From an optimization exercise on the open Yosys and OpenROAD flow, aimed at small area and a short achievable clock period; shortcuts taken in it are not production practice.
The RTL was checked by simulation tests, not by an equivalence proof against the original design.
Some runs may be left out. An edit can pass the tests and still lose a function that they never use.

## design/flow/design.v

```verilog
module flipper (input logic a,
            output logic notA);
    assign notA = ~a;
endmodule  
module and3 (input logic a, b, c,
                output logic out);
        assign out = a & b & c;
endmodule  
module or4(input logic a, b, c, d,
            output logic out);
    assign out = a | b | c | d;
endmodule  
module mux2 #(parameter WIDTH = 8)
   (input  logic [WIDTH-1:0] d0, d1,
    input  logic             s,
    output logic [WIDTH-1:0] y);
   assign y = s ? d1 : d0;
endmodule
module mux4 (   input  logic        d0, d1, d2, d3,
                input  logic [1:0]  S,
                output logic        Y);
    flipper i1 (S[0], Sbar0);
    flipper i2 (S[1], Sbar1);
    and3 a1 (d0, Sbar0, Sbar1, w1);
    and3 a2 (d1, S[0], Sbar1, w2);
    and3 a3 (d2, Sbar0, S[1], w3);
    and3 a4 (d3, S[0], S[1], w4);
    or4 o1 (w1, w2, w3, w4, Y);
endmodule  
module mux4by19(input  logic [18:0]     d0, d1, d2, d3,
                input  logic [1:0]      S,
                output logic [18:0]     Y);
    mux4 m0 (d0[0], d1[0], d2[0], d3[0], S, Y[0]);
    mux4 m1 (d0[1], d1[1], d2[1], d3[1], S, Y[1]);
    mux4 m2 (d0[2], d1[2], d2[2], d3[2], S, Y[2]);
    mux4 m3 (d0[3], d1[3], d2[3], d3[3], S, Y[3]);
    mux4 m4 (d0[4], d1[4], d2[4], d3[4], S, Y[4]);
    mux4 m5 (d0[5], d1[5], d2[5], d3[5], S, Y[5]);
    mux4 m6 (d0[6], d1[6], d2[6], d3[6], S, Y[6]);
    mux4 m7 (d0[7], d1[7], d2[7], d3[7], S, Y[7]);
    mux4 m8 (d0[8], d1[8], d2[8], d3[8], S, Y[8]);
    mux4 m9 (d0[9], d1[9], d2[9], d3[9], S, Y[9]);
    mux4 m10 (d0[10], d1[10], d2[10], d3[10], S, Y[10]);
    mux4 m11 (d0[11], d1[11], d2[11], d3[11], S, Y[11]);
    mux4 m12 (d0[12], d1[12], d2[12], d3[12], S, Y[12]);
    mux4 m13 (d0[13], d1[13], d2[13], d3[13], S, Y[13]);
    mux4 m14 (d0[14], d1[14], d2[14], d3[14], S, Y[14]);
    mux4 m15 (d0[15], d1[15], d2[15], d3[15], S, Y[15]);
    mux4 m16 (d0[16], d1[16], d2[16], d3[16], S, Y[16]);
    mux4 m17 (d0[17], d1[17], d2[17], d3[17], S, Y[17]);
    mux4 m18 (d0[18], d1[18], d2[18], d3[18], S, Y[18]);
endmodule  
module oneC #(parameter WIDTH = 8)
    (   input [WIDTH-1:0] num,
        output [WIDTH-1:0] answer);
    assign answer = ~num;
endmodule
module half_adder(output logic Cout, S, input logic A, B);
  wire n;
  assign Cout = A & B;
  assign n = A & B;
  assign S = (A | B) & ~n;
endmodule
module full_adder(output logic Cout, S, input logic A, B , Cin);
  wire toOr1, toOr2, aNext;
  half_adder first(toOr1, aNext, A, B);
  half_adder second(toOr2, S, aNext, Cin);
  assign Cout = toOr1 | toOr2;
endmodule
module halfAdderChain(  input logic [18:0] oneC,
                        output logic [18:0] toMux);
    logic carry[18:0];
    half_adder CPA0(carry[0], toMux[0], oneC[0], 1'b0);
    half_adder CPA1(carry[1], toMux[1], oneC[1], 1'b1);
    half_adder CPA2(carry[2], toMux[2], oneC[2], carry[1]);
    half_adder CPA3(carry[3], toMux[3], oneC[3], carry[2]);
    half_adder CPA4(carry[4], toMux[4], oneC[4], carry[3]);
    half_adder CPA5(carry[5], toMux[5], oneC[5], carry[4]);
    half_adder CPA6(carry[6], toMux[6], oneC[6], carry[5]);
    half_adder CPA7(carry[7], toMux[7], oneC[7], carry[6]);
    half_adder CPA8(carry[8], toMux[8], oneC[8], carry[7]);
    half_adder CPA9(carry[9], toMux[9], oneC[9], carry[8]);
    half_adder CPA10(carry[10], toMux[10], oneC[10], carry[9]);
    half_adder CPA11(carry[11], toMux[11], oneC[11], carry[10]);
    half_adder CPA12(carry[12], toMux[12], oneC[12], carry[11]);
    half_adder CPA13(carry[13], toMux[13], oneC[13], carry[12]);
    half_adder CPA14(carry[14], toMux[14], oneC[14], carry[13]);
    half_adder CPA15(carry[15], toMux[15], oneC[15], carry[14]);
    half_adder CPA16(carry[16], toMux[16], oneC[16], carry[15]);
    half_adder CPA17(carry[17], toMux[17], oneC[17], carry[16]);
    half_adder CPA18(carry[18], toMux[18], oneC[18], carry[17]);
endmodule
module kGenerator(  input logic[18:0] previousK,
                    input logic[18:0] IA,
                    input logic kSelect,
                    output logic[18:0] k);
    logic [18:0] sum;
    logic [18:0] between;
    oneC #(19) negate(previousK, between);
    halfAdderChain adder(between, sum);
    mux2 #(19) selecter(sum, IA, kSelect, k);
endmodule
module partialProduct(output logic P, input logic A, B);
  assign P = A & B;
endmodule
module CSAM(Z, X, Y);
        input logic [18:0] Y;
        input logic [18:0] X;
        output logic [37:0] Z;
        logic [18:0] P0;
        logic [18:0] carry1;
        logic [18:0] sum1;
        logic [18:0] P1;
        logic [18:0] carry2;
        logic [18:0] sum2;
        logic [18:0] P2;
        logic [18:0] carry3;
        logic [18:0] sum3;
        logic [18:0] P3;
        logic [18:0] carry4;
        logic [18:0] sum4;
        logic [18:0] P4;
        logic [18:0] carry5;
        logic [18:0] sum5;
        logic [18:0] P5;
        logic [18:0] carry6;
        logic [18:0] sum6;
        logic [18:0] P6;
        logic [18:0] carry7;
        logic [18:0] sum7;
        logic [18:0] P7;
        logic [18:0] carry8;
        logic [18:0] sum8;
        logic [18:0] P8;
        logic [18:0] carry9;
        logic [18:0] sum9;
        logic [18:0] P9;
        logic [18:0] carry10;
        logic [18:0] sum10;
        logic [18:0] P10;
        logic [18:0] carry11;
        logic [18:0] sum11;
        logic [18:0] P11;
        logic [18:0] carry12;
        logic [18:0] sum12;
        logic [18:0] P12;
        logic [18:0] carry13;
        logic [18:0] sum13;
        logic [18:0] P13;
        logic [18:0] carry14;
        logic [18:0] sum14;
        logic [18:0] P14;
        logic [18:0] carry15;
        logic [18:0] sum15;
        logic [18:0] P15;
        logic [18:0] carry16;
        logic [18:0] sum16;
        logic [18:0] P16;
        logic [18:0] carry17;
        logic [18:0] sum17;
        logic [18:0] P17;
        logic [18:0] carry18;
        logic [18:0] sum18;
        logic [18:0] P18;
        logic [18:0] carry19;
        logic [18:0] sum19;
        logic [36:0] carry20;
        partialProduct pp1(P0[18], X[18], Y[0]);
        partialProduct pp2(P0[17], X[17], Y[0]);
        partialProduct pp3(P0[16], X[16], Y[0]);
        partialProduct pp4(P0[15], X[15], Y[0]);
        partialProduct pp5(P0[14], X[14], Y[0]);
        partialProduct pp6(P0[13], X[13], Y[0]);
        partialProduct pp7(P0[12], X[12], Y[0]);
        partialProduct pp8(P0[11], X[11], Y[0]);
        partialProduct pp9(P0[10], X[10], Y[0]);
        partialProduct pp10(P0[9], X[9], Y[0]);
        partialProduct pp11(P0[8], X[8], Y[0]);
        partialProduct pp12(P0[7], X[7], Y[0]);
        partialProduct pp13(P0[6], X[6], Y[0]);
        partialProduct pp14(P0[5], X[5], Y[0]);
        partialProduct pp15(P0[4], X[4], Y[0]);
        partialProduct pp16(P0[3], X[3], Y[0]);
        partialProduct pp17(P0[2], X[2], Y[0]);
        partialProduct pp18(P0[1], X[1], Y[0]);
        partialProduct pp19(P0[0], X[0], Y[0]);
        partialProduct pp20(sum1[18], X[18], Y[1]);
        partialProduct pp21(P1[17], X[17], Y[1]);
        partialProduct pp22(P1[16], X[16], Y[1]);
        partialProduct pp23(P1[15], X[15], Y[1]);
        partialProduct pp24(P1[14], X[14], Y[1]);
        partialProduct pp25(P1[13], X[13], Y[1]);
        partialProduct pp26(P1[12], X[12], Y[1]);
        partialProduct pp27(P1[11], X[11], Y[1]);
        partialProduct pp28(P1[10], X[10], Y[1]);
        partialProduct pp29(P1[9], X[9], Y[1]);
        partialProduct pp30(P1[8], X[8], Y[1]);
        partialProduct pp31(P1[7], X[7], Y[1]);
        partialProduct pp32(P1[6], X[6], Y[1]);
        partialProduct pp33(P1[5], X[5], Y[1]);
        partialProduct pp34(P1[4], X[4], Y[1]);
        partialProduct pp35(P1[3], X[3], Y[1]);
        partialProduct pp36(P1[2], X[2], Y[1]);
        partialProduct pp37(P1[1], X[1], Y[1]);
        partialProduct pp38(P1[0], X[0], Y[1]);
        partialProduct pp39(sum2[18], X[18], Y[2]);
        partialProduct pp40(P2[17], X[17], Y[2]);
        partialProduct pp41(P2[16], X[16], Y[2]);
        partialProduct pp42(P2[15], X[15], Y[2]);
        partialProduct pp43(P2[14], X[14], Y[2]);
        partialProduct pp44(P2[13], X[13], Y[2]);
        partialProduct pp45(P2[12], X[12], Y[2]);
        partialProduct pp46(P2[11], X[11], Y[2]);
        partialProduct pp47(P2[10], X[10], Y[2]);
        partialProduct pp48(P2[9], X[9], Y[2]);
        partialProduct pp49(P2[8], X[8], Y[2]);
        partialProduct pp50(P2[7], X[7], Y[2]);
        partialProduct pp51(P2[6], X[6], Y[2]);
        partialProduct pp52(P2[5], X[5], Y[2]);
        partialProduct pp53(P2[4], X[4], Y[2]);
        partialProduct pp54(P2[3], X[3], Y[2]);
        partialProduct pp55(P2[2], X[2], Y[2]);
        partialProduct pp56(P2[1], X[1], Y[2]);
        partialProduct pp57(P2[0], X[0], Y[2]);
        partialProduct pp58(sum3[18], X[18], Y[3]);
        partialProduct pp59(P3[17], X[17], Y[3]);
        partialProduct pp60(P3[16], X[16], Y[3]);
        partialProduct pp61(P3[15], X[15], Y[3]);
        partialProduct pp62(P3[14], X[14], Y[3]);
        partialProduct pp63(P3[13], X[13], Y[3]);
        partialProduct pp64(P3[12], X[12], Y[3]);
        partialProduct pp65(P3[11], X[11], Y[3]);
        partialProduct pp66(P3[10], X[10], Y[3]);
        partialProduct pp67(P3[9], X[9], Y[3]);
        partialProduct pp68(P3[8], X[8], Y[3]);
        partialProduct pp69(P3[7], X[7], Y[3]);
        partialProduct pp70(P3[6], X[6], Y[3]);
        partialProduct pp71(P3[5], X[5], Y[3]);
        partialProduct pp72(P3[4], X[4], Y[3]);
        partialProduct pp73(P3[3], X[3], Y[3]);
        partialProduct pp74(P3[2], X[2], Y[3]);
        partialProduct pp75(P3[1], X[1], Y[3]);
        partialProduct pp76(P3[0], X[0], Y[3]);
        partialProduct pp77(sum4[18], X[18], Y[4]);
        partialProduct pp78(P4[17], X[17], Y[4]);
        partialProduct pp79(P4[16], X[16], Y[4]);
        partialProduct pp80(P4[15], X[15], Y[4]);
        partialProduct pp81(P4[14], X[14], Y[4]);
        partialProduct pp82(P4[13], X[13], Y[4]);
        partialProduct pp83(P4[12], X[12], Y[4]);
        partialProduct pp84(P4[11], X[11], Y[4]);
        partialProduct pp85(P4[10], X[10], Y[4]);
        partialProduct pp86(P4[9], X[9], Y[4]);
        partialProduct pp87(P4[8], X[8], Y[4]);
        partialProduct pp88(P4[7], X[7], Y[4]);
        partialProduct pp89(P4[6], X[6], Y[4]);
        partialProduct pp90(P4[5], X[5], Y[4]);
        partialProduct pp91(P4[4], X[4], Y[4]);
        partialProduct pp92(P4[3], X[3], Y[4]);
        partialProduct pp93(P4[2], X[2], Y[4]);
        partialProduct pp94(P4[1], X[1], Y[4]);
        partialProduct pp95(P4[0], X[0], Y[4]);
        partialProduct pp96(sum5[18], X[18], Y[5]);
        partialProduct pp97(P5[17], X[17], Y[5]);
        partialProduct pp98(P5[16], X[16], Y[5]);
        partialProduct pp99(P5[15], X[15], Y[5]);
        partialProduct pp100(P5[14], X[14], Y[5]);
        partialProduct pp101(P5[13], X[13], Y[5]);
        partialProduct pp102(P5[12], X[12], Y[5]);
        partialProduct pp103(P5[11], X[11], Y[5]);
        partialProduct pp104(P5[10], X[10], Y[5]);
        partialProduct pp105(P5[9], X[9], Y[5]);
        partialProduct pp106(P5[8], X[8], Y[5]);
        partialProduct pp107(P5[7], X[7], Y[5]);
        partialProduct pp108(P5[6], X[6], Y[5]);
        partialProduct pp109(P5[5], X[5], Y[5]);
        partialProduct pp110(P5[4], X[4], Y[5]);
        partialProduct pp111(P5[3], X[3], Y[5]);
        partialProduct pp112(P5[2], X[2], Y[5]);
        partialProduct pp113(P5[1], X[1], Y[5]);
        partialProduct pp114(P5[0], X[0], Y[5]);
        partialProduct pp115(sum6[18], X[18], Y[6]);
        partialProduct pp116(P6[17], X[17], Y[6]);
        partialProduct pp117(P6[16], X[16], Y[6]);
        partialProduct pp118(P6[15], X[15], Y[6]);
        partialProduct pp119(P6[14], X[14], Y[6]);
        partialProduct pp120(P6[13], X[13], Y[6]);
        partialProduct pp121(P6[12], X[12], Y[6]);
        partialProduct pp122(P6[11], X[11], Y[6]);
        partialProduct pp123(P6[10], X[10], Y[6]);
        partialProduct pp124(P6[9], X[9], Y[6]);
        partialProduct pp125(P6[8], X[8], Y[6]);
        partialProduct pp126(P6[7], X[7], Y[6]);
        partialProduct pp127(P6[6], X[6], Y[6]);
        partialProduct pp128(P6[5], X[5], Y[6]);
        partialProduct pp129(P6[4], X[4], Y[6]);
        partialProduct pp130(P6[3], X[3], Y[6]);
        partialProduct pp131(P6[2], X[2], Y[6]);
        partialProduct pp132(P6[1], X[1], Y[6]);
        partialProduct pp133(P6[0], X[0], Y[6]);
        partialProduct pp134(sum7[18], X[18], Y[7]);
        partialProduct pp135(P7[17], X[17], Y[7]);
        partialProduct pp136(P7[16], X[16], Y[7]);
        partialProduct pp137(P7[15], X[15], Y[7]);
        partialProduct pp138(P7[14], X[14], Y[7]);
        partialProduct pp139(P7[13], X[13], Y[7]);
        partialProduct pp140(P7[12], X[12], Y[7]);
        partialProduct pp141(P7[11], X[11], Y[7]);
        partialProduct pp142(P7[10], X[10], Y[7]);
        partialProduct pp143(P7[9], X[9], Y[7]);
        partialProduct pp144(P7[8], X[8], Y[7]);
        partialProduct pp145(P7[7], X[7], Y[7]);
        partialProduct pp146(P7[6], X[6], Y[7]);
        partialProduct pp147(P7[5], X[5], Y[7]);
        partialProduct pp148(P7[4], X[4], Y[7]);
        partialProduct pp149(P7[3], X[3], Y[7]);
        partialProduct pp150(P7[2], X[2], Y[7]);
        partialProduct pp151(P7[1], X[1], Y[7]);
        partialProduct pp152(P7[0], X[0], Y[7]);
        partialProduct pp153(sum8[18], X[18], Y[8]);
        partialProduct pp154(P8[17], X[17], Y[8]);
        partialProduct pp155(P8[16], X[16], Y[8]);
        partialProduct pp156(P8[15], X[15], Y[8]);
        partialProduct pp157(P8[14], X[14], Y[8]);
        partialProduct pp158(P8[13], X[13], Y[8]);
        partialProduct pp159(P8[12], X[12], Y[8]);
        partialProduct pp160(P8[11], X[11], Y[8]);
        partialProduct pp161(P8[10], X[10], Y[8]);
        partialProduct pp162(P8[9], X[9], Y[8]);
        partialProduct pp163(P8[8], X[8], Y[8]);
        partialProduct pp164(P8[7], X[7], Y[8]);
        partialProduct pp165(P8[6], X[6], Y[8]);
        partialProduct pp166(P8[5], X[5], Y[8]);
        partialProduct pp167(P8[4], X[4], Y[8]);
        partialProduct pp168(P8[3], X[3], Y[8]);
        partialProduct pp169(P8[2], X[2], Y[8]);
        partialProduct pp170(P8[1], X[1], Y[8]);
        partialProduct pp171(P8[0], X[0], Y[8]);
        partialProduct pp172(sum9[18], X[18], Y[9]);
        partialProduct pp173(P9[17], X[17], Y[9]);
        partialProduct pp174(P9[16], X[16], Y[9]);
        partialProduct pp175(P9[15], X[15], Y[9]);
        partialProduct pp176(P9[14], X[14], Y[9]);
        partialProduct pp177(P9[13], X[13], Y[9]);
        partialProduct pp178(P9[12], X[12], Y[9]);
        partialProduct pp179(P9[11], X[11], Y[9]);
        partialProduct pp180(P9[10], X[10], Y[9]);
        partialProduct pp181(P9[9], X[9], Y[9]);
        partialProduct pp182(P9[8], X[8], Y[9]);
        partialProduct pp183(P9[7], X[7], Y[9]);
        partialProduct pp184(P9[6], X[6], Y[9]);
        partialProduct pp185(P9[5], X[5], Y[9]);
        partialProduct pp186(P9[4], X[4], Y[9]);
        partialProduct pp187(P9[3], X[3], Y[9]);
        partialProduct pp188(P9[2], X[2], Y[9]);
        partialProduct pp189(P9[1], X[1], Y[9]);
        partialProduct pp190(P9[0], X[0], Y[9]);
        partialProduct pp191(sum10[18], X[18], Y[10]);
        partialProduct pp192(P10[17], X[17], Y[10]);
        partialProduct pp193(P10[16], X[16], Y[10]);
        partialProduct pp194(P10[15], X[15], Y[10]);
        partialProduct pp195(P10[14], X[14], Y[10]);
        partialProduct pp196(P10[13], X[13], Y[10]);
        partialProduct pp197(P10[12], X[12], Y[10]);
        partialProduct pp198(P10[11], X[11], Y[10]);
        partialProduct pp199(P10[10], X[10], Y[10]);
        partialProduct pp200(P10[9], X[9], Y[10]);
        partialProduct pp201(P10[8], X[8], Y[10]);
        partialProduct pp202(P10[7], X[7], Y[10]);
        partialProduct pp203(P10[6], X[6], Y[10]);
        partialProduct pp204(P10[5], X[5], Y[10]);
        partialProduct pp205(P10[4], X[4], Y[10]);
        partialProduct pp206(P10[3], X[3], Y[10]);
        partialProduct pp207(P10[2], X[2], Y[10]);
        partialProduct pp208(P10[1], X[1], Y[10]);
        partialProduct pp209(P10[0], X[0], Y[10]);
        partialProduct pp210(sum11[18], X[18], Y[11]);
        partialProduct pp211(P11[17], X[17], Y[11]);
        partialProduct pp212(P11[16], X[16], Y[11]);
        partialProduct pp213(P11[15], X[15], Y[11]);
        partialProduct pp214(P11[14], X[14], Y[11]);
        partialProduct pp215(P11[13], X[13], Y[11]);
        partialProduct pp216(P11[12], X[12], Y[11]);
        partialProduct pp217(P11[11], X[11], Y[11]);
        partialProduct pp218(P11[10], X[10], Y[11]);
        partialProduct pp219(P11[9], X[9], Y[11]);
        partialProduct pp220(P11[8], X[8], Y[11]);
        partialProduct pp221(P11[7], X[7], Y[11]);
        partialProduct pp222(P11[6], X[6], Y[11]);
        partialProduct pp223(P11[5], X[5], Y[11]);
        partialProduct pp224(P11[4], X[4], Y[11]);
        partialProduct pp225(P11[3], X[3], Y[11]);
        partialProduct pp226(P11[2], X[2], Y[11]);
        partialProduct pp227(P11[1], X[1], Y[11]);
        partialProduct pp228(P11[0], X[0], Y[11]);
        partialProduct pp229(sum12[18], X[18], Y[12]);
        partialProduct pp230(P12[17], X[17], Y[12]);
        partialProduct pp231(P12[16], X[16], Y[12]);
        partialProduct pp232(P12[15], X[15], Y[12]);
        partialProduct pp233(P12[14], X[14], Y[12]);
        partialProduct pp234(P12[13], X[13], Y[12]);
        partialProduct pp235(P12[12], X[12], Y[12]);
        partialProduct pp236(P12[11], X[11], Y[12]);
        partialProduct pp237(P12[10], X[10], Y[12]);
        partialProduct pp238(P12[9], X[9], Y[12]);
        partialProduct pp239(P12[8], X[8], Y[12]);
        partialProduct pp240(P12[7], X[7], Y[12]);
        partialProduct pp241(P12[6], X[6], Y[12]);
        partialProduct pp242(P12[5], X[5], Y[12]);
        partialProduct pp243(P12[4], X[4], Y[12]);
        partialProduct pp244(P12[3], X[3], Y[12]);
        partialProduct pp245(P12[2], X[2], Y[12]);
        partialProduct pp246(P12[1], X[1], Y[12]);
        partialProduct pp247(P12[0], X[0], Y[12]);
        partialProduct pp248(sum13[18], X[18], Y[13]);
        partialProduct pp249(P13[17], X[17], Y[13]);
        partialProduct pp250(P13[16], X[16], Y[13]);
        partialProduct pp251(P13[15], X[15], Y[13]);
        partialProduct pp252(P13[14], X[14], Y[13]);
        partialProduct pp253(P13[13], X[13], Y[13]);
        partialProduct pp254(P13[12], X[12], Y[13]);
        partialProduct pp255(P13[11], X[11], Y[13]);
        partialProduct pp256(P13[10], X[10], Y[13]);
        partialProduct pp257(P13[9], X[9], Y[13]);
        partialProduct pp258(P13[8], X[8], Y[13]);
        partialProduct pp259(P13[7], X[7], Y[13]);
        partialProduct pp260(P13[6], X[6], Y[13]);
        partialProduct pp261(P13[5], X[5], Y[13]);
        partialProduct pp262(P13[4], X[4], Y[13]);
        partialProduct pp263(P13[3], X[3], Y[13]);
        partialProduct pp264(P13[2], X[2], Y[13]);
        partialProduct pp265(P13[1], X[1], Y[13]);
        partialProduct pp266(P13[0], X[0], Y[13]);
        partialProduct pp267(sum14[18], X[18], Y[14]);
        partialProduct pp268(P14[17], X[17], Y[14]);
        partialProduct pp269(P14[16], X[16], Y[14]);
        partialProduct pp270(P14[15], X[15], Y[14]);
        partialProduct pp271(P14[14], X[14], Y[14]);
        partialProduct pp272(P14[13], X[13], Y[14]);
        partialProduct pp273(P14[12], X[12], Y[14]);
        partialProduct pp274(P14[11], X[11], Y[14]);
        partialProduct pp275(P14[10], X[10], Y[14]);
        partialProduct pp276(P14[9], X[9], Y[14]);
        partialProduct pp277(P14[8], X[8], Y[14]);
        partialProduct pp278(P14[7], X[7], Y[14]);
        partialProduct pp279(P14[6], X[6], Y[14]);
        partialProduct pp280(P14[5], X[5], Y[14]);
        partialProduct pp281(P14[4], X[4], Y[14]);
        partialProduct pp282(P14[3], X[3], Y[14]);
        partialProduct pp283(P14[2], X[2], Y[14]);
        partialProduct pp284(P14[1], X[1], Y[14]);
        partialProduct pp285(P14[0], X[0], Y[14]);
        partialProduct pp286(sum15[18], X[18], Y[15]);
        partialProduct pp287(P15[17], X[17], Y[15]);
        partialProduct pp288(P15[16], X[16], Y[15]);
        partialProduct pp289(P15[15], X[15], Y[15]);
        partialProduct pp290(P15[14], X[14], Y[15]);
        partialProduct pp291(P15[13], X[13], Y[15]);
        partialProduct pp292(P15[12], X[12], Y[15]);
        partialProduct pp293(P15[11], X[11], Y[15]);
        partialProduct pp294(P15[10], X[10], Y[15]);
        partialProduct pp295(P15[9], X[9], Y[15]);
        partialProduct pp296(P15[8], X[8], Y[15]);
        partialProduct pp297(P15[7], X[7], Y[15]);
        partialProduct pp298(P15[6], X[6], Y[15]);
        partialProduct pp299(P15[5], X[5], Y[15]);
        partialProduct pp300(P15[4], X[4], Y[15]);
        partialProduct pp301(P15[3], X[3], Y[15]);
        partialProduct pp302(P15[2], X[2], Y[15]);
        partialProduct pp303(P15[1], X[1], Y[15]);
        partialProduct pp304(P15[0], X[0], Y[15]);
        partialProduct pp305(sum16[18], X[18], Y[16]);
        partialProduct pp306(P16[17], X[17], Y[16]);
        partialProduct pp307(P16[16], X[16], Y[16]);
        partialProduct pp308(P16[15], X[15], Y[16]);
        partialProduct pp309(P16[14], X[14], Y[16]);
        partialProduct pp310(P16[13], X[13], Y[16]);
        partialProduct pp311(P16[12], X[12], Y[16]);
        partialProduct pp312(P16[11], X[11], Y[16]);
        partialProduct pp313(P16[10], X[10], Y[16]);
        partialProduct pp314(P16[9], X[9], Y[16]);
        partialProduct pp315(P16[8], X[8], Y[16]);
        partialProduct pp316(P16[7], X[7], Y[16]);
        partialProduct pp317(P16[6], X[6], Y[16]);
        partialProduct pp318(P16[5], X[5], Y[16]);
        partialProduct pp319(P16[4], X[4], Y[16]);
        partialProduct pp320(P16[3], X[3], Y[16]);
        partialProduct pp321(P16[2], X[2], Y[16]);
        partialProduct pp322(P16[1], X[1], Y[16]);
        partialProduct pp323(P16[0], X[0], Y[16]);
        partialProduct pp324(sum17[18], X[18], Y[17]);
        partialProduct pp325(P17[17], X[17], Y[17]);
        partialProduct pp326(P17[16], X[16], Y[17]);
        partialProduct pp327(P17[15], X[15], Y[17]);
        partialProduct pp328(P17[14], X[14], Y[17]);
        partialProduct pp329(P17[13], X[13], Y[17]);
        partialProduct pp330(P17[12], X[12], Y[17]);
        partialProduct pp331(P17[11], X[11], Y[17]);
        partialProduct pp332(P17[10], X[10], Y[17]);
        partialProduct pp333(P17[9], X[9], Y[17]);
        partialProduct pp334(P17[8], X[8], Y[17]);
        partialProduct pp335(P17[7], X[7], Y[17]);
        partialProduct pp336(P17[6], X[6], Y[17]);
        partialProduct pp337(P17[5], X[5], Y[17]);
        partialProduct pp338(P17[4], X[4], Y[17]);
        partialProduct pp339(P17[3], X[3], Y[17]);
        partialProduct pp340(P17[2], X[2], Y[17]);
        partialProduct pp341(P17[1], X[1], Y[17]);
        partialProduct pp342(P17[0], X[0], Y[17]);
        partialProduct pp343(sum18[18], X[18], Y[18]);
        partialProduct pp344(P18[17], X[17], Y[18]);
        partialProduct pp345(P18[16], X[16], Y[18]);
        partialProduct pp346(P18[15], X[15], Y[18]);
        partialProduct pp347(P18[14], X[14], Y[18]);
        partialProduct pp348(P18[13], X[13], Y[18]);
        partialProduct pp349(P18[12], X[12], Y[18]);
        partialProduct pp350(P18[11], X[11], Y[18]);
        partialProduct pp351(P18[10], X[10], Y[18]);
        partialProduct pp352(P18[9], X[9], Y[18]);
        partialProduct pp353(P18[8], X[8], Y[18]);
        partialProduct pp354(P18[7], X[7], Y[18]);
        partialProduct pp355(P18[6], X[6], Y[18]);
        partialProduct pp356(P18[5], X[5], Y[18]);
        partialProduct pp357(P18[4], X[4], Y[18]);
        partialProduct pp358(P18[3], X[3], Y[18]);
        partialProduct pp359(P18[2], X[2], Y[18]);
        partialProduct pp360(P18[1], X[1], Y[18]);
        partialProduct pp361(P18[0], X[0], Y[18]);
        half_adder  HA1(carry1[17],sum1[17],P1[17],P0[18]);
        half_adder  HA2(carry1[16],sum1[16],P1[16],P0[17]);
        half_adder  HA3(carry1[15],sum1[15],P1[15],P0[16]);
        half_adder  HA4(carry1[14],sum1[14],P1[14],P0[15]);
        half_adder  HA5(carry1[13],sum1[13],P1[13],P0[14]);
        half_adder  HA6(carry1[12],sum1[12],P1[12],P0[13]);
        half_adder  HA7(carry1[11],sum1[11],P1[11],P0[12]);
        half_adder  HA8(carry1[10],sum1[10],P1[10],P0[11]);
        half_adder  HA9(carry1[9],sum1[9],P1[9],P0[10]);
        half_adder  HA10(carry1[8],sum1[8],P1[8],P0[9]);
        half_adder  HA11(carry1[7],sum1[7],P1[7],P0[8]);
        half_adder  HA12(carry1[6],sum1[6],P1[6],P0[7]);
        half_adder  HA13(carry1[5],sum1[5],P1[5],P0[6]);
        half_adder  HA14(carry1[4],sum1[4],P1[4],P0[5]);
        half_adder  HA15(carry1[3],sum1[3],P1[3],P0[4]);
        half_adder  HA16(carry1[2],sum1[2],P1[2],P0[3]);
        half_adder  HA17(carry1[1],sum1[1],P1[1],P0[2]);
        half_adder  HA18(carry1[0],sum1[0],P1[0],P0[1]);
        full_adder  FA1(carry2[17],sum2[17],P2[17],sum1[18],carry1[17]);
        full_adder  FA2(carry2[16],sum2[16],P2[16],sum1[17],carry1[16]);
        full_adder  FA3(carry2[15],sum2[15],P2[15],sum1[16],carry1[15]);
        full_adder  FA4(carry2[14],sum2[14],P2[14],sum1[15],carry1[14]);
        full_adder  FA5(carry2[13],sum2[13],P2[13],sum1[14],carry1[13]);
        full_adder  FA6(carry2[12],sum2[12],P2[12],sum1[13],carry1[12]);
        full_adder  FA7(carry2[11],sum2[11],P2[11],sum1[12],carry1[11]);
        full_adder  FA8(carry2[10],sum2[10],P2[10],sum1[11],carry1[10]);
        full_adder  FA9(carry2[9],sum2[9],P2[9],sum1[10],carry1[9]);
        full_adder  FA10(carry2[8],sum2[8],P2[8],sum1[9],carry1[8]);
        full_adder  FA11(carry2[7],sum2[7],P2[7],sum1[8],carry1[7]);
        full_adder  FA12(carry2[6],sum2[6],P2[6],sum1[7],carry1[6]);
        full_adder  FA13(carry2[5],sum2[5],P2[5],sum1[6],carry1[5]);
        full_adder  FA14(carry2[4],sum2[4],P2[4],sum1[5],carry1[4]);
        full_adder  FA15(carry2[3],sum2[3],P2[3],sum1[4],carry1[3]);
        full_adder  FA16(carry2[2],sum2[2],P2[2],sum1[3],carry1[2]);
        full_adder  FA17(carry2[1],sum2[1],P2[1],sum1[2],carry1[1]);
        full_adder  FA18(carry2[0],sum2[0],P2[0],sum1[1],carry1[0]);
        full_adder  FA19(carry3[17],sum3[17],P3[17],sum2[18],carry2[17]);
        full_adder  FA20(carry3[16],sum3[16],P3[16],sum2[17],carry2[16]);
        full_adder  FA21(carry3[15],sum3[15],P3[15],sum2[16],carry2[15]);
        full_adder  FA22(carry3[14],sum3[14],P3[14],sum2[15],carry2[14]);
        full_adder  FA23(carry3[13],sum3[13],P3[13],sum2[14],carry2[13]);
        full_adder  FA24(carry3[12],sum3[12],P3[12],sum2[13],carry2[12]);
        full_adder  FA25(carry3[11],sum3[11],P3[11],sum2[12],carry2[11]);
        full_adder  FA26(carry3[10],sum3[10],P3[10],sum2[11],carry2[10]);
        full_adder  FA27(carry3[9],sum3[9],P3[9],sum2[10],carry2[9]);
        full_adder  FA28(carry3[8],sum3[8],P3[8],sum2[9],carry2[8]);
        full_adder  FA29(carry3[7],sum3[7],P3[7],sum2[8],carry2[7]);
        full_adder  FA30(carry3[6],sum3[6],P3[6],sum2[7],carry2[6]);
        full_adder  FA31(carry3[5],sum3[5],P3[5],sum2[6],carry2[5]);
        full_adder  FA32(carry3[4],sum3[4],P3[4],sum2[5],carry2[4]);
        full_adder  FA33(carry3[3],sum3[3],P3[3],sum2[4],carry2[3]);
        full_adder  FA34(carry3[2],sum3[2],P3[2],sum2[3],carry2[2]);
        full_adder  FA35(carry3[1],sum3[1],P3[1],sum2[2],carry2[1]);
        full_adder  FA36(carry3[0],sum3[0],P3[0],sum2[1],carry2[0]);
        full_adder  FA37(carry4[17],sum4[17],P4[17],sum3[18],carry3[17]);
        full_adder  FA38(carry4[16],sum4[16],P4[16],sum3[17],carry3[16]);
        full_adder  FA39(carry4[15],sum4[15],P4[15],sum3[16],carry3[15]);
        full_adder  FA40(carry4[14],sum4[14],P4[14],sum3[15],carry3[14]);
        full_adder  FA41(carry4[13],sum4[13],P4[13],sum3[14],carry3[13]);
        full_adder  FA42(carry4[12],sum4[12],P4[12],sum3[13],carry3[12]);
        full_adder  FA43(carry4[11],sum4[11],P4[11],sum3[12],carry3[11]);
        full_adder  FA44(carry4[10],sum4[10],P4[10],sum3[11],carry3[10]);
        full_adder  FA45(carry4[9],sum4[9],P4[9],sum3[10],carry3[9]);
        full_adder  FA46(carry4[8],sum4[8],P4[8],sum3[9],carry3[8]);
        full_adder  FA47(carry4[7],sum4[7],P4[7],sum3[8],carry3[7]);
        full_adder  FA48(carry4[6],sum4[6],P4[6],sum3[7],carry3[6]);
        full_adder  FA49(carry4[5],sum4[5],P4[5],sum3[6],carry3[5]);
        full_adder  FA50(carry4[4],sum4[4],P4[4],sum3[5],carry3[4]);
        full_adder  FA51(carry4[3],sum4[3],P4[3],sum3[4],carry3[3]);
        full_adder  FA52(carry4[2],sum4[2],P4[2],sum3[3],carry3[2]);
        full_adder  FA53(carry4[1],sum4[1],P4[1],sum3[2],carry3[1]);
        full_adder  FA54(carry4[0],sum4[0],P4[0],sum3[1],carry3[0]);
        full_adder  FA55(carry5[17],sum5[17],P5[17],sum4[18],carry4[17]);
        full_adder  FA56(carry5[16],sum5[16],P5[16],sum4[17],carry4[16]);
        full_adder  FA57(carry5[15],sum5[15],P5[15],sum4[16],carry4[15]);
        full_adder  FA58(carry5[14],sum5[14],P5[14],sum4[15],carry4[14]);
        full_adder  FA59(carry5[13],sum5[13],P5[13],sum4[14],carry4[13]);
        full_adder  FA60(carry5[12],sum5[12],P5[12],sum4[13],carry4[12]);
        full_adder  FA61(carry5[11],sum5[11],P5[11],sum4[12],carry4[11]);
        full_adder  FA62(carry5[10],sum5[10],P5[10],sum4[11],carry4[10]);
        full_adder  FA63(carry5[9],sum5[9],P5[9],sum4[10],carry4[9]);
        full_adder  FA64(carry5[8],sum5[8],P5[8],sum4[9],carry4[8]);
        full_adder  FA65(carry5[7],sum5[7],P5[7],sum4[8],carry4[7]);
        full_adder  FA66(carry5[6],sum5[6],P5[6],sum4[7],carry4[6]);
        full_adder  FA67(carry5[5],sum5[5],P5[5],sum4[6],carry4[5]);
        full_adder  FA68(carry5[4],sum5[4],P5[4],sum4[5],carry4[4]);
        full_adder  FA69(carry5[3],sum5[3],P5[3],sum4[4],carry4[3]);
        full_adder  FA70(carry5[2],sum5[2],P5[2],sum4[3],carry4[2]);
        full_adder  FA71(carry5[1],sum5[1],P5[1],sum4[2],carry4[1]);
        full_adder  FA72(carry5[0],sum5[0],P5[0],sum4[1],carry4[0]);
        full_adder  FA73(carry6[17],sum6[17],P6[17],sum5[18],carry5[17]);
        full_adder  FA74(carry6[16],sum6[16],P6[16],sum5[17],carry5[16]);
        full_adder  FA75(carry6[15],sum6[15],P6[15],sum5[16],carry5[15]);
        full_adder  FA76(carry6[14],sum6[14],P6[14],sum5[15],carry5[14]);
        full_adder  FA77(carry6[13],sum6[13],P6[13],sum5[14],carry5[13]);
        full_adder  FA78(carry6[12],sum6[12],P6[12],sum5[13],carry5[12]);
        full_adder  FA79(carry6[11],sum6[11],P6[11],sum5[12],carry5[11]);
        full_adder  FA80(carry6[10],sum6[10],P6[10],sum5[11],carry5[10]);
        full_adder  FA81(carry6[9],sum6[9],P6[9],sum5[10],carry5[9]);
        full_adder  FA82(carry6[8],sum6[8],P6[8],sum5[9],carry5[8]);
        full_adder  FA83(carry6[7],sum6[7],P6[7],sum5[8],carry5[7]);
        full_adder  FA84(carry6[6],sum6[6],P6[6],sum5[7],carry5[6]);
        full_adder  FA85(carry6[5],sum6[5],P6[5],sum5[6],carry5[5]);
        full_adder  FA86(carry6[4],sum6[4],P6[4],sum5[5],carry5[4]);
        full_adder  FA87(carry6[3],sum6[3],P6[3],sum5[4],carry5[3]);
        full_adder  FA88(carry6[2],sum6[2],P6[2],sum5[3],carry5[2]);
        full_adder  FA89(carry6[1],sum6[1],P6[1],sum5[2],carry5[1]);
        full_adder  FA90(carry6[0],sum6[0],P6[0],sum5[1],carry5[0]);
        full_adder  FA91(carry7[17],sum7[17],P7[17],sum6[18],carry6[17]);
        full_adder  FA92(carry7[16],sum7[16],P7[16],sum6[17],carry6[16]);
        full_adder  FA93(carry7[15],sum7[15],P7[15],sum6[16],carry6[15]);
        full_adder  FA94(carry7[14],sum7[14],P7[14],sum6[15],carry6[14]);
        full_adder  FA95(carry7[13],sum7[13],P7[13],sum6[14],carry6[13]);
        full_adder  FA96(carry7[12],sum7[12],P7[12],sum6[13],carry6[12]);
        full_adder  FA97(carry7[11],sum7[11],P7[11],sum6[12],carry6[11]);
        full_adder  FA98(carry7[10],sum7[10],P7[10],sum6[11],carry6[10]);
        full_adder  FA99(carry7[9],sum7[9],P7[9],sum6[10],carry6[9]);
        full_adder  FA100(carry7[8],sum7[8],P7[8],sum6[9],carry6[8]);
        full_adder  FA101(carry7[7],sum7[7],P7[7],sum6[8],carry6[7]);
        full_adder  FA102(carry7[6],sum7[6],P7[6],sum6[7],carry6[6]);
        full_adder  FA103(carry7[5],sum7[5],P7[5],sum6[6],carry6[5]);
        full_adder  FA104(carry7[4],sum7[4],P7[4],sum6[5],carry6[4]);
        full_adder  FA105(carry7[3],sum7[3],P7[3],sum6[4],carry6[3]);
        full_adder  FA106(carry7[2],sum7[2],P7[2],sum6[3],carry6[2]);
        full_adder  FA107(carry7[1],sum7[1],P7[1],sum6[2],carry6[1]);
        full_adder  FA108(carry7[0],sum7[0],P7[0],sum6[1],carry6[0]);
        full_adder  FA109(carry8[17],sum8[17],P8[17],sum7[18],carry7[17]);
        full_adder  FA110(carry8[16],sum8[16],P8[16],sum7[17],carry7[16]);
        full_adder  FA111(carry8[15],sum8[15],P8[15],sum7[16],carry7[15]);
        full_adder  FA112(carry8[14],sum8[14],P8[14],sum7[15],carry7[14]);
        full_adder  FA113(carry8[13],sum8[13],P8[13],sum7[14],carry7[13]);
        full_adder  FA114(carry8[12],sum8[12],P8[12],sum7[13],carry7[12]);
        full_adder  FA115(carry8[11],sum8[11],P8[11],sum7[12],carry7[11]);
        full_adder  FA116(carry8[10],sum8[10],P8[10],sum7[11],carry7[10]);
        full_adder  FA117(carry8[9],sum8[9],P8[9],sum7[10],carry7[9]);
        full_adder  FA118(carry8[8],sum8[8],P8[8],sum7[9],carry7[8]);
        full_adder  FA119(carry8[7],sum8[7],P8[7],sum7[8],carry7[7]);
        full_adder  FA120(carry8[6],sum8[6],P8[6],sum7[7],carry7[6]);
        full_adder  FA121(carry8[5],sum8[5],P8[5],sum7[6],carry7[5]);
        full_adder  FA122(carry8[4],sum8[4],P8[4],sum7[5],carry7[4]);
        full_adder  FA123(carry8[3],sum8[3],P8[3],sum7[4],carry7[3]);
        full_adder  FA124(carry8[2],sum8[2],P8[2],sum7[3],carry7[2]);
        full_adder  FA125(carry8[1],sum8[1],P8[1],sum7[2],carry7[1]);
        full_adder  FA126(carry8[0],sum8[0],P8[0],sum7[1],carry7[0]);
        full_adder  FA127(carry9[17],sum9[17],P9[17],sum8[18],carry8[17]);
        full_adder  FA128(carry9[16],sum9[16],P9[16],sum8[17],carry8[16]);
        full_adder  FA129(carry9[15],sum9[15],P9[15],sum8[16],carry8[15]);
        full_adder  FA130(carry9[14],sum9[14],P9[14],sum8[15],carry8[14]);
        full_adder  FA131(carry9[13],sum9[13],P9[13],sum8[14],carry8[13]);
        full_adder  FA132(carry9[12],sum9[12],P9[12],sum8[13],carry8[12]);
        full_adder  FA133(carry9[11],sum9[11],P9[11],sum8[12],carry8[11]);
        full_adder  FA134(carry9[10],sum9[10],P9[10],sum8[11],carry8[10]);
        full_adder  FA135(carry9[9],sum9[9],P9[9],sum8[10],carry8[9]);
        full_adder  FA136(carry9[8],sum9[8],P9[8],sum8[9],carry8[8]);
        full_adder  FA137(carry9[7],sum9[7],P9[7],sum8[8],carry8[7]);
        full_adder  FA138(carry9[6],sum9[6],P9[6],sum8[7],carry8[6]);
        full_adder  FA139(carry9[5],sum9[5],P9[5],sum8[6],carry8[5]);
        full_adder  FA140(carry9[4],sum9[4],P9[4],sum8[5],carry8[4]);
        full_adder  FA141(carry9[3],sum9[3],P9[3],sum8[4],carry8[3]);
        full_adder  FA142(carry9[2],sum9[2],P9[2],sum8[3],carry8[2]);
        full_adder  FA143(carry9[1],sum9[1],P9[1],sum8[2],carry8[1]);
        full_adder  FA144(carry9[0],sum9[0],P9[0],sum8[1],carry8[0]);
        full_adder  FA145(carry10[17],sum10[17],P10[17],sum9[18],carry9[17]);
        full_adder  FA146(carry10[16],sum10[16],P10[16],sum9[17],carry9[16]);
        full_adder  FA147(carry10[15],sum10[15],P10[15],sum9[16],carry9[15]);
        full_adder  FA148(carry10[14],sum10[14],P10[14],sum9[15],carry9[14]);
        full_adder  FA149(carry10[13],sum10[13],P10[13],sum9[14],carry9[13]);
        full_adder  FA150(carry10[12],sum10[12],P10[12],sum9[13],carry9[12]);
        full_adder  FA151(carry10[11],sum10[11],P10[11],sum9[12],carry9[11]);
        full_adder  FA152(carry10[10],sum10[10],P10[10],sum9[11],carry9[10]);
        full_adder  FA153(carry10[9],sum10[9],P10[9],sum9[10],carry9[9]);
        full_adder  FA154(carry10[8],sum10[8],P10[8],sum9[9],carry9[8]);
        full_adder  FA155(carry10[7],sum10[7],P10[7],sum9[8],carry9[7]);
        full_adder  FA156(carry10[6],sum10[6],P10[6],sum9[7],carry9[6]);
        full_adder  FA157(carry10[5],sum10[5],P10[5],sum9[6],carry9[5]);
        full_adder  FA158(carry10[4],sum10[4],P10[4],sum9[5],carry9[4]);
        full_adder  FA159(carry10[3],sum10[3],P10[3],sum9[4],carry9[3]);
        full_adder  FA160(carry10[2],sum10[2],P10[2],sum9[3],carry9[2]);
        full_adder  FA161(carry10[1],sum10[1],P10[1],sum9[2],carry9[1]);
        full_adder  FA162(carry10[0],sum10[0],P10[0],sum9[1],carry9[0]);
        full_adder  FA163(carry11[17],sum11[17],P11[17],sum10[18],carry10[17]);
        full_adder  FA164(carry11[16],sum11[16],P11[16],sum10[17],carry10[16]);
        full_adder  FA165(carry11[15],sum11[15],P11[15],sum10[16],carry10[15]);
        full_adder  FA166(carry11[14],sum11[14],P11[14],sum10[15],carry10[14]);
        full_adder  FA167(carry11[13],sum11[13],P11[13],sum10[14],carry10[13]);
        full_adder  FA168(carry11[12],sum11[12],P11[12],sum10[13],carry10[12]);
        full_adder  FA169(carry11[11],sum11[11],P11[11],sum10[12],carry10[11]);
        full_adder  FA170(carry11[10],sum11[10],P11[10],sum10[11],carry10[10]);
        full_adder  FA171(carry11[9],sum11[9],P11[9],sum10[10],carry10[9]);
        full_adder  FA172(carry11[8],sum11[8],P11[8],sum10[9],carry10[8]);
        full_adder  FA173(carry11[7],sum11[7],P11[7],sum10[8],carry10[7]);
        full_adder  FA174(carry11[6],sum11[6],P11[6],sum10[7],carry10[6]);
        full_adder  FA175(carry11[5],sum11[5],P11[5],sum10[6],carry10[5]);
        full_adder  FA176(carry11[4],sum11[4],P11[4],sum10[5],carry10[4]);
        full_adder  FA177(carry11[3],sum11[3],P11[3],sum10[4],carry10[3]);
        full_adder  FA178(carry11[2],sum11[2],P11[2],sum10[3],carry10[2]);
        full_adder  FA179(carry11[1],sum11[1],P11[1],sum10[2],carry10[1]);
        full_adder  FA180(carry11[0],sum11[0],P11[0],sum10[1],carry10[0]);
        full_adder  FA181(carry12[17],sum12[17],P12[17],sum11[18],carry11[17]);
        full_adder  FA182(carry12[16],sum12[16],P12[16],sum11[17],carry11[16]);
        full_adder  FA183(carry12[15],sum12[15],P12[15],sum11[16],carry11[15]);
        full_adder  FA184(carry12[14],sum12[14],P12[14],sum11[15],carry11[14]);
        full_adder  FA185(carry12[13],sum12[13],P12[13],sum11[14],carry11[13]);
        full_adder  FA186(carry12[12],sum12[12],P12[12],sum11[13],carry11[12]);
        full_adder  FA187(carry12[11],sum12[11],P12[11],sum11[12],carry11[11]);
        full_adder  FA188(carry12[10],sum12[10],P12[10],sum11[11],carry11[10]);
        full_adder  FA189(carry12[9],sum12[9],P12[9],sum11[10],carry11[9]);
        full_adder  FA190(carry12[8],sum12[8],P12[8],sum11[9],carry11[8]);
        full_adder  FA191(carry12[7],sum12[7],P12[7],sum11[8],carry11[7]);
        full_adder  FA192(carry12[6],sum12[6],P12[6],sum11[7],carry11[6]);
        full_adder  FA193(carry12[5],sum12[5],P12[5],sum11[6],carry11[5]);
        full_adder  FA194(carry12[4],sum12[4],P12[4],sum11[5],carry11[4]);
        full_adder  FA195(carry12[3],sum12[3],P12[3],sum11[4],carry11[3]);
        full_adder  FA196(carry12[2],sum12[2],P12[2],sum11[3],carry11[2]);
        full_adder  FA197(carry12[1],sum12[1],P12[1],sum11[2],carry11[1]);
        full_adder  FA198(carry12[0],sum12[0],P12[0],sum11[1],carry11[0]);
        full_adder  FA199(carry13[17],sum13[17],P13[17],sum12[18],carry12[17]);
        full_adder  FA200(carry13[16],sum13[16],P13[16],sum12[17],carry12[16]);
        full_adder  FA201(carry13[15],sum13[15],P13[15],sum12[16],carry12[15]);
        full_adder  FA202(carry13[14],sum13[14],P13[14],sum12[15],carry12[14]);
        full_adder  FA203(carry13[13],sum13[13],P13[13],sum12[14],carry12[13]);
        full_adder  FA204(carry13[12],sum13[12],P13[12],sum12[13],carry12[12]);
        full_adder  FA205(carry13[11],sum13[11],P13[11],sum12[12],carry12[11]);
        full_adder  FA206(carry13[10],sum13[10],P13[10],sum12[11],carry12[10]);
        full_adder  FA207(carry13[9],sum13[9],P13[9],sum12[10],carry12[9]);
        full_adder  FA208(carry13[8],sum13[8],P13[8],sum12[9],carry12[8]);
        full_adder  FA209(carry13[7],sum13[7],P13[7],sum12[8],carry12[7]);
        full_adder  FA210(carry13[6],sum13[6],P13[6],sum12[7],carry12[6]);
        full_adder  FA211(carry13[5],sum13[5],P13[5],sum12[6],carry12[5]);
        full_adder  FA212(carry13[4],sum13[4],P13[4],sum12[5],carry12[4]);
        full_adder  FA213(carry13[3],sum13[3],P13[3],sum12[4],carry12[3]);
        full_adder  FA214(carry13[2],sum13[2],P13[2],sum12[3],carry12[2]);
        full_adder  FA215(carry13[1],sum13[1],P13[1],sum12[2],carry12[1]);
        full_adder  FA216(carry13[0],sum13[0],P13[0],sum12[1],carry12[0]);
        full_adder  FA217(carry14[17],sum14[17],P14[17],sum13[18],carry13[17]);
        full_adder  FA218(carry14[16],sum14[16],P14[16],sum13[17],carry13[16]);
        full_adder  FA219(carry14[15],sum14[15],P14[15],sum13[16],carry13[15]);
        full_adder  FA220(carry14[14],sum14[14],P14[14],sum13[15],carry13[14]);
        full_adder  FA221(carry14[13],sum14[13],P14[13],sum13[14],carry13[13]);
        full_adder  FA222(carry14[12],sum14[12],P14[12],sum13[13],carry13[12]);
        full_adder  FA223(carry14[11],sum14[11],P14[11],sum13[12],carry13[11]);
        full_adder  FA224(carry14[10],sum14[10],P14[10],sum13[11],carry13[10]);
        full_adder  FA225(carry14[9],sum14[9],P14[9],sum13[10],carry13[9]);
        full_adder  FA226(carry14[8],sum14[8],P14[8],sum13[9],carry13[8]);
        full_adder  FA227(carry14[7],sum14[7],P14[7],sum13[8],carry13[7]);
        full_adder  FA228(carry14[6],sum14[6],P14[6],sum13[7],carry13[6]);
        full_adder  FA229(carry14[5],sum14[5],P14[5],sum13[6],carry13[5]);
        full_adder  FA230(carry14[4],sum14[4],P14[4],sum13[5],carry13[4]);
        full_adder  FA231(carry14[3],sum14[3],P14[3],sum13[4],carry13[3]);
        full_adder  FA232(carry14[2],sum14[2],P14[2],sum13[3],carry13[2]);
        full_adder  FA233(carry14[1],sum14[1],P14[1],sum13[2],carry13[1]);
        full_adder  FA234(carry14[0],sum14[0],P14[0],sum13[1],carry13[0]);
        full_adder  FA235(carry15[17],sum15[17],P15[17],sum14[18],carry14[17]);
        full_adder  FA236(carry15[16],sum15[16],P15[16],sum14[17],carry14[16]);
        full_adder  FA237(carry15[15],sum15[15],P15[15],sum14[16],carry14[15]);
        full_adder  FA238(carry15[14],sum15[14],P15[14],sum14[15],carry14[14]);
        full_adder  FA239(carry15[13],sum15[13],P15[13],sum14[14],carry14[13]);
        full_adder  FA240(carry15[12],sum15[12],P15[12],sum14[13],carry14[12]);
        full_adder  FA241(carry15[11],sum15[11],P15[11],sum14[12],carry14[11]);
        full_adder  FA242(carry15[10],sum15[10],P15[10],sum14[11],carry14[10]);
        full_adder  FA243(carry15[9],sum15[9],P15[9],sum14[10],carry14[9]);
        full_adder  FA244(carry15[8],sum15[8],P15[8],sum14[9],carry14[8]);
        full_adder  FA245(carry15[7],sum15[7],P15[7],sum14[8],carry14[7]);
        full_adder  FA246(carry15[6],sum15[6],P15[6],sum14[7],carry14[6]);
        full_adder  FA247(carry15[5],sum15[5],P15[5],sum14[6],carry14[5]);
        full_adder  FA248(carry15[4],sum15[4],P15[4],sum14[5],carry14[4]);
        full_adder  FA249(carry15[3],sum15[3],P15[3],sum14[4],carry14[3]);
        full_adder  FA250(carry15[2],sum15[2],P15[2],sum14[3],carry14[2]);
        full_adder  FA251(carry15[1],sum15[1],P15[1],sum14[2],carry14[1]);
        full_adder  FA252(carry15[0],sum15[0],P15[0],sum14[1],carry14[0]);
        full_adder  FA253(carry16[17],sum16[17],P16[17],sum15[18],carry15[17]);
        full_adder  FA254(carry16[16],sum16[16],P16[16],sum15[17],carry15[16]);
        full_adder  FA255(carry16[15],sum16[15],P16[15],sum15[16],carry15[15]);
        full_adder  FA256(carry16[14],sum16[14],P16[14],sum15[15],carry15[14]);
        full_adder  FA257(carry16[13],sum16[13],P16[13],sum15[14],carry15[13]);
        full_adder  FA258(carry16[12],sum16[12],P16[12],sum15[13],carry15[12]);
        full_adder  FA259(carry16[11],sum16[11],P16[11],sum15[12],carry15[11]);
        full_adder  FA260(carry16[10],sum16[10],P16[10],sum15[11],carry15[10]);
        full_adder  FA261(carry16[9],sum16[9],P16[9],sum15[10],carry15[9]);
        full_adder  FA262(carry16[8],sum16[8],P16[8],sum15[9],carry15[8]);
        full_adder  FA263(carry16[7],sum16[7],P16[7],sum15[8],carry15[7]);
        full_adder  FA264(carry16[6],sum16[6],P16[6],sum15[7],carry15[6]);
        full_adder  FA265(carry16[5],sum16[5],P16[5],sum15[6],carry15[5]);
        full_adder  FA266(carry16[4],sum16[4],P16[4],sum15[5],carry15[4]);
        full_adder  FA267(carry16[3],sum16[3],P16[3],sum15[4],carry15[3]);
        full_adder  FA268(carry16[2],sum16[2],P16[2],sum15[3],carry15[2]);
        full_adder  FA269(carry16[1],sum16[1],P16[1],sum15[2],carry15[1]);
        full_adder  FA270(carry16[0],sum16[0],P16[0],sum15[1],carry15[0]);
        full_adder  FA271(carry17[17],sum17[17],P17[17],sum16[18],carry16[17]);
        full_adder  FA272(carry17[16],sum17[16],P17[16],sum16[17],carry16[16]);
        full_adder  FA273(carry17[15],sum17[15],P17[15],sum16[16],carry16[15]);
        full_adder  FA274(carry17[14],sum17[14],P17[14],sum16[15],carry16[14]);
        full_adder  FA275(carry17[13],sum17[13],P17[13],sum16[14],carry16[13]);
        full_adder  FA276(carry17[12],sum17[12],P17[12],sum16[13],carry16[12]);
        full_adder  FA277(carry17[11],sum17[11],P17[11],sum16[12],carry16[11]);
        full_adder  FA278(carry17[10],sum17[10],P17[10],sum16[11],carry16[10]);
        full_adder  FA279(carry17[9],sum17[9],P17[9],sum16[10],carry16[9]);
        full_adder  FA280(carry17[8],sum17[8],P17[8],sum16[9],carry16[8]);
        full_adder  FA281(carry17[7],sum17[7],P17[7],sum16[8],carry16[7]);
        full_adder  FA282(carry17[6],sum17[6],P17[6],sum16[7],carry16[6]);
        full_adder  FA283(carry17[5],sum17[5],P17[5],sum16[6],carry16[5]);
        full_adder  FA284(carry17[4],sum17[4],P17[4],sum16[5],carry16[4]);
        full_adder  FA285(carry17[3],sum17[3],P17[3],sum16[4],carry16[3]);
        full_adder  FA286(carry17[2],sum17[2],P17[2],sum16[3],carry16[2]);
        full_adder  FA287(carry17[1],sum17[1],P17[1],sum16[2],carry16[1]);
        full_adder  FA288(carry17[0],sum17[0],P17[0],sum16[1],carry16[0]);
        full_adder  FA289(carry18[17],sum18[17],P18[17],sum17[18],carry17[17]);
        full_adder  FA290(carry18[16],sum18[16],P18[16],sum17[17],carry17[16]);
        full_adder  FA291(carry18[15],sum18[15],P18[15],sum17[16],carry17[15]);
        full_adder  FA292(carry18[14],sum18[14],P18[14],sum17[15],carry17[14]);
        full_adder  FA293(carry18[13],sum18[13],P18[13],sum17[14],carry17[13]);
        full_adder  FA294(carry18[12],sum18[12],P18[12],sum17[13],carry17[12]);
        full_adder  FA295(carry18[11],sum18[11],P18[11],sum17[12],carry17[11]);
        full_adder  FA296(carry18[10],sum18[10],P18[10],sum17[11],carry17[10]);
        full_adder  FA297(carry18[9],sum18[9],P18[9],sum17[10],carry17[9]);
        full_adder  FA298(carry18[8],sum18[8],P18[8],sum17[9],carry17[8]);
        full_adder  FA299(carry18[7],sum18[7],P18[7],sum17[8],carry17[7]);
        full_adder  FA300(carry18[6],sum18[6],P18[6],sum17[7],carry17[6]);
        full_adder  FA301(carry18[5],sum18[5],P18[5],sum17[6],carry17[5]);
        full_adder  FA302(carry18[4],sum18[4],P18[4],sum17[5],carry17[4]);
        full_adder  FA303(carry18[3],sum18[3],P18[3],sum17[4],carry17[3]);
        full_adder  FA304(carry18[2],sum18[2],P18[2],sum17[3],carry17[2]);
        full_adder  FA305(carry18[1],sum18[1],P18[1],sum17[2],carry17[1]);
        full_adder  FA306(carry18[0],sum18[0],P18[0],sum17[1],carry17[0]);
        buf b1(Z[0], P0[0]);
        assign Z[1] = sum1[0];
        assign Z[2] = sum2[0];
        assign Z[3] = sum3[0];
        assign Z[4] = sum4[0];
        assign Z[5] = sum5[0];
        assign Z[6] = sum6[0];
        assign Z[7] = sum7[0];
        assign Z[8] = sum8[0];
        assign Z[9] = sum9[0];
        assign Z[10] = sum10[0];
        assign Z[11] = sum11[0];
        assign Z[12] = sum12[0];
        assign Z[13] = sum13[0];
        assign Z[14] = sum14[0];
        assign Z[15] = sum15[0];
        assign Z[16] = sum16[0];
        assign Z[17] = sum17[0];
        assign Z[18] = sum18[0];
        half_adder CPA1(carry19[0],Z[19],carry18[0],sum18[1]);
        full_adder CPA2(carry19[1],Z[20],carry18[1],carry19[0],sum18[2]);
        full_adder CPA3(carry19[2],Z[21],carry18[2],carry19[1],sum18[3]);
        full_adder CPA4(carry19[3],Z[22],carry18[3],carry19[2],sum18[4]);
        full_adder CPA5(carry19[4],Z[23],carry18[4],carry19[3],sum18[5]);
        full_adder CPA6(carry19[5],Z[24],carry18[5],carry19[4],sum18[6]);
        full_adder CPA7(carry19[6],Z[25],carry18[6],carry19[5],sum18[7]);
        full_adder CPA8(carry19[7],Z[26],carry18[7],carry19[6],sum18[8]);
        full_adder CPA9(carry19[8],Z[27],carry18[8],carry19[7],sum18[9]);
        full_adder CPA10(carry19[9],Z[28],carry18[9],carry19[8],sum18[10]);
        full_adder CPA11(carry19[10],Z[29],carry18[10],carry19[9],sum18[11]);
        full_adder CPA12(carry19[11],Z[30],carry18[11],carry19[10],sum18[12]);
        full_adder CPA13(carry19[12],Z[31],carry18[12],carry19[11],sum18[13]);
        full_adder CPA14(carry19[13],Z[32],carry18[13],carry19[12],sum18[14]);
        full_adder CPA15(carry19[14],Z[33],carry18[14],carry19[13],sum18[15]);
        full_adder CPA16(carry19[15],Z[34],carry18[15],carry19[14],sum18[16]);
        full_adder CPA17(carry19[16],Z[35],carry18[16],carry19[15],sum18[17]);
        full_adder CPA18(Z[37],Z[36],carry18[17],carry19[16],sum18[18]);
endmodule
module RNE19(input logic[37:0] big,
            output logic [18:0] rounded);
    assign rounded[18:1] = big[37:19];
    assign rounded[0] = (big[18] & big[17]) | (big[17]&big[16]);
endmodule
module RNE16(input logic[18:0] big,
            output logic [15:0] rounded);
    assign rounded[15:1] = big[18:3];
    assign rounded[0] = (big[2] & big[1]) | (big[1]&big[0]);
endmodule
module flopenr #(parameter WIDTH = 8)
   (input  logic             clk,
    input logic              reset,
    input logic              en,
    input logic [WIDTH-1:0]  d,
    output logic [WIDTH-1:0] q);
  always_ff @(posedge clk, posedge reset)
    if      (reset) q <= 0;
    else if (en)    q <= d;
endmodule  
module datapath(input   logic              clk, reset, kSelect, nEnable, dEnable,
                input   logic       [1:0]  ndSelect,
                input   logic       [15:0] N, D, IA,
                output  logic       [15:0] result);
    wire [37:0] CSAM_RNE;
    wire [18:0] RNE_reg, K_CSAM, newD, newN, num_CSAM;
    wire [15:0] final_16;
    wire [18:0] N19, D19, IA19;
    assign N19[18:3] = N;
    assign N19[2:0] = 3'b000;
    assign D19[18:3] = D;
    assign D19[2:0] = 3'b000;
    assign IA19[18:3] = IA;
    assign IA19[2:0] = 3'b000;
    kGenerator kStuff(.previousK(newD),
                      .IA(IA19),
                      .kSelect(kSelect),
                      .k(K_CSAM));
    mux4by19   selecter(.d0(D19),
                        .d1(N19),
                        .d2(newD),
                        .d3(newN),
                        .S(ndSelect),
                        .Y(num_CSAM));
    CSAM multiplier(.Z(CSAM_RNE),
                    .X(K_CSAM),
                    .Y(num_CSAM));
    RNE19 rounder19(.big(CSAM_RNE),
                .rounded(RNE_reg));
    flopenr  #(19) CSAM_Reg_N(.clk(clk),
                        .reset(reset),
                        .en(nEnable),
                        .d(RNE_reg),
                        .q(newN));
    flopenr  #(19) CSAM_Reg_D(.clk(clk),
                            .reset(reset),
                            .en(dEnable),
                            .d(RNE_reg),
                            .q(newD));
    RNE16 rounder16(.big(newD),
                    .rounded(final_16));
    assign result = final_16;
endmodule
```

## design/flow/run.sh

```bash
#!/bin/bash
# synth_recipe.tcl (not shown) runs the flow's synth.tcl, then flattens the netlist and writes it again
# the make line also repeats each setting of config.mk as NAME=value (left out here)
make -C /OpenROAD-flow-scripts/flow DESIGN_CONFIG=/design/flow/config.mk WORK_HOME=/design/flow/orfs CLKGATE_MAP_FILE= SYNTH_SCRIPT=/design/flow/synth_recipe.tcl finish
```

## design/flow/config.mk

```make
export PLATFORM = sky130hd
export DESIGN_NAME = datapath
export DESIGN_NICKNAME = datapath
export VERILOG_FILES = /design/flow/design.v
export SDC_FILE = /design/flow/constraint.sdc
export NUM_CORES = 4
export LEC_CHECK = 0
export CAP_MARGIN = 20
export CORE_MARGIN = 2
export CORE_UTILIZATION = 40
export SLEW_MARGIN = 20
```

## design/flow/constraint.sdc

```tcl
create_clock -name core_clock -period 22.0 [get_ports {clk}]
set_input_delay 4.4000 -clock core_clock [delete_from_list [all_inputs] [get_ports {clk}]]
set_output_delay 4.4000 -clock core_clock [all_outputs]
set_load 0.01 [all_outputs]
```

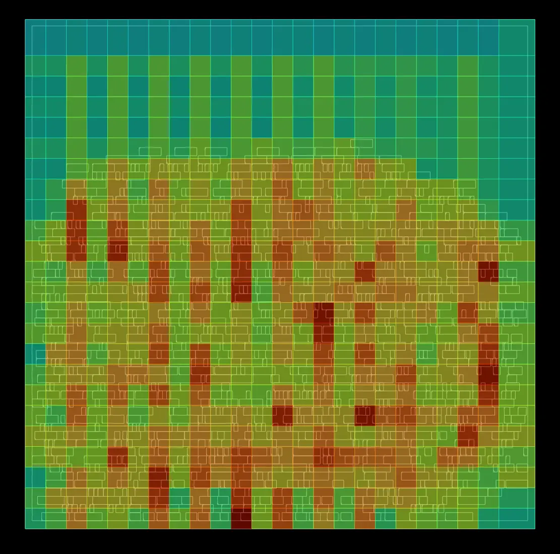
Figure 1: run 1, track usage over the die.
met3 GRT Util: 0.0204
GRT Overall Usage: 0.182

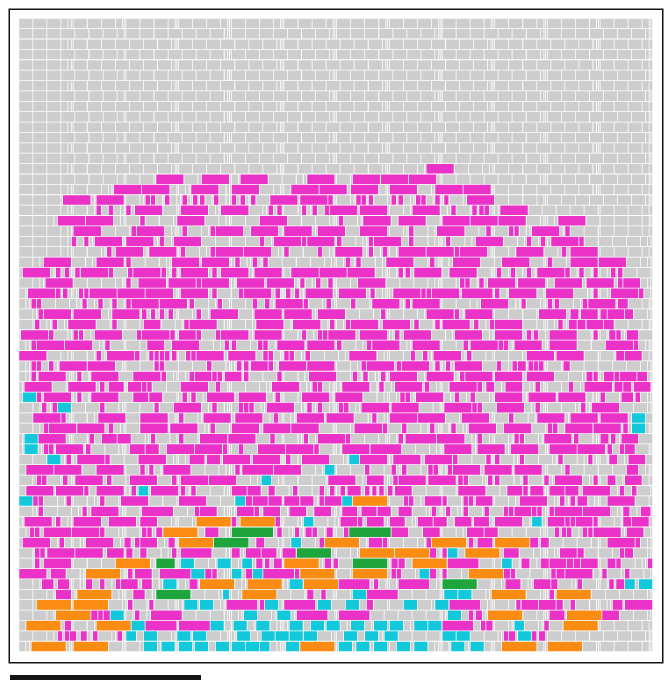
Figure 2: run 1, placed cells, one color a class.
The bar under the picture is 50 microns long. Fill, decap, tap and diode cells in gray.
[green] clock drivers and dummy loads | cells: 8
[magenta] all other logic | cells: 937
[orange] flip-flops | cells: 38
[cyan] other buffers and delay cells | cells: 89
Core Footprint: 27600 sq um
post-route cell area: 12200 sq um
row count: 61

==> results.sh, run 1 <==
export IMPL_regArea_sq_um=951
export IMPL_crit_type="input port to flop"
export IMPL_cp_end_kind="flop"
export IMPL_cts_buffers=5
export IMPL_antenna_left=0
export IMPL_status="timing/DRC/antenna clean"
export IMPL_r2r_start="CSAM_Reg_D.q[1]"
export IMPL_fin_nets=1483
export IMPL_final_fill_count=2698
export IMPL_yosys_area_share_adder=0.609
export IMPL_grt_max_degree=39
export IMPL_synthMuxAreaShare=0.0708
export IMPL_nWellTaps=378
export IMPL_tns_ns=0
export IMPL_first_pass_iters=5
export IMPL_wl_microns=24300
export IMPL_rsz0062_at_grt="no"
export IMPL_yosysWarnings=9
export IMPL_vias=7331
export IMPL_drtIter0Drc=309
export IMPL_synth_ff_type="dfrtp_1"
export IMPL_grt_pass1_vias=8209
export IMPL_dominant_cells="multi-input gates"
export IMPL_critPathArrivalTime_ns=21.39
export IMPL_path_max_fanout=7
export IMPL_critical_path_max_stage_delay_ns=0.57
export IMPL_cp_common_cell="fa_1"
export IMPL_synth_top_family_by_area="adder cells"
export IMPL_post_place_ws_ns=-0.0387
export IMPL_post_place_cells=1441
export IMPL_final_common_cell="fa_1"
export IMPL_wl_met2_microns=13100
export IMPL_reg_top3="CSAM_Reg_D.q: 19 flops, CSAM_Reg_N.q: 19 flops"
export IMPL_r2r_setup_slack_ns=1.73
export IMPL_hold_path_class="flop to flop"
export IMPL_multi_input_area_sq_um=9470
export IMPL_top_layer_used="met4"
export IMPL_min_from="CSAM_Reg_N.q[2]"
export IMPL_multi_input_area_share=0.776
export IMPL_setup_viol=0
export IMPL_io_pin_count=71
export IMPL_ctsHoldBuffers=0
export IMPL_syn_avg_cell_area_sq_um=10.5
export IMPL_grt_antenna_before_repair=0
export IMPL_synth_xor_area_share=0.00236
export IMPL_max_freq_mhz=47.1
export IMPL_start_util=0.404
export IMPL_fin_crit_ns=21.21
export IMPL_min_delay_worst_endpoint="CSAM_Reg_N.q[2]"
export IMPL_wl_met3_microns=551
export IMPL_clock_latency_ns=0.28
export IMPL_r2r_end="CSAM_Reg_D.q[18]"
export IMPL_synth_cell_type_count=32
export IMPL_final_cell_mix="fa_1 (303), nand2_1 (292), nor2_1 (78)"
export IMPL_grt_use_met1=0.227
export IMPL_post_drt_wl_per_cell_microns=16.7
export IMPL_reg2regPathDepth=62
export IMPL_synth_yosys_seq_area_share=0.0855
export IMPL_root_buffer="clkbuf_16"
export IMPL_clock_area_frac=0.0163
export IMPL_cts_sinks=38
export IMPL_synth_edf_count=0
export IMPL_drv_cap=0
export IMPL_worst_pin_slew_ns=0.951
export IMPL_areaGrowthSynthToFinish_pct=9.64
export IMPL_cts_tree="built"
export IMPL_syn_inst=1063
export IMPL_clk_pin_slew_worst_paths_ns=0.06
export IMPL_drc=0
export IMPL_cp_data_required_time_ns=22.17
export IMPL_avgViaCountPerCell=5.06
export IMPL_layout_setup_ws_ns=0.786
export IMPL_dieArea_sq_um=29200
export IMPL_nFlopsAndLatches=38
export IMPL_utilization=0.443
export IMPL_timing_hold_violations_final=0
export IMPL_sh_seq_area=0.0779
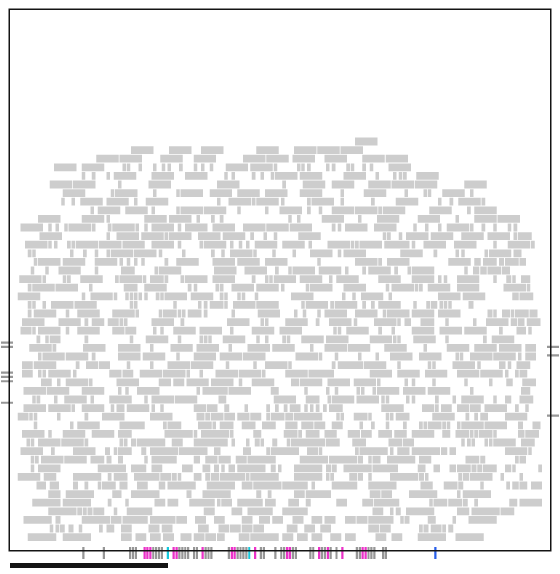
Figure 3: run 1, I/O pins on the die edge.
The bar under the picture is 50 microns long. Pins as bars across the die edge, other pins in gray.
[magenta] N | pins: 16 | direction: input | edge: bottom
[cyan] ndSelect | pins: 2 | direction: input | edge: bottom
[blue] nEnable | pins: 1 | direction: input | edge: bottom
all pins by edge: 62 bottom, 6 left, 3 right
DIE WIDTH: 171 microns
Die Y: 171 microns
I/O Buffers: 70

## run 1: how the worst max path moves through the flow
stage	cells after the start	start	to	slack, ns
2_1_floorplan	46	kSelect	CSAM_Reg_D.q[18]	0.60
3_3_place_gp	45	ndSelect[0]	CSAM_Reg_N.q[18]	0.15
3_5_place_dp	51	ndSelect[0]	CSAM_Reg_D.q[18]	-0.04
4_1_cts	51	ndSelect[0]	CSAM_Reg_D.q[18]	0.23
5_1_grt	52	ndSelect[0]	CSAM_Reg_D.q[18]	0.04
6_report	48	ndSelect[0]	CSAM_Reg_D.q[18]	0.79
## run 1: cells in the mapped netlist (all sizes together) (3+ instances only)
| cell type | instances | area share |
|---|---|---|
| fa | 308 | 0.55 |
| nand2 | 295 | 0.10 |
| nor2 | 78 | 0.026 |
| inv | 72 | 0.024 |
| buf | 56 | 0.031 |
| ha | 49 | 0.055 |
| dfrtp | 38 | 0.085 |
| clkbuf | 32 | 0.011 |
| a21oi | 31 | 0.014 |
| mux2 | 22 | 0.022 |
| mux2i | 18 | 0.016 |
| and2 | 16 | 0.0090 |
| mux4 | 16 | 0.032 |
| o21ai | 5 | 0.0022 |
| a21o | 3 | 0.0020 |
| nand2b | 3 | 0.0017 |
| o211ai | 3 | 0.0025 |
| o21a | 3 | 0.0020 |
## run 1: what timing repair did
| item | in CTS | in global routing |
|---|---|---|
| setup buffers | 0 | 1 |
| resized for setup | 0 | 11 |
| endpoints found under the hold margin | 0 | 0 |
| endpoints found under the setup margin | 0 | 4 |
## run 1: stage by stage
step | instance area (sq um) | hold WS, ns
after global routing | 12200 | 0.533
final | 12200 | 0.515
after global placement | 12000 | 0.493
after detailed placement | 12000 | 0.500
after CTS | 12200 | 0.514
after floorplan | 11100 | 0.475
## run 1: worst max-delay path, delay by kind of cell
kind	cells	cell delay (ns)
AND/OR/NAND/NOR	3	0.23
adder cells (fa/ha/maj)	35	15.10
AO/OA/AOI/OAI	1	0.09
XOR/XNOR	2	0.31
multiplexers	1	0.26
buffers and inverters	6	0.97
Figure 4. Signal wires on met2 (run 1).
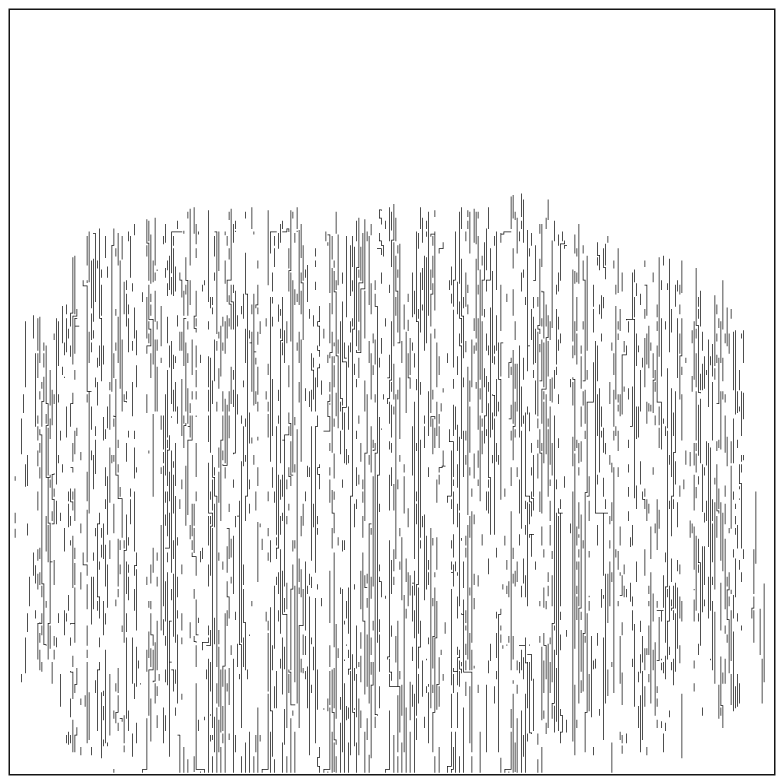

## Run 2: large edit since run 1, in outline
design/flow/design.v: 953 -> 1382 lines; modules unchanged: 0
  fa: new, 4 lines
  ha: new, 4 lines
  datapath: edited, 43 -> 1374 lines
  removed: flipper, and3, or4, mux2, mux4, mux4by19, oneC, half_adder, full_adder, halfAdderChain, kGenerator, partialProduct, CSAM, RNE19, RNE16, flopenr
==> module ha as of run 2 <==
module ha(input logic a, b, output logic s, co);
    assign s  = a ^ b;
    assign co = a & b;
endmodule
==> module fa as of run 2 <==
module fa(input logic a, b, ci, output logic s, co);
    assign s  = a ^ b ^ ci;
    assign co = (a & b) | (a & ci) | (b & ci);
endmodule
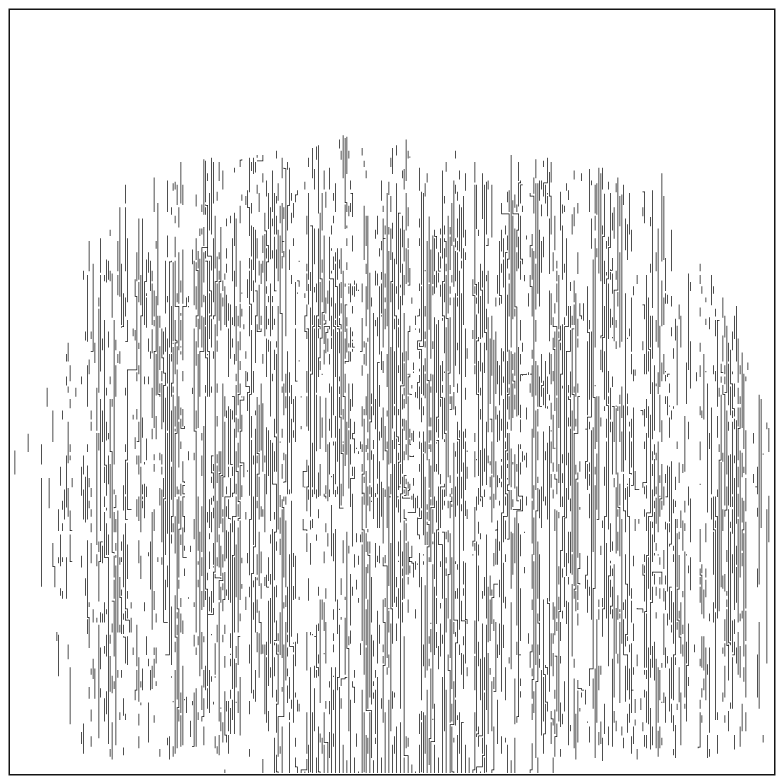
Figure 5: run 2, signal wires on met2.
nets with wire on the layer: 1670
share of all routed wire: 49%
main direction: vertical
wire length on this layer: 19800 microns
longest straight run: 72.4 microns
Total Wirelength: 40100 microns
routing usage on met2: 0.438
vias: 10300

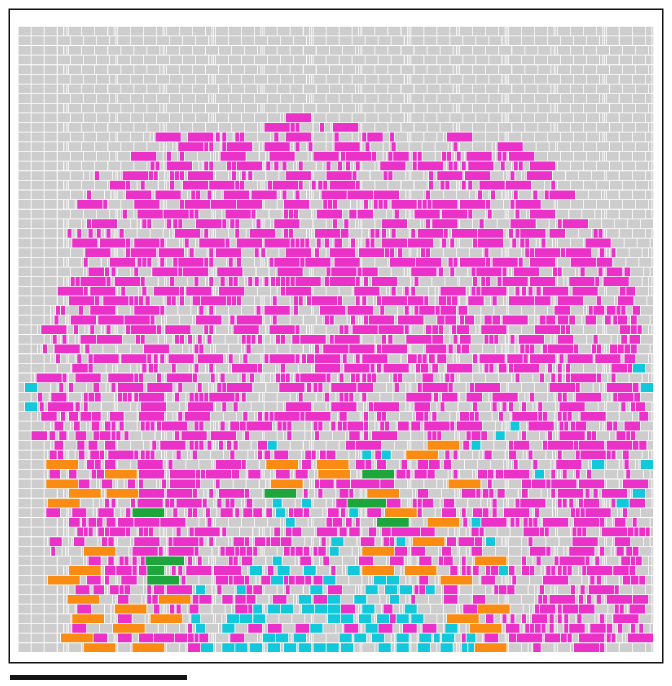
Figure 6: run 2, placed cells, one color a class.
The bar under the picture is 50 microns long. Fill, decap, tap and diode cells in gray.
[green] clock drivers and dummy loads | cells: 8
[magenta] all other logic | cells: 1423
[cyan] other buffers and delay cells | cells: 96
[orange] flip-flops | cells: 38
Core Footprint: 31700 sq um
post-route cell area: 14200 sq um

==> results.sh, run 2 <==
export IMPL_status="timing/DRC/antenna clean"
export IMPL_synth_edf_count=0
export IMPL_post_drt_wl_per_cell_microns=20.4
export IMPL_grt_antenna_before_repair=1
export IMPL_final_cell_mix="inv_1 (351), fa_1 (288), nand2_1 (216)"
export IMPL_min_delay_worst_endpoint="regN[2]"
export IMPL_cp_common_cell="fa_1"
export IMPL_die_w_microns=184
export IMPL_crit_buf_inv=5
export IMPL_worst_pin_slew_ns=1.15
export IMPL_root_buffer="clkbuf_16"
export IMPL_tns_ns=0
export IMPL_fin_nets=1960
export IMPL_drtIter0Drc=677
export IMPL_yosysWarnings=1
export IMPL_areaGrowthSynthToFinish_pct=9.52
export IMPL_antenna_left=0
export IMPL_synth_cell_type_count=56
export IMPL_num_rows=65
export IMPL_cp_end_kind="flop"
export IMPL_port_buffers=70
export IMPL_ctsHoldBuffers=0
export IMPL_timing_hold_violations_final=0
export IMPL_yosys_top_cells_count="inv_1 (351), fa_1 (288), nand2_1 (216), nor2_1 (212), ha_1 (53)"
export IMPL_drc=0
export IMPL_drv_cap=0
export IMPL_synth_yosys_seq_area_share=0.0733
export IMPL_dieArea_sq_um=33900
export IMPL_worstSetupPathDepth=25
export IMPL_crit_type="input port to flop"
export IMPL_clk_pin_slew_worst_paths_ns=0.06
export IMPL_critPathArrivalTime_ns=12.11
export IMPL_rsz0062_at_grt="no"
export IMPL_synth_area_top_cells="fa_1 (44%), inv_1 (10%), dfrtp_1 (7.3%), nand2_1 (6.2%), nor2_1 (6.1%)"
export IMPL_critical_path_max_stage_delay_ns=0.73
export IMPL_clock_latency_ns=0.29
export IMPL_syn_avg_cell_area_sq_um=8.44
export IMPL_syn_inst=1538
export IMPL_cp_data_required_time_ns=22.16
export IMPL_start_util=0.409
export IMPL_cts_buffers=5
export IMPL_max_freq_mhz=83.7
export IMPL_reg_top3="regD: 19 flops, regN: 19 flops"
export IMPL_cts_tree="built"
export IMPL_r2r_start="regD[1]"
export IMPL_utilization=0.448
export IMPL_whs_ns=0.510
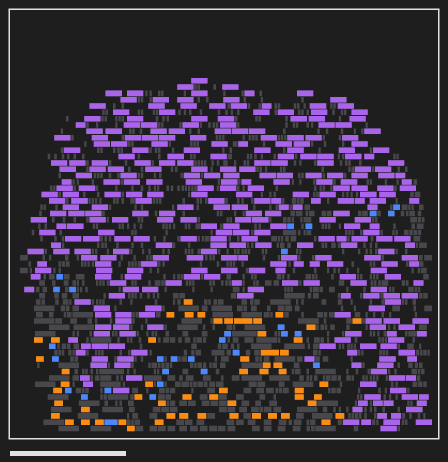
Figure 7: run 2, gate-type map.
The bar under the picture is 50 microns long.
[purple] adder and majority cells | cells: 341 | most used: fa_1
[blue] XOR/XNOR gates | cells: 29 | most used: xnor2_1
[orange] multiplexers | cells: 58 | most used: mux2_2
post-route insts no fill: 1967
leading cell type in the layout, fill and taps excluded: inv_1
fraction of area in multi-input gates: 0.729

-- run 2: worst max-delay path by stage --
| stage | from | to | slack (ns) |
|---|---|---|---|
| CTS | ndSelect[0] | regN[18] | 10.14 |
| floorplan | ndSelect[0] | regD[17] | 10.63 |
| global route | ndSelect[0] | regD[18] | 9.68 |
| finish | ndSelect[0] | regN[18] | 10.05 |
| global placement | ndSelect[0] | regD[17] | 9.91 |
| detailed placement | ndSelect[0] | regN[18] | 9.85 |
-- run 2: through the flow --
stage | instance area (sq um) | cells
3_5_place_dp | 14000 | 1959
2_1_floorplan | 13000 | 1538
6_report | 14200 | 1967
3_3_place_gp | 14000 | 1959
5_1_grt | 14200 | 1967
4_1_cts | 14200 | 1967
-- run 2: area by class of cell --
| cell class | instances | area (sq um) |
|---|---|---|
| clock inverter | 2 | 60.1 |
| fill | 3142 | 17500 |
| inverter | 351 | 1320 |
| multi-input combinational | 1072 | 10400 |
| sequential | 38 | 951 |
| clock buffer | 6 | 139 |
| tap | 402 | 503 |
| timing repair buffer | 96 | 881 |
-- run 2: per-layer routing --
layer	up-vias	wire, microns	GRT usage
met4	2	1690	0.0992
met1	5211	15500	0.306
met5	-	13	0
met2	372	19800	0.438
met3	92	3080	0.0486
li1	4603	-	-
-- run 2: kinds of logic (layout without fill, tap and decap cells) --
group                    after synthesis  in the layout  synth area share
flip-flops                            38             38            0.0733
adder cells (fa/ha/maj)              341            341             0.495
XOR/XNOR                              29             29            0.0202
multiplexers                          58             58            0.0507
AO/OA/AOI/OAI                        138            138            0.0689
AND/OR/NAND/NOR                      506            506             0.163
buffers and inverters                428            455             0.129
Figure 8. Track usage over the die (run 2).
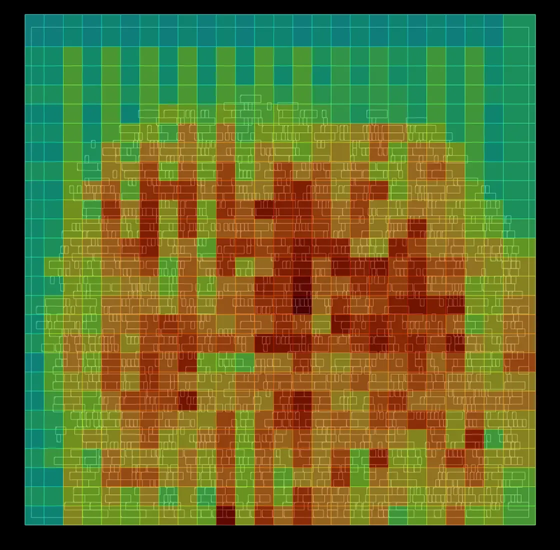

==> run 2 -> run 3 <==
==> design/flow/flow/run.sh (new file) <==
#!/bin/bash
# The standard layout, with Yosys's quick ABC pass inside `synth` turned off
# (-noabc) so that extract_fa sees the full adders as written in the RTL.
set -euo pipefail
bash standard.sh SYNTH_ARGS=-noabc finish > standard_flow.log 2>&1
==> design/flow/standard.sh (new file) <==
#!/bin/bash
# synth_recipe.tcl (not shown) runs the flow's synth.tcl, then flattens the netlist and writes it again
# the make line also repeats each setting of config.mk as NAME=value (left out here)
make -C /OpenROAD-flow-scripts/flow DESIGN_CONFIG=/design/flow/config.mk WORK_HOME=/design/flow/orfs CLKGATE_MAP_FILE= SYNTH_SCRIPT=/design/flow/synth_recipe.tcl "${@:-finish}"
removed: design/flow/run.sh
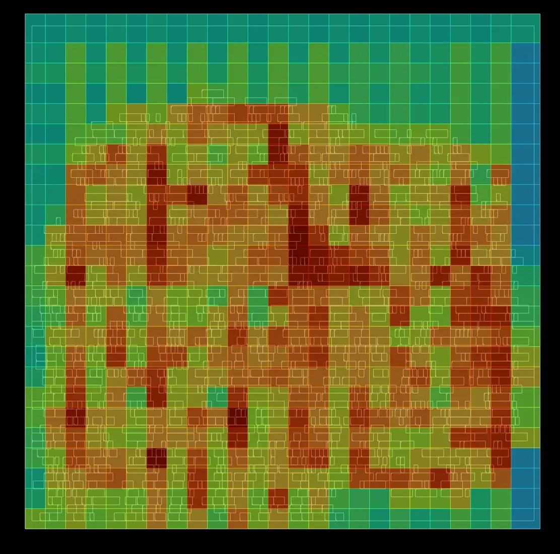
Figure 9: run 3, track usage over the die.
routing usage on met2: 0.432
met1 usage: 0.323
Avg WL per Cell: 22.3 microns

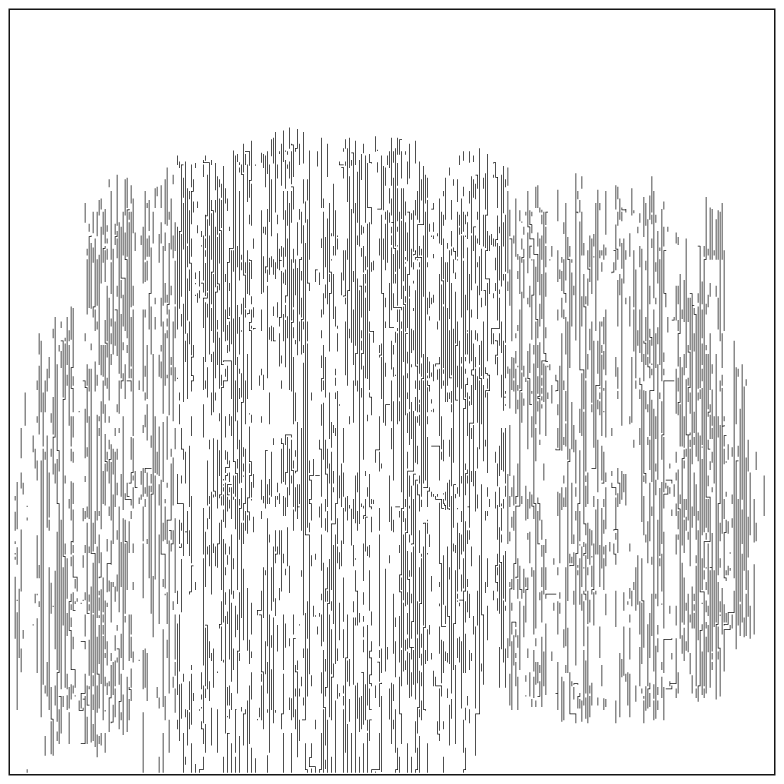
Figure 10: run 3, signal wires on met2.
longest straight run: 67.0 microns
wire length on this layer: 18400 microns
nets with wire on the layer: 1439
Total Wirelength: 36600 microns
vias: 9469

==> results.sh, run 3 <==
export IMPL_min_delay_worst_endpoint="regN[17]"
export IMPL_post_place_cells=1632
export IMPL_top_layer_used="met4"
export IMPL_fin_crit_ns=11.73
export IMPL_io_pin_count=71
export IMPL_cp_data_required_time_ns=22.17
export IMPL_synth_top_cell_area_share=0.490
export IMPL_postCtsSetupBuffers=0
export IMPL_first_pass_iters=7
export IMPL_cts_sinks=38
export IMPL_hold_path_class="flop to flop"
export IMPL_instances_no_fill=1640
export IMPL_grt_use_total=0.248
export IMPL_yosysWarnings=1
export IMPL_critical_path_max_stage_delay_ns=0.53
export IMPL_rsz0062_at_grt="no"
export IMPL_path_max_fanout=19
export IMPL_drv_cap=0
export IMPL_grt_max_degree=39
export IMPL_port_buffers=70
export IMPL_r2r_setup_slack_ns=13.92
export IMPL_crit_type="input port to flop"
export IMPL_drc=0
export IMPL_status="timing/DRC/antenna clean"
export IMPL_ctsHoldBuffers=0
export IMPL_wl_met3_microns=2670
export IMPL_cp_common_cell="fa_1"
export IMPL_antenna_left=0
export IMPL_syn_inst=1225
export IMPL_cp_top_family="adder cells"
export IMPL_dpl_cell_area_sq_um=12900
export IMPL_dieArea_sq_um=30800
export IMPL_grt_antenna_before_repair=0
export IMPL_clock_latency_ns=0.28
export IMPL_reg2regPathDepth=22
export IMPL_timing_hold_violations_final=0
export IMPL_fin_nets=1655
export IMPL_num_rows=62
export IMPL_final_common_cell="nor2_1"
export IMPL_drtIter0Drc=759
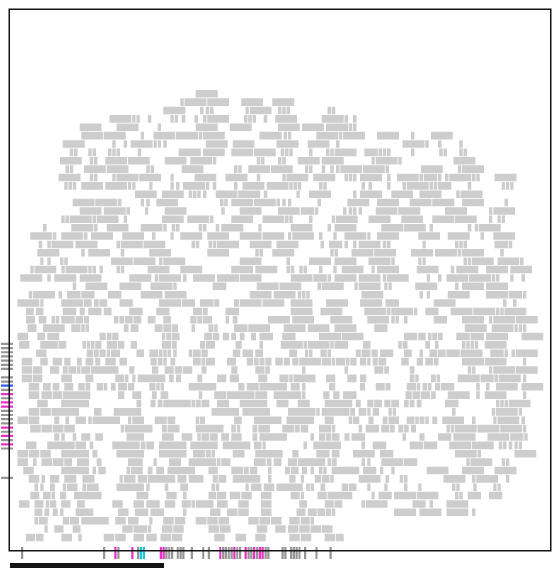
Figure 11: run 3, I/O pins on the die edge.
The bar under the picture is 50 microns long. Pins as bars across the die edge, other pins in gray.
[blue] nEnable | pins: 1 | direction: input | edge: left
[magenta] N | pins: 16 | direction: input | edge: 10 bottom, 6 left
[cyan] ndSelect | pins: 2 | direction: input | edge: bottom
DIE WIDTH: 175 microns
Die Y: 175 microns

-- run 3: changes by cell type in the layout (fill, tap and decap cells not counted), moves of 14 or more --
cell,previous run,this run
mux2_2,42,24
nor2_1,212,391
o21a_1,17,3
a222oi_1,0,16
inv_1,351,15
and2_1,20,2
nand2_1,216,48
-- run 3: layout make-up --
cell class,instances,area (sq um)
clock buffers,7,143
clock inverters,1,5.00
fillers,2793,15800
inverters,16,60.1
multi-input cells,1087,10400
flip-flops and latches,38,951
well taps,384,480
repair buffers,107,978
-- run 3: cells by family after synthesis --
group	synth area share
XOR/XNOR	0.0237
AO/OA/AOI/OAI	0.0961
buffers and inverters	0.0381
flip-flops	0.0809
adder cells (fa/ha/maj)	0.551
AND/OR/NAND/NOR	0.184
multiplexers	0.0267
-- run 3: per-stage QoR --
stage | utilization | setup WS, ns | hold WS (ns)
finish | 0.451 | 10.27 | 0.508
global route | 0.451 | 9.84 | 0.526
CTS | 0.451 | 10.37 | 0.505
detailed placement | 0.446 | 10.12 | 0.491
global placement | 0.446 | 10.22 | 0.484
floorplan | - | 11.01 | 0.457
-- run 3: routing by layer --
| metal | vias to the layer above | GRT usage |
|---|---|---|
| li1 | 4084 | - |
| met1 | 4900 | 0.323 |
| met2 | 398 | 0.432 |
| met3 | 87 | 0.0407 |
| met4 | 0 | 0.0634 |
| met5 | - | 0 |
-- run 3: how the worst max path moves through the flow --
stage / endpoint / depth (start not counted) / startpoint / slack, ns
final: regD[15] / 23 / ndSelect[0] / 10.27
after global routing: regN[18] / 23 / ndSelect[0] / 9.84
after CTS: regD[16] / 23 / ndSelect[0] / 10.37
after detailed placement: regD[16] / 23 / ndSelect[0] / 10.12
after global placement: regN[16] / 23 / ndSelect[0] / 10.22
after floorplan: regD[16] / 26 / ndSelect[0] / 11.01
-- run 3: worst register-to-register path, cell delays in order (launching register included) --
cell	delay, ns
dfrtp_1	0.47
nor4_1	0.40
nor4b_4	0.56
nand2_1	0.14
xnor2_1	0.15
nor2_1	0.08
a21oi_4	0.72
nor2_1	0.19
fa_1	0.57
fa_1	0.46
fa_1	0.52
fa_1	0.42
fa_1	0.45
fa_1	0.48
ha_1	0.46
nand2_1	0.23
o21ai_0	0.27
a41oi_1	0.07
a31oi_1	0.48
nand3_1	0.27
a21boi_1	0.22
o21ai_0	0.13
a31o_2	0.26
Figure 12. Placed cells, one color a class (run 3).
The bar under the picture is 50 microns long. Fill, decap, tap and diode cells in gray.
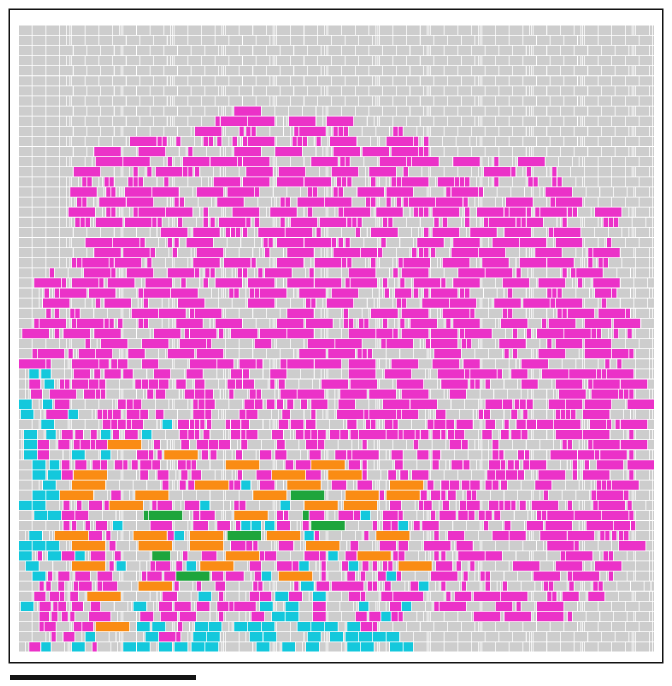

==> run 3 -> run 4 <==
==> design/flow/flow/run.sh (replaced) <==
#!/bin/bash
# The standard layout with three changes:
#  - Yosys's quick ABC pass inside `synth` is off (-noabc), so extract_fa
#    sees the full adders as written in the RTL (no inverters between them);
#  - ports are buffered with buf_1 instead of the resizer's default pick;
#  - repair_timing aims for 10.8 ns of setup slack, so that it sizes the
#    critical paths instead of stopping at the (easy) 22 ns clock.
set -euo pipefail
bash standard.sh SYNTH_ARGS=-noabc \
  "BUFFER_PORTS_ARGS=-buffer_cell sky130_fd_sc_hd__buf_1" \
  SETUP_SLACK_MARGIN=10.8 finish > standard_flow.log 2>&1
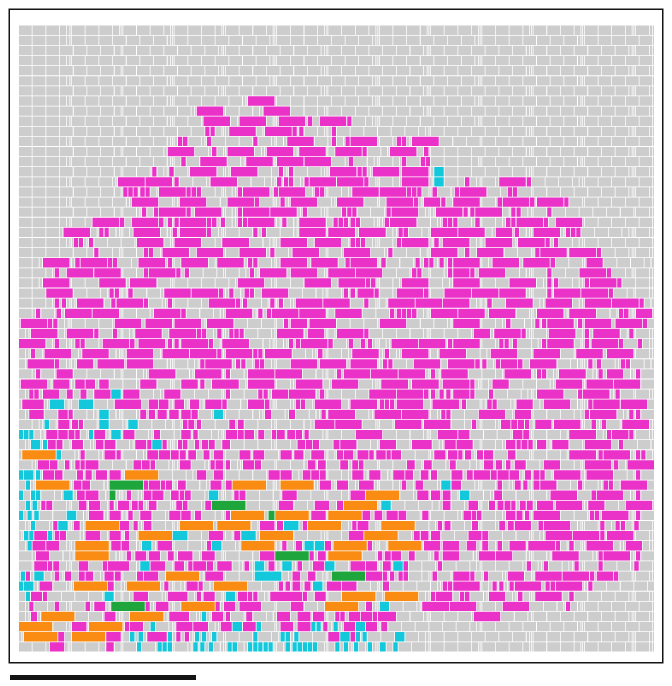
Figure 13: run 4, placed cells, one color a class.
The bar under the picture is 50 microns long. Fill, decap, tap and diode cells in gray.
[magenta] all other logic | cells: 1103
[orange] flip-flops | cells: 38
[green] clock drivers and dummy loads | cells: 7
[cyan] other buffers and delay cells | cells: 113
row count: 62
post-route cell area: 12700 sq um
sequential share of cell area: 0.0751
final cell utilization of the core: 0.439

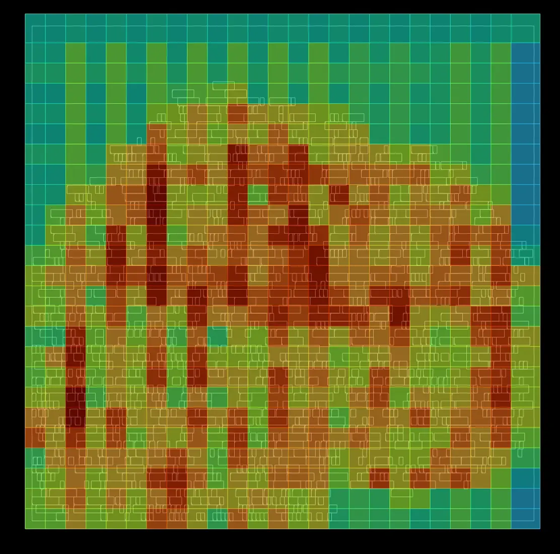
Figure 14: run 4, track usage over the die.
GRT Overall Usage: 0.244
met1 usage: 0.328
met3 GRT Util: 0.0368

==> results.sh, run 4 <==
export IMPL_htreeDepth=2
export IMPL_io_pin_count=71
export IMPL_cp_common_cell="fa_1"
export IMPL_cp_data_required_time_ns=22.23
export IMPL_synth_top_cell_by_area="fa_1"
export IMPL_multi_input_area_sq_um=10400
export IMPL_final_fill_count=2839
export IMPL_timing_hold_violations_final=0
export IMPL_grt_antenna_before_repair=0
export IMPL_areaGrowthSynthToFinish_pct=7.70
export IMPL_vias=9564
export IMPL_drc=0
export IMPL_syn_avg_cell_area_sq_um=9.60
export IMPL_slew_viol_final=0
export IMPL_clk_pin_slew_worst_paths_ns=0.06
export IMPL_antenna_left=0
export IMPL_post_place_ws_ns=10.51
export IMPL_dpl_cell_area_sq_um=12400
export IMPL_tns_ns=0
export IMPL_avgViaCountPerCell=5.81
export IMPL_r2r_setup_slack_ns=14.31
export IMPL_cts_sinks=38
export IMPL_final_common_cell="nor2_1"
export IMPL_first_pass_iters=8
export IMPL_yosysWarnings=1
export IMPL_dieArea_sq_um=30800
export IMPL_root_buffer="clkbuf_16"
export IMPL_cp_end_kind="flop"
export IMPL_post_drt_wl_per_cell_microns=22.1
export IMPL_yosys_top_cells_count="nor2_1 (391), fa_1 (288), clkbuf_1 (58), ha_1 (57), nand2_1 (48)"
export IMPL_grt_max_degree=39
export IMPL_chipHeight_microns=175
export IMPL_post_place_cells=1634
export IMPL_critPathArrivalTime_ns=11.18
export IMPL_fin_nets=1661
export IMPL_syn_inst=1225
export IMPL_status="timing/DRC/antenna clean"
export IMPL_synth_most_common_cell="nor2_1"
export IMPL_hold_path_class="flop to flop"
export IMPL_layout_setup_ws_ns=11.05
export IMPL_worst_pin_slew_ns=0.875
export IMPL_synth_ff_type="dfrtp_1"
export IMPL_crit_type="input port to flop"
export IMPL_final_cell_mix="nor2_1 (391), fa_1 (288), buf_1 (69)"
export IMPL_synth_edf_count=0
export IMPL_cts_tree="built"
export IMPL_die_w_microns=175
export IMPL_rsz0062_at_grt="no"
export IMPL_drtIter0Drc=768
export IMPL_grt_pass1_wl_microns=57900
export IMPL_regArea_sq_um=951
export IMPL_instances_no_fill=1645
export IMPL_synth_area_top_cells="fa_1 (49%), nor2_1 (12%), dfrtp_1 (8.1%), ha_1 (6.1%), mux2_2 (2.3%)"
export IMPL_ctsHoldBuffers=0
export IMPL_setup_viol=0
export IMPL_cp_top_family="adder cells"
export IMPL_cts_buffers=5
export IMPL_reg_top3="regD: 19 flops, regN: 19 flops"
export IMPL_synth_yosys_seq_area_share=0.0809
export IMPL_crit_buf_inv=4
export IMPL_wl_microns=36300
export IMPL_clock_latency_ns=0.29
export IMPL_synth_cell_type_count=66
export IMPL_fin_crit_ns=10.95
export IMPL_port_buffers=70
export IMPL_max_freq_mhz=91.3
export IMPL_path_max_fanout=16
export IMPL_whs_ns=0.501
export IMPL_critical_path_max_stage_delay_ns=0.59
export IMPL_synth_top_cell_area_share=0.490
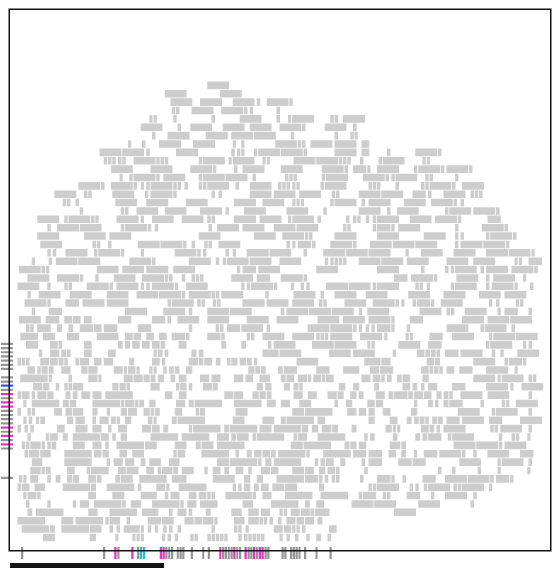
Figure 15: run 4, I/O pins on the die edge.
The bar under the picture is 50 microns long. Pins as bars across the die edge, other pins in gray.
[cyan] ndSelect | pins: 2 | direction: input | edge: bottom
[magenta] N | pins: 16 | direction: input | edge: 10 bottom, 6 left
[blue] nEnable | pins: 1 | direction: input | edge: left
all pins by edge: 45 bottom, 26 left

-- run 4: per-layer routing --
metal  track usage  wire length (microns)
met5             0                      0
met4        0.0668                   1020
met3        0.0368                   2670
met2         0.413                  18100
met1         0.328                  14600
-- run 4: worst register-to-register path, cell delays in order, from the launching register on --
cell      delay, ns
dfrtp_1        0.49
inv_1          0.17
ha_1           0.26
nand2_1        0.13
nor2_1         0.40
nand3b_1       0.16
xor2_1         0.18
mux2i_2        0.20
buf_4          0.37
nor2_1         0.13
fa_1           0.58
fa_1           0.45
fa_1           0.53
fa_1           0.40
fa_1           0.53
fa_1           0.42
ha_2           0.44
nand2_1        0.18
o21ai_0        0.26
inv_1          0.08
a31oi_2        0.37
nand3_1        0.25
nand2_1        0.14
xor2_1         0.30
mux2_2         0.22
-- run 4: final cells by class --
cell class,count,area share
well taps,384,0.0379
clock inverters,2,0.000790
inverters,16,0.00494
clock buffers,5,0.00988
repair buffers,113,0.0488
multi-input cells,1087,0.823
flip-flops and latches,38,0.0751
-- run 4: cell families after synthesis --
| logic type | Yosys count | share of synthesized area |
|---|---|---|
| AO/OA/AOI/OAI | 165 | 0.0961 |
| multiplexers | 28 | 0.0267 |
| buffers and inverters | 100 | 0.0381 |
| AND/OR/NAND/NOR | 518 | 0.184 |
| flip-flops | 38 | 0.0809 |
| adder cells (fa/ha/maj) | 345 | 0.551 |
| XOR/XNOR | 31 | 0.0237 |
-- run 4: path summary, 6_finish.rpt --
| path | start | endpoint | cells past startpoint |
|---|---|---|---|
| setup / recovery | ndSelect[0] | regN[14] | 23 |
| hold / removal | regN[17] | regN[17] | 2 |
| setup reg to reg | regD[1] | regN[14] | 24 |
| hold reg to reg | regN[17] | regN[17] | 2 |
| max in group asynchronous | reset | regN[4] | 3 |
| min in group asynchronous | reset | regD[18] | 3 |
-- run 4: timing repair --
action                                  4_1_cts  5_1_grt
endpoints found under the setup margin        0       31
gates resized for setup                       0       16
buffers inserted                              0        4
-- run 4: per-stage QoR --
step	utilization
after floorplan	-
after global placement	0.431
after detailed placement	0.431
after CTS	0.436
after global routing	0.439
final	0.439
Figure 16. Gate-type map (run 4).
The bar under the picture is 50 microns long.
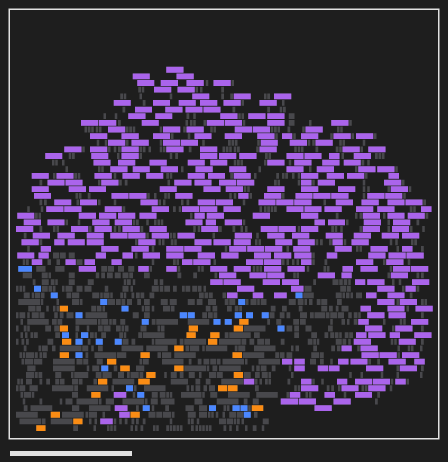

==> run 4 -> run 5 <==
==> design/flow/flow/run.sh (replaced) <==
#!/bin/bash
# The standard layout (standard.sh) with these changes:
#  - Yosys's quick ABC pass inside `synth` is off (-noabc), so extract_fa
#    sees the full adders as written in the RTL (no inverters between them);
#  - ports are buffered with buf_1 instead of the resizer's default pick;
#  - repair_timing aims for 11.4 ns of setup slack, so that it sizes the
#    critical paths instead of stopping at the (easy) 22 ns clock; it only
#    resizes and swaps pins (no new buffers, no cloning);
#  - a denser core (70 %) and clkbuf_4 clock buffers.
# Each tool's full log stays in orfs/logs/; make's output is in standard_flow.log.
set -euo pipefail
bash standard.sh SYNTH_ARGS=-noabc \
  "BUFFER_PORTS_ARGS=-buffer_cell sky130_fd_sc_hd__buf_1" \
  SETUP_SLACK_MARGIN=11.4 SETUP_MOVE_SEQUENCE=unbuffer,sizeup,swap \
  finish > standard_flow.log 2>&1
--- a/design/flow/config.mk
+++ b/design/flow/config.mk
@@ -7,5 +7,6 @@
 export LEC_CHECK = 0
 export CAP_MARGIN = 20
 export CORE_MARGIN = 2
-export CORE_UTILIZATION = 40
+export CORE_UTILIZATION = 70
+export CTS_BUF_LIST = sky130_fd_sc_hd__clkbuf_4
 export SLEW_MARGIN = 20
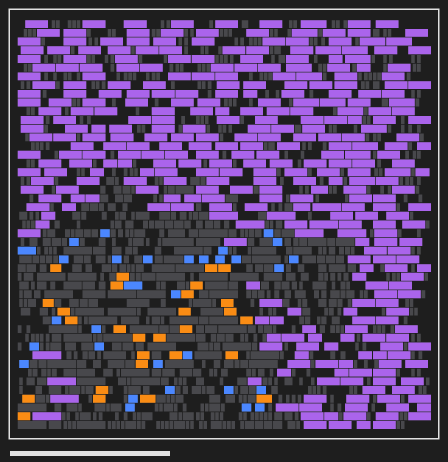
Figure 17: run 5, gate-type map.
The bar under the picture is 50 microns long.
[orange] multiplexers | cells: 28 | most used: mux2_2
[blue] XOR/XNOR gates | cells: 31 | most used: xnor2_1
[purple] adder and majority cells | cells: 345 | most used: fa_1 | where: widely spread
leading cell type in the layout, fill and taps excluded: nor2_1
fraction of area in multi-input gates: 0.843
post-route insts no fill: 1478

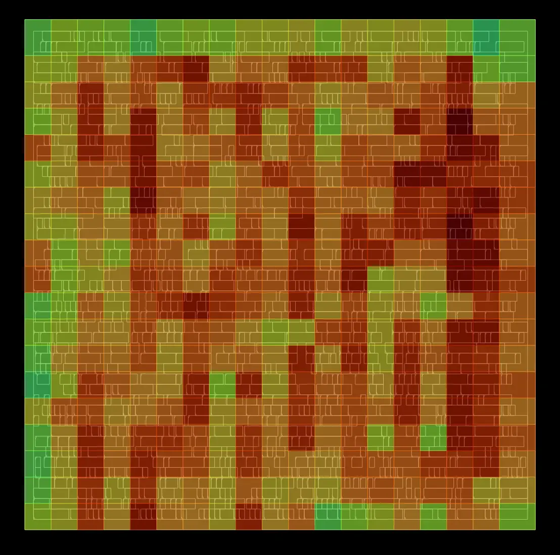
Figure 18: run 5, track usage over the die.
GRT Overall Usage: 0.413
met1 usage: 0.514
final cell utilization of the core: 0.780
met3 GRT Util: 0.102

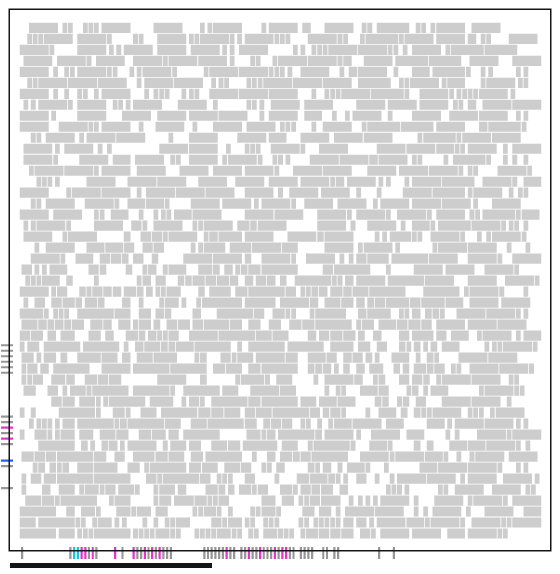
Figure 19: run 5, I/O pins on the die edge.
The bar under the picture is 50 microns long. Pins as bars across the die edge, other pins in gray.
[cyan] ndSelect | pins: 2 | direction: input | edge: bottom
[blue] nEnable | pins: 1 | direction: input | edge: left
[magenta] N | pins: 16 | direction: input | edge: 14 bottom, 2 left
DIE WIDTH: 134 microns
Die Y: 134 microns

==> results.sh, run 5 <==
export IMPL_synth_ff_type="dfrtp_1"
export IMPL_synth_area_top_cells="fa_1 (49%), nor2_1 (12%), dfrtp_1 (8.1%), ha_1 (6.1%), mux2_2 (2.3%)"
export IMPL_areaGrowthSynthToFinish_pct=9.68
export IMPL_grt_antenna_before_repair=0
export IMPL_postCtsSetupBuffers=0
export IMPL_final_cell_mix="nor2_1 (382), fa_1 (270), buf_1 (67)"
export IMPL_max_freq_mhz=95.6
export IMPL_critical_path_max_stage_delay_ns=0.61
export IMPL_cts_buffers=5
export IMPL_num_rows=47
export IMPL_dieArea_sq_um=17900
export IMPL_final_cell_area_sq_um=12900
export IMPL_reg_top3="regD: 19 flops, regN: 19 flops"
export IMPL_syn_nets=1625
export IMPL_io_pin_count=71
export IMPL_path_max_fanout=19
export IMPL_fin_crit_ns=10.47
export IMPL_slew_viol_final=0
export IMPL_cp_end_kind="flop"
export IMPL_cts_tree="built"
export IMPL_worst_pin_slew_ns=0.874
export IMPL_core_area_sq_um=16500
export IMPL_worst_clock_skew_ns=0.00843
export IMPL_timing_hold_violations_final=0
export IMPL_drtIter0Drc=800
export IMPL_whs_ns=0.528
export IMPL_yosys_top_cells_count="nor2_1 (391), fa_1 (288), clkbuf_1 (58), ha_1 (57), nand2_1 (48)"
export IMPL_root_buffer="clkbuf_4"
export IMPL_cts_sinks=38
export IMPL_finalCritPeriodShare=0.476
export IMPL_drv_cap=0
export IMPL_first_pass_iters=8
export IMPL_holdPathStages=2
export IMPL_synth_most_common_cell="nor2_1"
export IMPL_clk_pin_slew_worst_paths_ns=0.12
export IMPL_drc=0
export IMPL_post_drt_wl_per_cell_microns=24.4
export IMPL_ctsHoldBuffers=0
export IMPL_grt_max_degree=39
export IMPL_cp_common_cell="fa_1"
export IMPL_syn_inst=1225
export IMPL_start_util=0.712
export IMPL_vias=10000
export IMPL_status="timing/DRC/antenna clean"
export IMPL_port_buffers=70
export IMPL_synth_top_cell_area_share=0.490
export IMPL_synth_top_cell_by_area="fa_1"
export IMPL_crit_type="input port to flop"
export IMPL_fin_nets=1656
export IMPL_synth_yosys_seq_area_share=0.0809
export IMPL_rsz0062_at_grt="no"
export IMPL_reg2regPathDepth=23
export IMPL_syn_avg_cell_area_sq_um=9.60
export IMPL_clock_latency_ns=0.37
export IMPL_tns_ns=0
export IMPL_yosysWarnings=1
export IMPL_dpl_cell_area_sq_um=12300
export IMPL_htreeDepth=2
export IMPL_grt_pass1_vias=10600
export IMPL_critPathArrivalTime_ns=10.73
export IMPL_cp_data_required_time_ns=22.27
export IMPL_r2r_setup_slack_ns=14.46
export IMPL_setup_viol=0
export IMPL_synth_edf_count=0
export IMPL_grt_pass1_wl_microns=55700
export IMPL_wl_microns=36100
export IMPL_avgViaCountPerCell=6.79
export IMPL_hold_path_class="flop to flop"
export IMPL_cts_resized=41
[run 5: cell types whose count changed in the layout (fill, tap and decap cells not counted), moves of 5 or more]
cell       previous run  this run
o21ai_1              15         2
buf_12                1         6
nor2_1              391       382
clkbuf_16             5         0
o21ai_2               1        14
nor2_2                0         9
clkbuf_4              0         7
buf_4                37        25
a21oi_1              35        29
fa_2                  0        18
ha_4                  0        11
ha_1                 51        42
fa_1                288       270
[run 5: per-stage QoR]
step / std cells / setup slack (ns)
after detailed placement: 1469 / 10.58
after global routing: 1477 / 11.36
after CTS: 1477 / 11.39
after global placement: 1469 / 10.64
final: 1478 / 11.53
after floorplan: 1225 / 11.40
[run 5: cell type report]
cell class,instances,area (sq um)
fill,1147,3630
antenna,1,2.50
clock inverter,2,8.76
timing repair buffer,108,672
multi-input combinational,1087,10900
inverter,16,67.6
tap,220,275
sequential,38,951
clock buffer,6,45.0
[run 5: worst paths after layout]
path | startpoint | end
setup / recovery | ndSelect[0] | regD[9]
hold / removal | regN[17] | regN[17]
setup reg to reg | regD[3] | regD[9]
hold reg to reg | regN[17] | regN[17]
max in group asynchronous | reset | regN[3]
min in group asynchronous | reset | regD[2]
[run 5: per-layer routing]
metal	GRT usage	wire length [microns]	vias to the layer above
met5	0	0	-
met4	0.168	1550	0
met3	0.102	3380	128
met2	0.699	18200	651
met1	0.514	13000	5149
li1	-	-	4101
[run 5: kinds of logic (layout without fill, tap and decap cells)]
family	after synthesis	after routing	share of synthesized area
buffers and inverters	100	132	0.0381
other	0	1	0
DFF	38	38	0.0809
muxes	28	28	0.0267
adders and majority gates	345	345	0.551
xor gates and xnor gates	31	31	0.0237
and+or+nand+nor	518	518	0.184
AOI/OAI and AO/OA	165	165	0.0961
[run 5: critical path, delay by kind of cell]
kind                       cells  cell delay, ns
and+or+nand+nor                2            0.24
xor gates and xnor gates       1            0.17
adders and majority gates      8            3.55
muxes                          1            0.26
AOI/OAI and AO/OA              8            1.91
buffers and inverters          2            0.17
Figure 20. Signal wires on met2 (run 5).
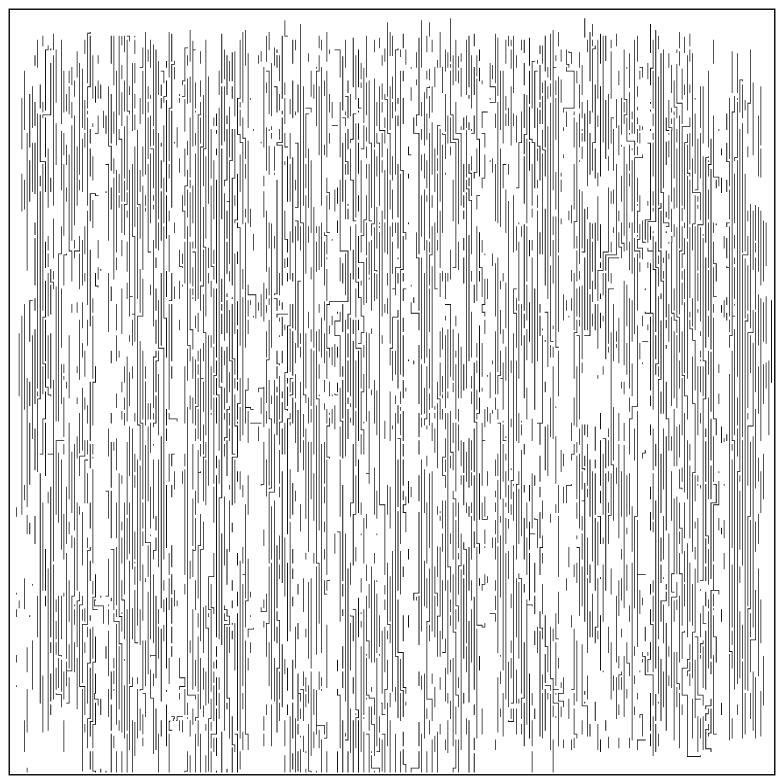

--- run 6: outline of the changes from run 5 ---
design/flow/design.v: 1382 -> 1245 lines; modules unchanged: 2
  datapath: edited, 1374 -> 1237 lines
--- a/design/flow/flow/run.sh
+++ b/design/flow/flow/run.sh
@@ -7,5 +7,5 @@
 #    critical paths instead of stopping at the (easy) 22 ns clock; it only
 #    resizes and swaps pins (no new buffers, no cloning);
-#  - a denser core (70 %) and clkbuf_4 clock buffers.
+#  - a denser core (70 %) and clkbuf_8 clock buffers.
 # Each tool's full log stays in orfs/logs/; make's output is in standard_flow.log.
 set -euo pipefail
--- a/design/flow/config.mk
+++ b/design/flow/config.mk
@@ -9,4 +9,4 @@
 export CORE_MARGIN = 2
 export CORE_UTILIZATION = 70
-export CTS_BUF_LIST = sky130_fd_sc_hd__clkbuf_4
+export CTS_BUF_LIST = sky130_fd_sc_hd__clkbuf_8
 export SLEW_MARGIN = 20
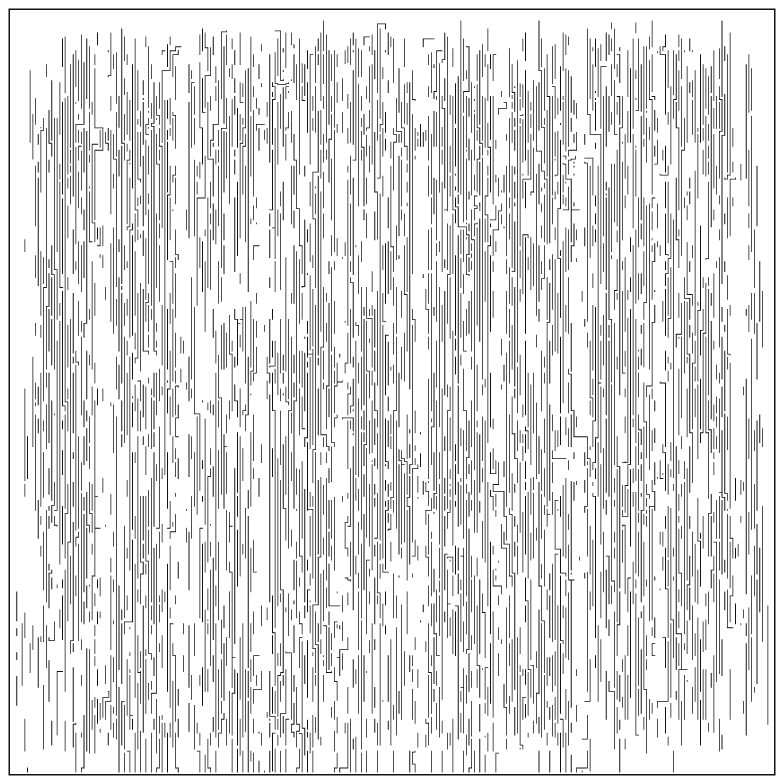
Figure 21: run 6, signal wires on met2.
nets with wire on the layer: 1401
longest straight run: 63.9 microns
main direction: vertical
share of all routed wire: 50%
Total Wirelength: 33900 microns
vias: 9130
routing usage on met2: 0.695

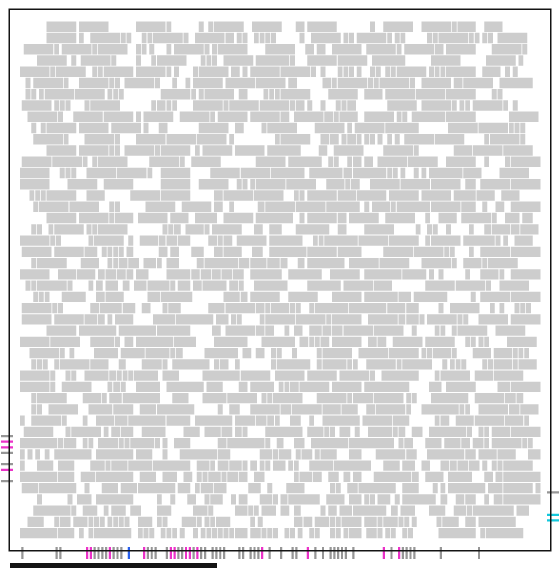
Figure 22: run 6, I/O pins on the die edge.
The bar under the picture is 50 microns long. Pins as bars across the die edge, other pins in gray.
[magenta] N | pins: 16 | direction: input | edge: 13 bottom, 3 left
[blue] nEnable | pins: 1 | direction: input | edge: bottom
[cyan] ndSelect | pins: 2 | direction: input | edge: right
all pins by edge: 61 bottom, 7 left, 3 right
Die Y: 131 microns
DIE WIDTH: 131 microns

==> results.sh, run 6 <==
export IMPL_status="timing/DRC/antenna clean"
export IMPL_syn_nets=1520
export IMPL_htreeDepth=2
export IMPL_r2r_end="regD[12]"
export IMPL_min_from="regN[1]"
export IMPL_antenna_left=0
export IMPL_drv_cap=0
export IMPL_timing_hold_violations_final=0
export IMPL_grt_max_degree=39
export IMPL_r2r_setup_slack_ns=14.20
export IMPL_post_place_ws_ns=10.08
export IMPL_avgViaCountPerCell=6.70
export IMPL_hold_path_class="flop to flop"
export IMPL_synth_edf_count=0
export IMPL_crit_buf_inv=2
export IMPL_yosys_top_cells_count="nor2_1 (387), fa_1 (290), ha_1 (57), clkbuf_1 (48), nand2_1 (43)"
export IMPL_cp_top_family="adder cells"
export IMPL_io_pin_count=71
export IMPL_final_common_cell="nor2_1"
export IMPL_reg_top3="regD: 19 flops, regN: 19 flops"
export IMPL_cts_tree="built"
export IMPL_ctsHoldBuffers=0
export IMPL_cp_data_required_time_ns=22.20
export IMPL_start_util=0.711
export IMPL_cts_buffers=5
export IMPL_syn_avg_cell_area_sq_um=10.0
export IMPL_setup_viol=0
export IMPL_synth_top_cell_area_share=0.518
export IMPL_max_freq_mhz=93.5
export IMPL_clock_latency_ns=0.31
export IMPL_synth_area_top_cells="fa_1 (52%), nor2_1 (13%), dfrtp_1 (8.5%), ha_1 (6.4%), mux2_2 (3.0%)"
export IMPL_crit_type="input port to flop"
export IMPL_tns_ns=0
export IMPL_yosysWarnings=1
export IMPL_layout_setup_ws_ns=11.31
export IMPL_port_buffers=70
export IMPL_final_cell_mix="nor2_1 (339), fa_1 (261), buf_1 (68)"
export IMPL_synth_top_cell_by_area="fa_1"
export IMPL_worst_clock_skew_ns=0.00912
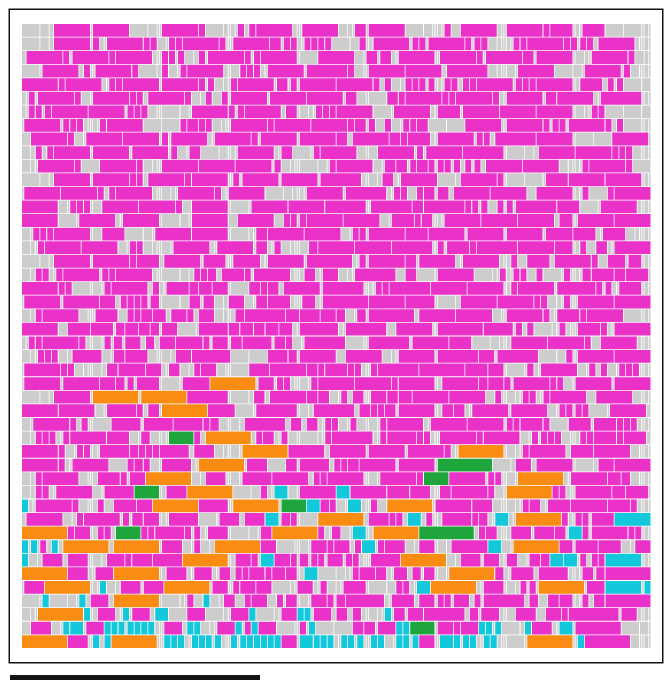
Figure 23: run 6, placed cells, one color a class.
The bar under the picture is 50 microns long. Fill, decap, tap and diode cells in gray.
[magenta] all other logic | cells: 1008
[green] clock drivers and dummy loads | cells: 8
[cyan] other buffers and delay cells | cells: 92
[orange] flip-flops | cells: 38
final cell utilization of the core: 0.789
post-route cell area: 12400 sq um
Core Footprint: 15800 sq um
sequential share of cell area: 0.0764
row count: 46

-- run 6: changes by cell type after synthesis, moves of 5 or more --
cell      previous run  this run
a21oi_1             41        28
nand3_1             15         2
o21ai_0             17         6
clkbuf_1            58        48
o211ai_1            10         1
a21o_1              14         7
mux2_2              24        30
nand2b_1             9         3
a21oi_2              8         3
inv_1               15        10
nand2_1             48        43
nand4_1             10         5
nor3_1              11         6
-- run 6: worst max-delay path by stage --
stage | cells after the start | end | startpoint | slack (ns)
floorplan | 23 | regD[14] | ndSelect[0] | 11.40
global placement | 19 | regD[14] | ndSelect[0] | 10.19
detailed placement | 19 | regN[14] | ndSelect[0] | 10.08
CTS | 22 | regD[12] | ndSelect[0] | 11.40
global route | 22 | regD[12] | ndSelect[0] | 11.17
finish | 20 | regD[12] | ndSelect[0] | 11.31
-- run 6: final cells by class --
type | instances | area [sq um]
flip-flops and latches | 38 | 951
fillers | 1072 | 3330
clock inverters | 2 | 60.1
inverters | 12 | 70.1
clock buffers | 6 | 82.6
repair buffers | 92 | 473
well taps | 216 | 270
multi-input cells | 996 | 10500
-- run 6: cells by family (layout without fill, tap and decap cells) --
family                     after synthesis  in the layout  synth area share
muxes                                   31             31            0.0310
xor gates and xnor gates                32             32            0.0250
DFF                                     38             38            0.0848
buffers and inverters                   84            112            0.0350
adders and majority gates              347            347             0.581
and+or+nand+nor                        476            476             0.170
AOI/OAI and AO/OA                      110            110            0.0729
-- run 6: layer usage --
layer  up-vias  wire, microns  share of wire  global-route usage
met3       163           3240          0.096              0.0932
li1       3676              -              -                   -
met5         -              0              0                   0
met2       604          17100           0.50               0.695
met4         0           1700          0.050               0.217
met1      4687          11900           0.35               0.513
-- run 6: per-stage QoR --
stage          cell area (sq um)  hold WS, ns
4_1_cts                    12300        0.520
6_report                   12400        0.516
2_1_floorplan              11600        0.477
3_5_place_dp               11800        0.500
5_1_grt                    12400        0.542
3_3_place_gp               11800        0.495
-- run 6: timing repair --
action	CTS	global route
setup endpoints to repair	38	26
gates resized for setup	102	38
pin swaps	63	44

==> layout pictures side by side <==
Gate-type map.
The bar under the picture is 50 microns long.
image #1
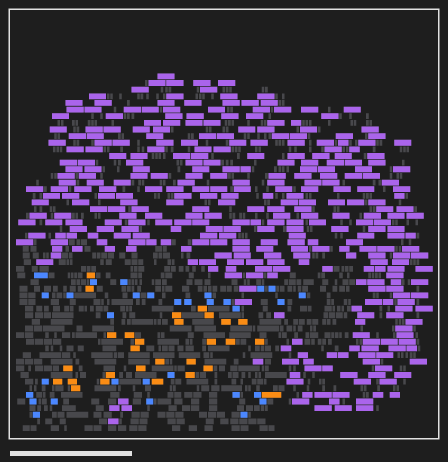
image #2
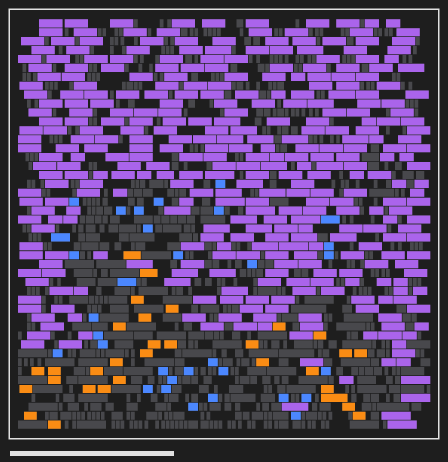
image #3
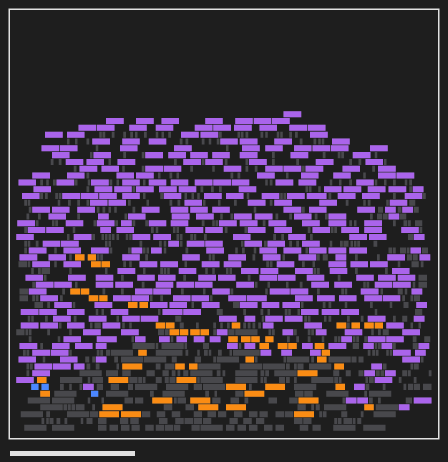
The one with the smallest die is image #2.
image #2: run 6
image #1: run 3
image #3: run 1

afterwards: timing with drivers on the ports:
The results above use ideal ports. As a check the final layouts listed here were re-extracted and re-timed, cells and wires unchanged. Step 1: set_driving_cell puts a clkbuf_16 on clk and a buf_2 on each other input, an assumption about the parent block. Step 2 adds t to the input delays and takes it off the output delays; t is the mean of the earliest and latest rising clock arrival at the registers after step 1. Input paths then give back, and output paths get back, about the clock's delay inside the block. Three values: ideal, step 1, step 2; two values: the first two.
| run | t (ns) | setup slack, ns | hold WS [ns] | clock arrival spread, ns | cell pins on the clock port's net |
|---|---|---|---|---|---|
| run 1 | 0.316 | 0.786 / 0.783 / 0.467 | 0.515 / 0.515 / 0.515 | 0.006 / 0.006 | 1 |
| run 2 | 0.319 | 10.046 / 10.056 / 9.737 | 0.510 / 0.510 / 0.510 | 0.005 / 0.004 | 1 |
| run 3 | 0.312 | 10.269 / 10.282 / 9.969 | 0.508 / 0.508 / 0.508 | 0.004 / 0.003 | 1 |
| run 4 | 0.320 | 11.045 / 11.058 / 10.739 | 0.501 / 0.501 / 0.501 | 0.005 / 0.005 | 1 |
| run 5 | 0.394 | 11.535 / 11.515 / 11.122 | 0.528 / 0.528 / 0.528 | 0.009 / 0.009 | 1 |
| run 6 | 0.342 | 11.308 / 11.265 / 10.923 | 0.516 / 0.516 / 0.516 | 0.009 / 0.010 | 1 |
After both steps setup and hold are still met in every run listed. The setup slack of run 5, which loses most, moves by -0.020 ns with the drivers and by -0.413 ns with both steps.
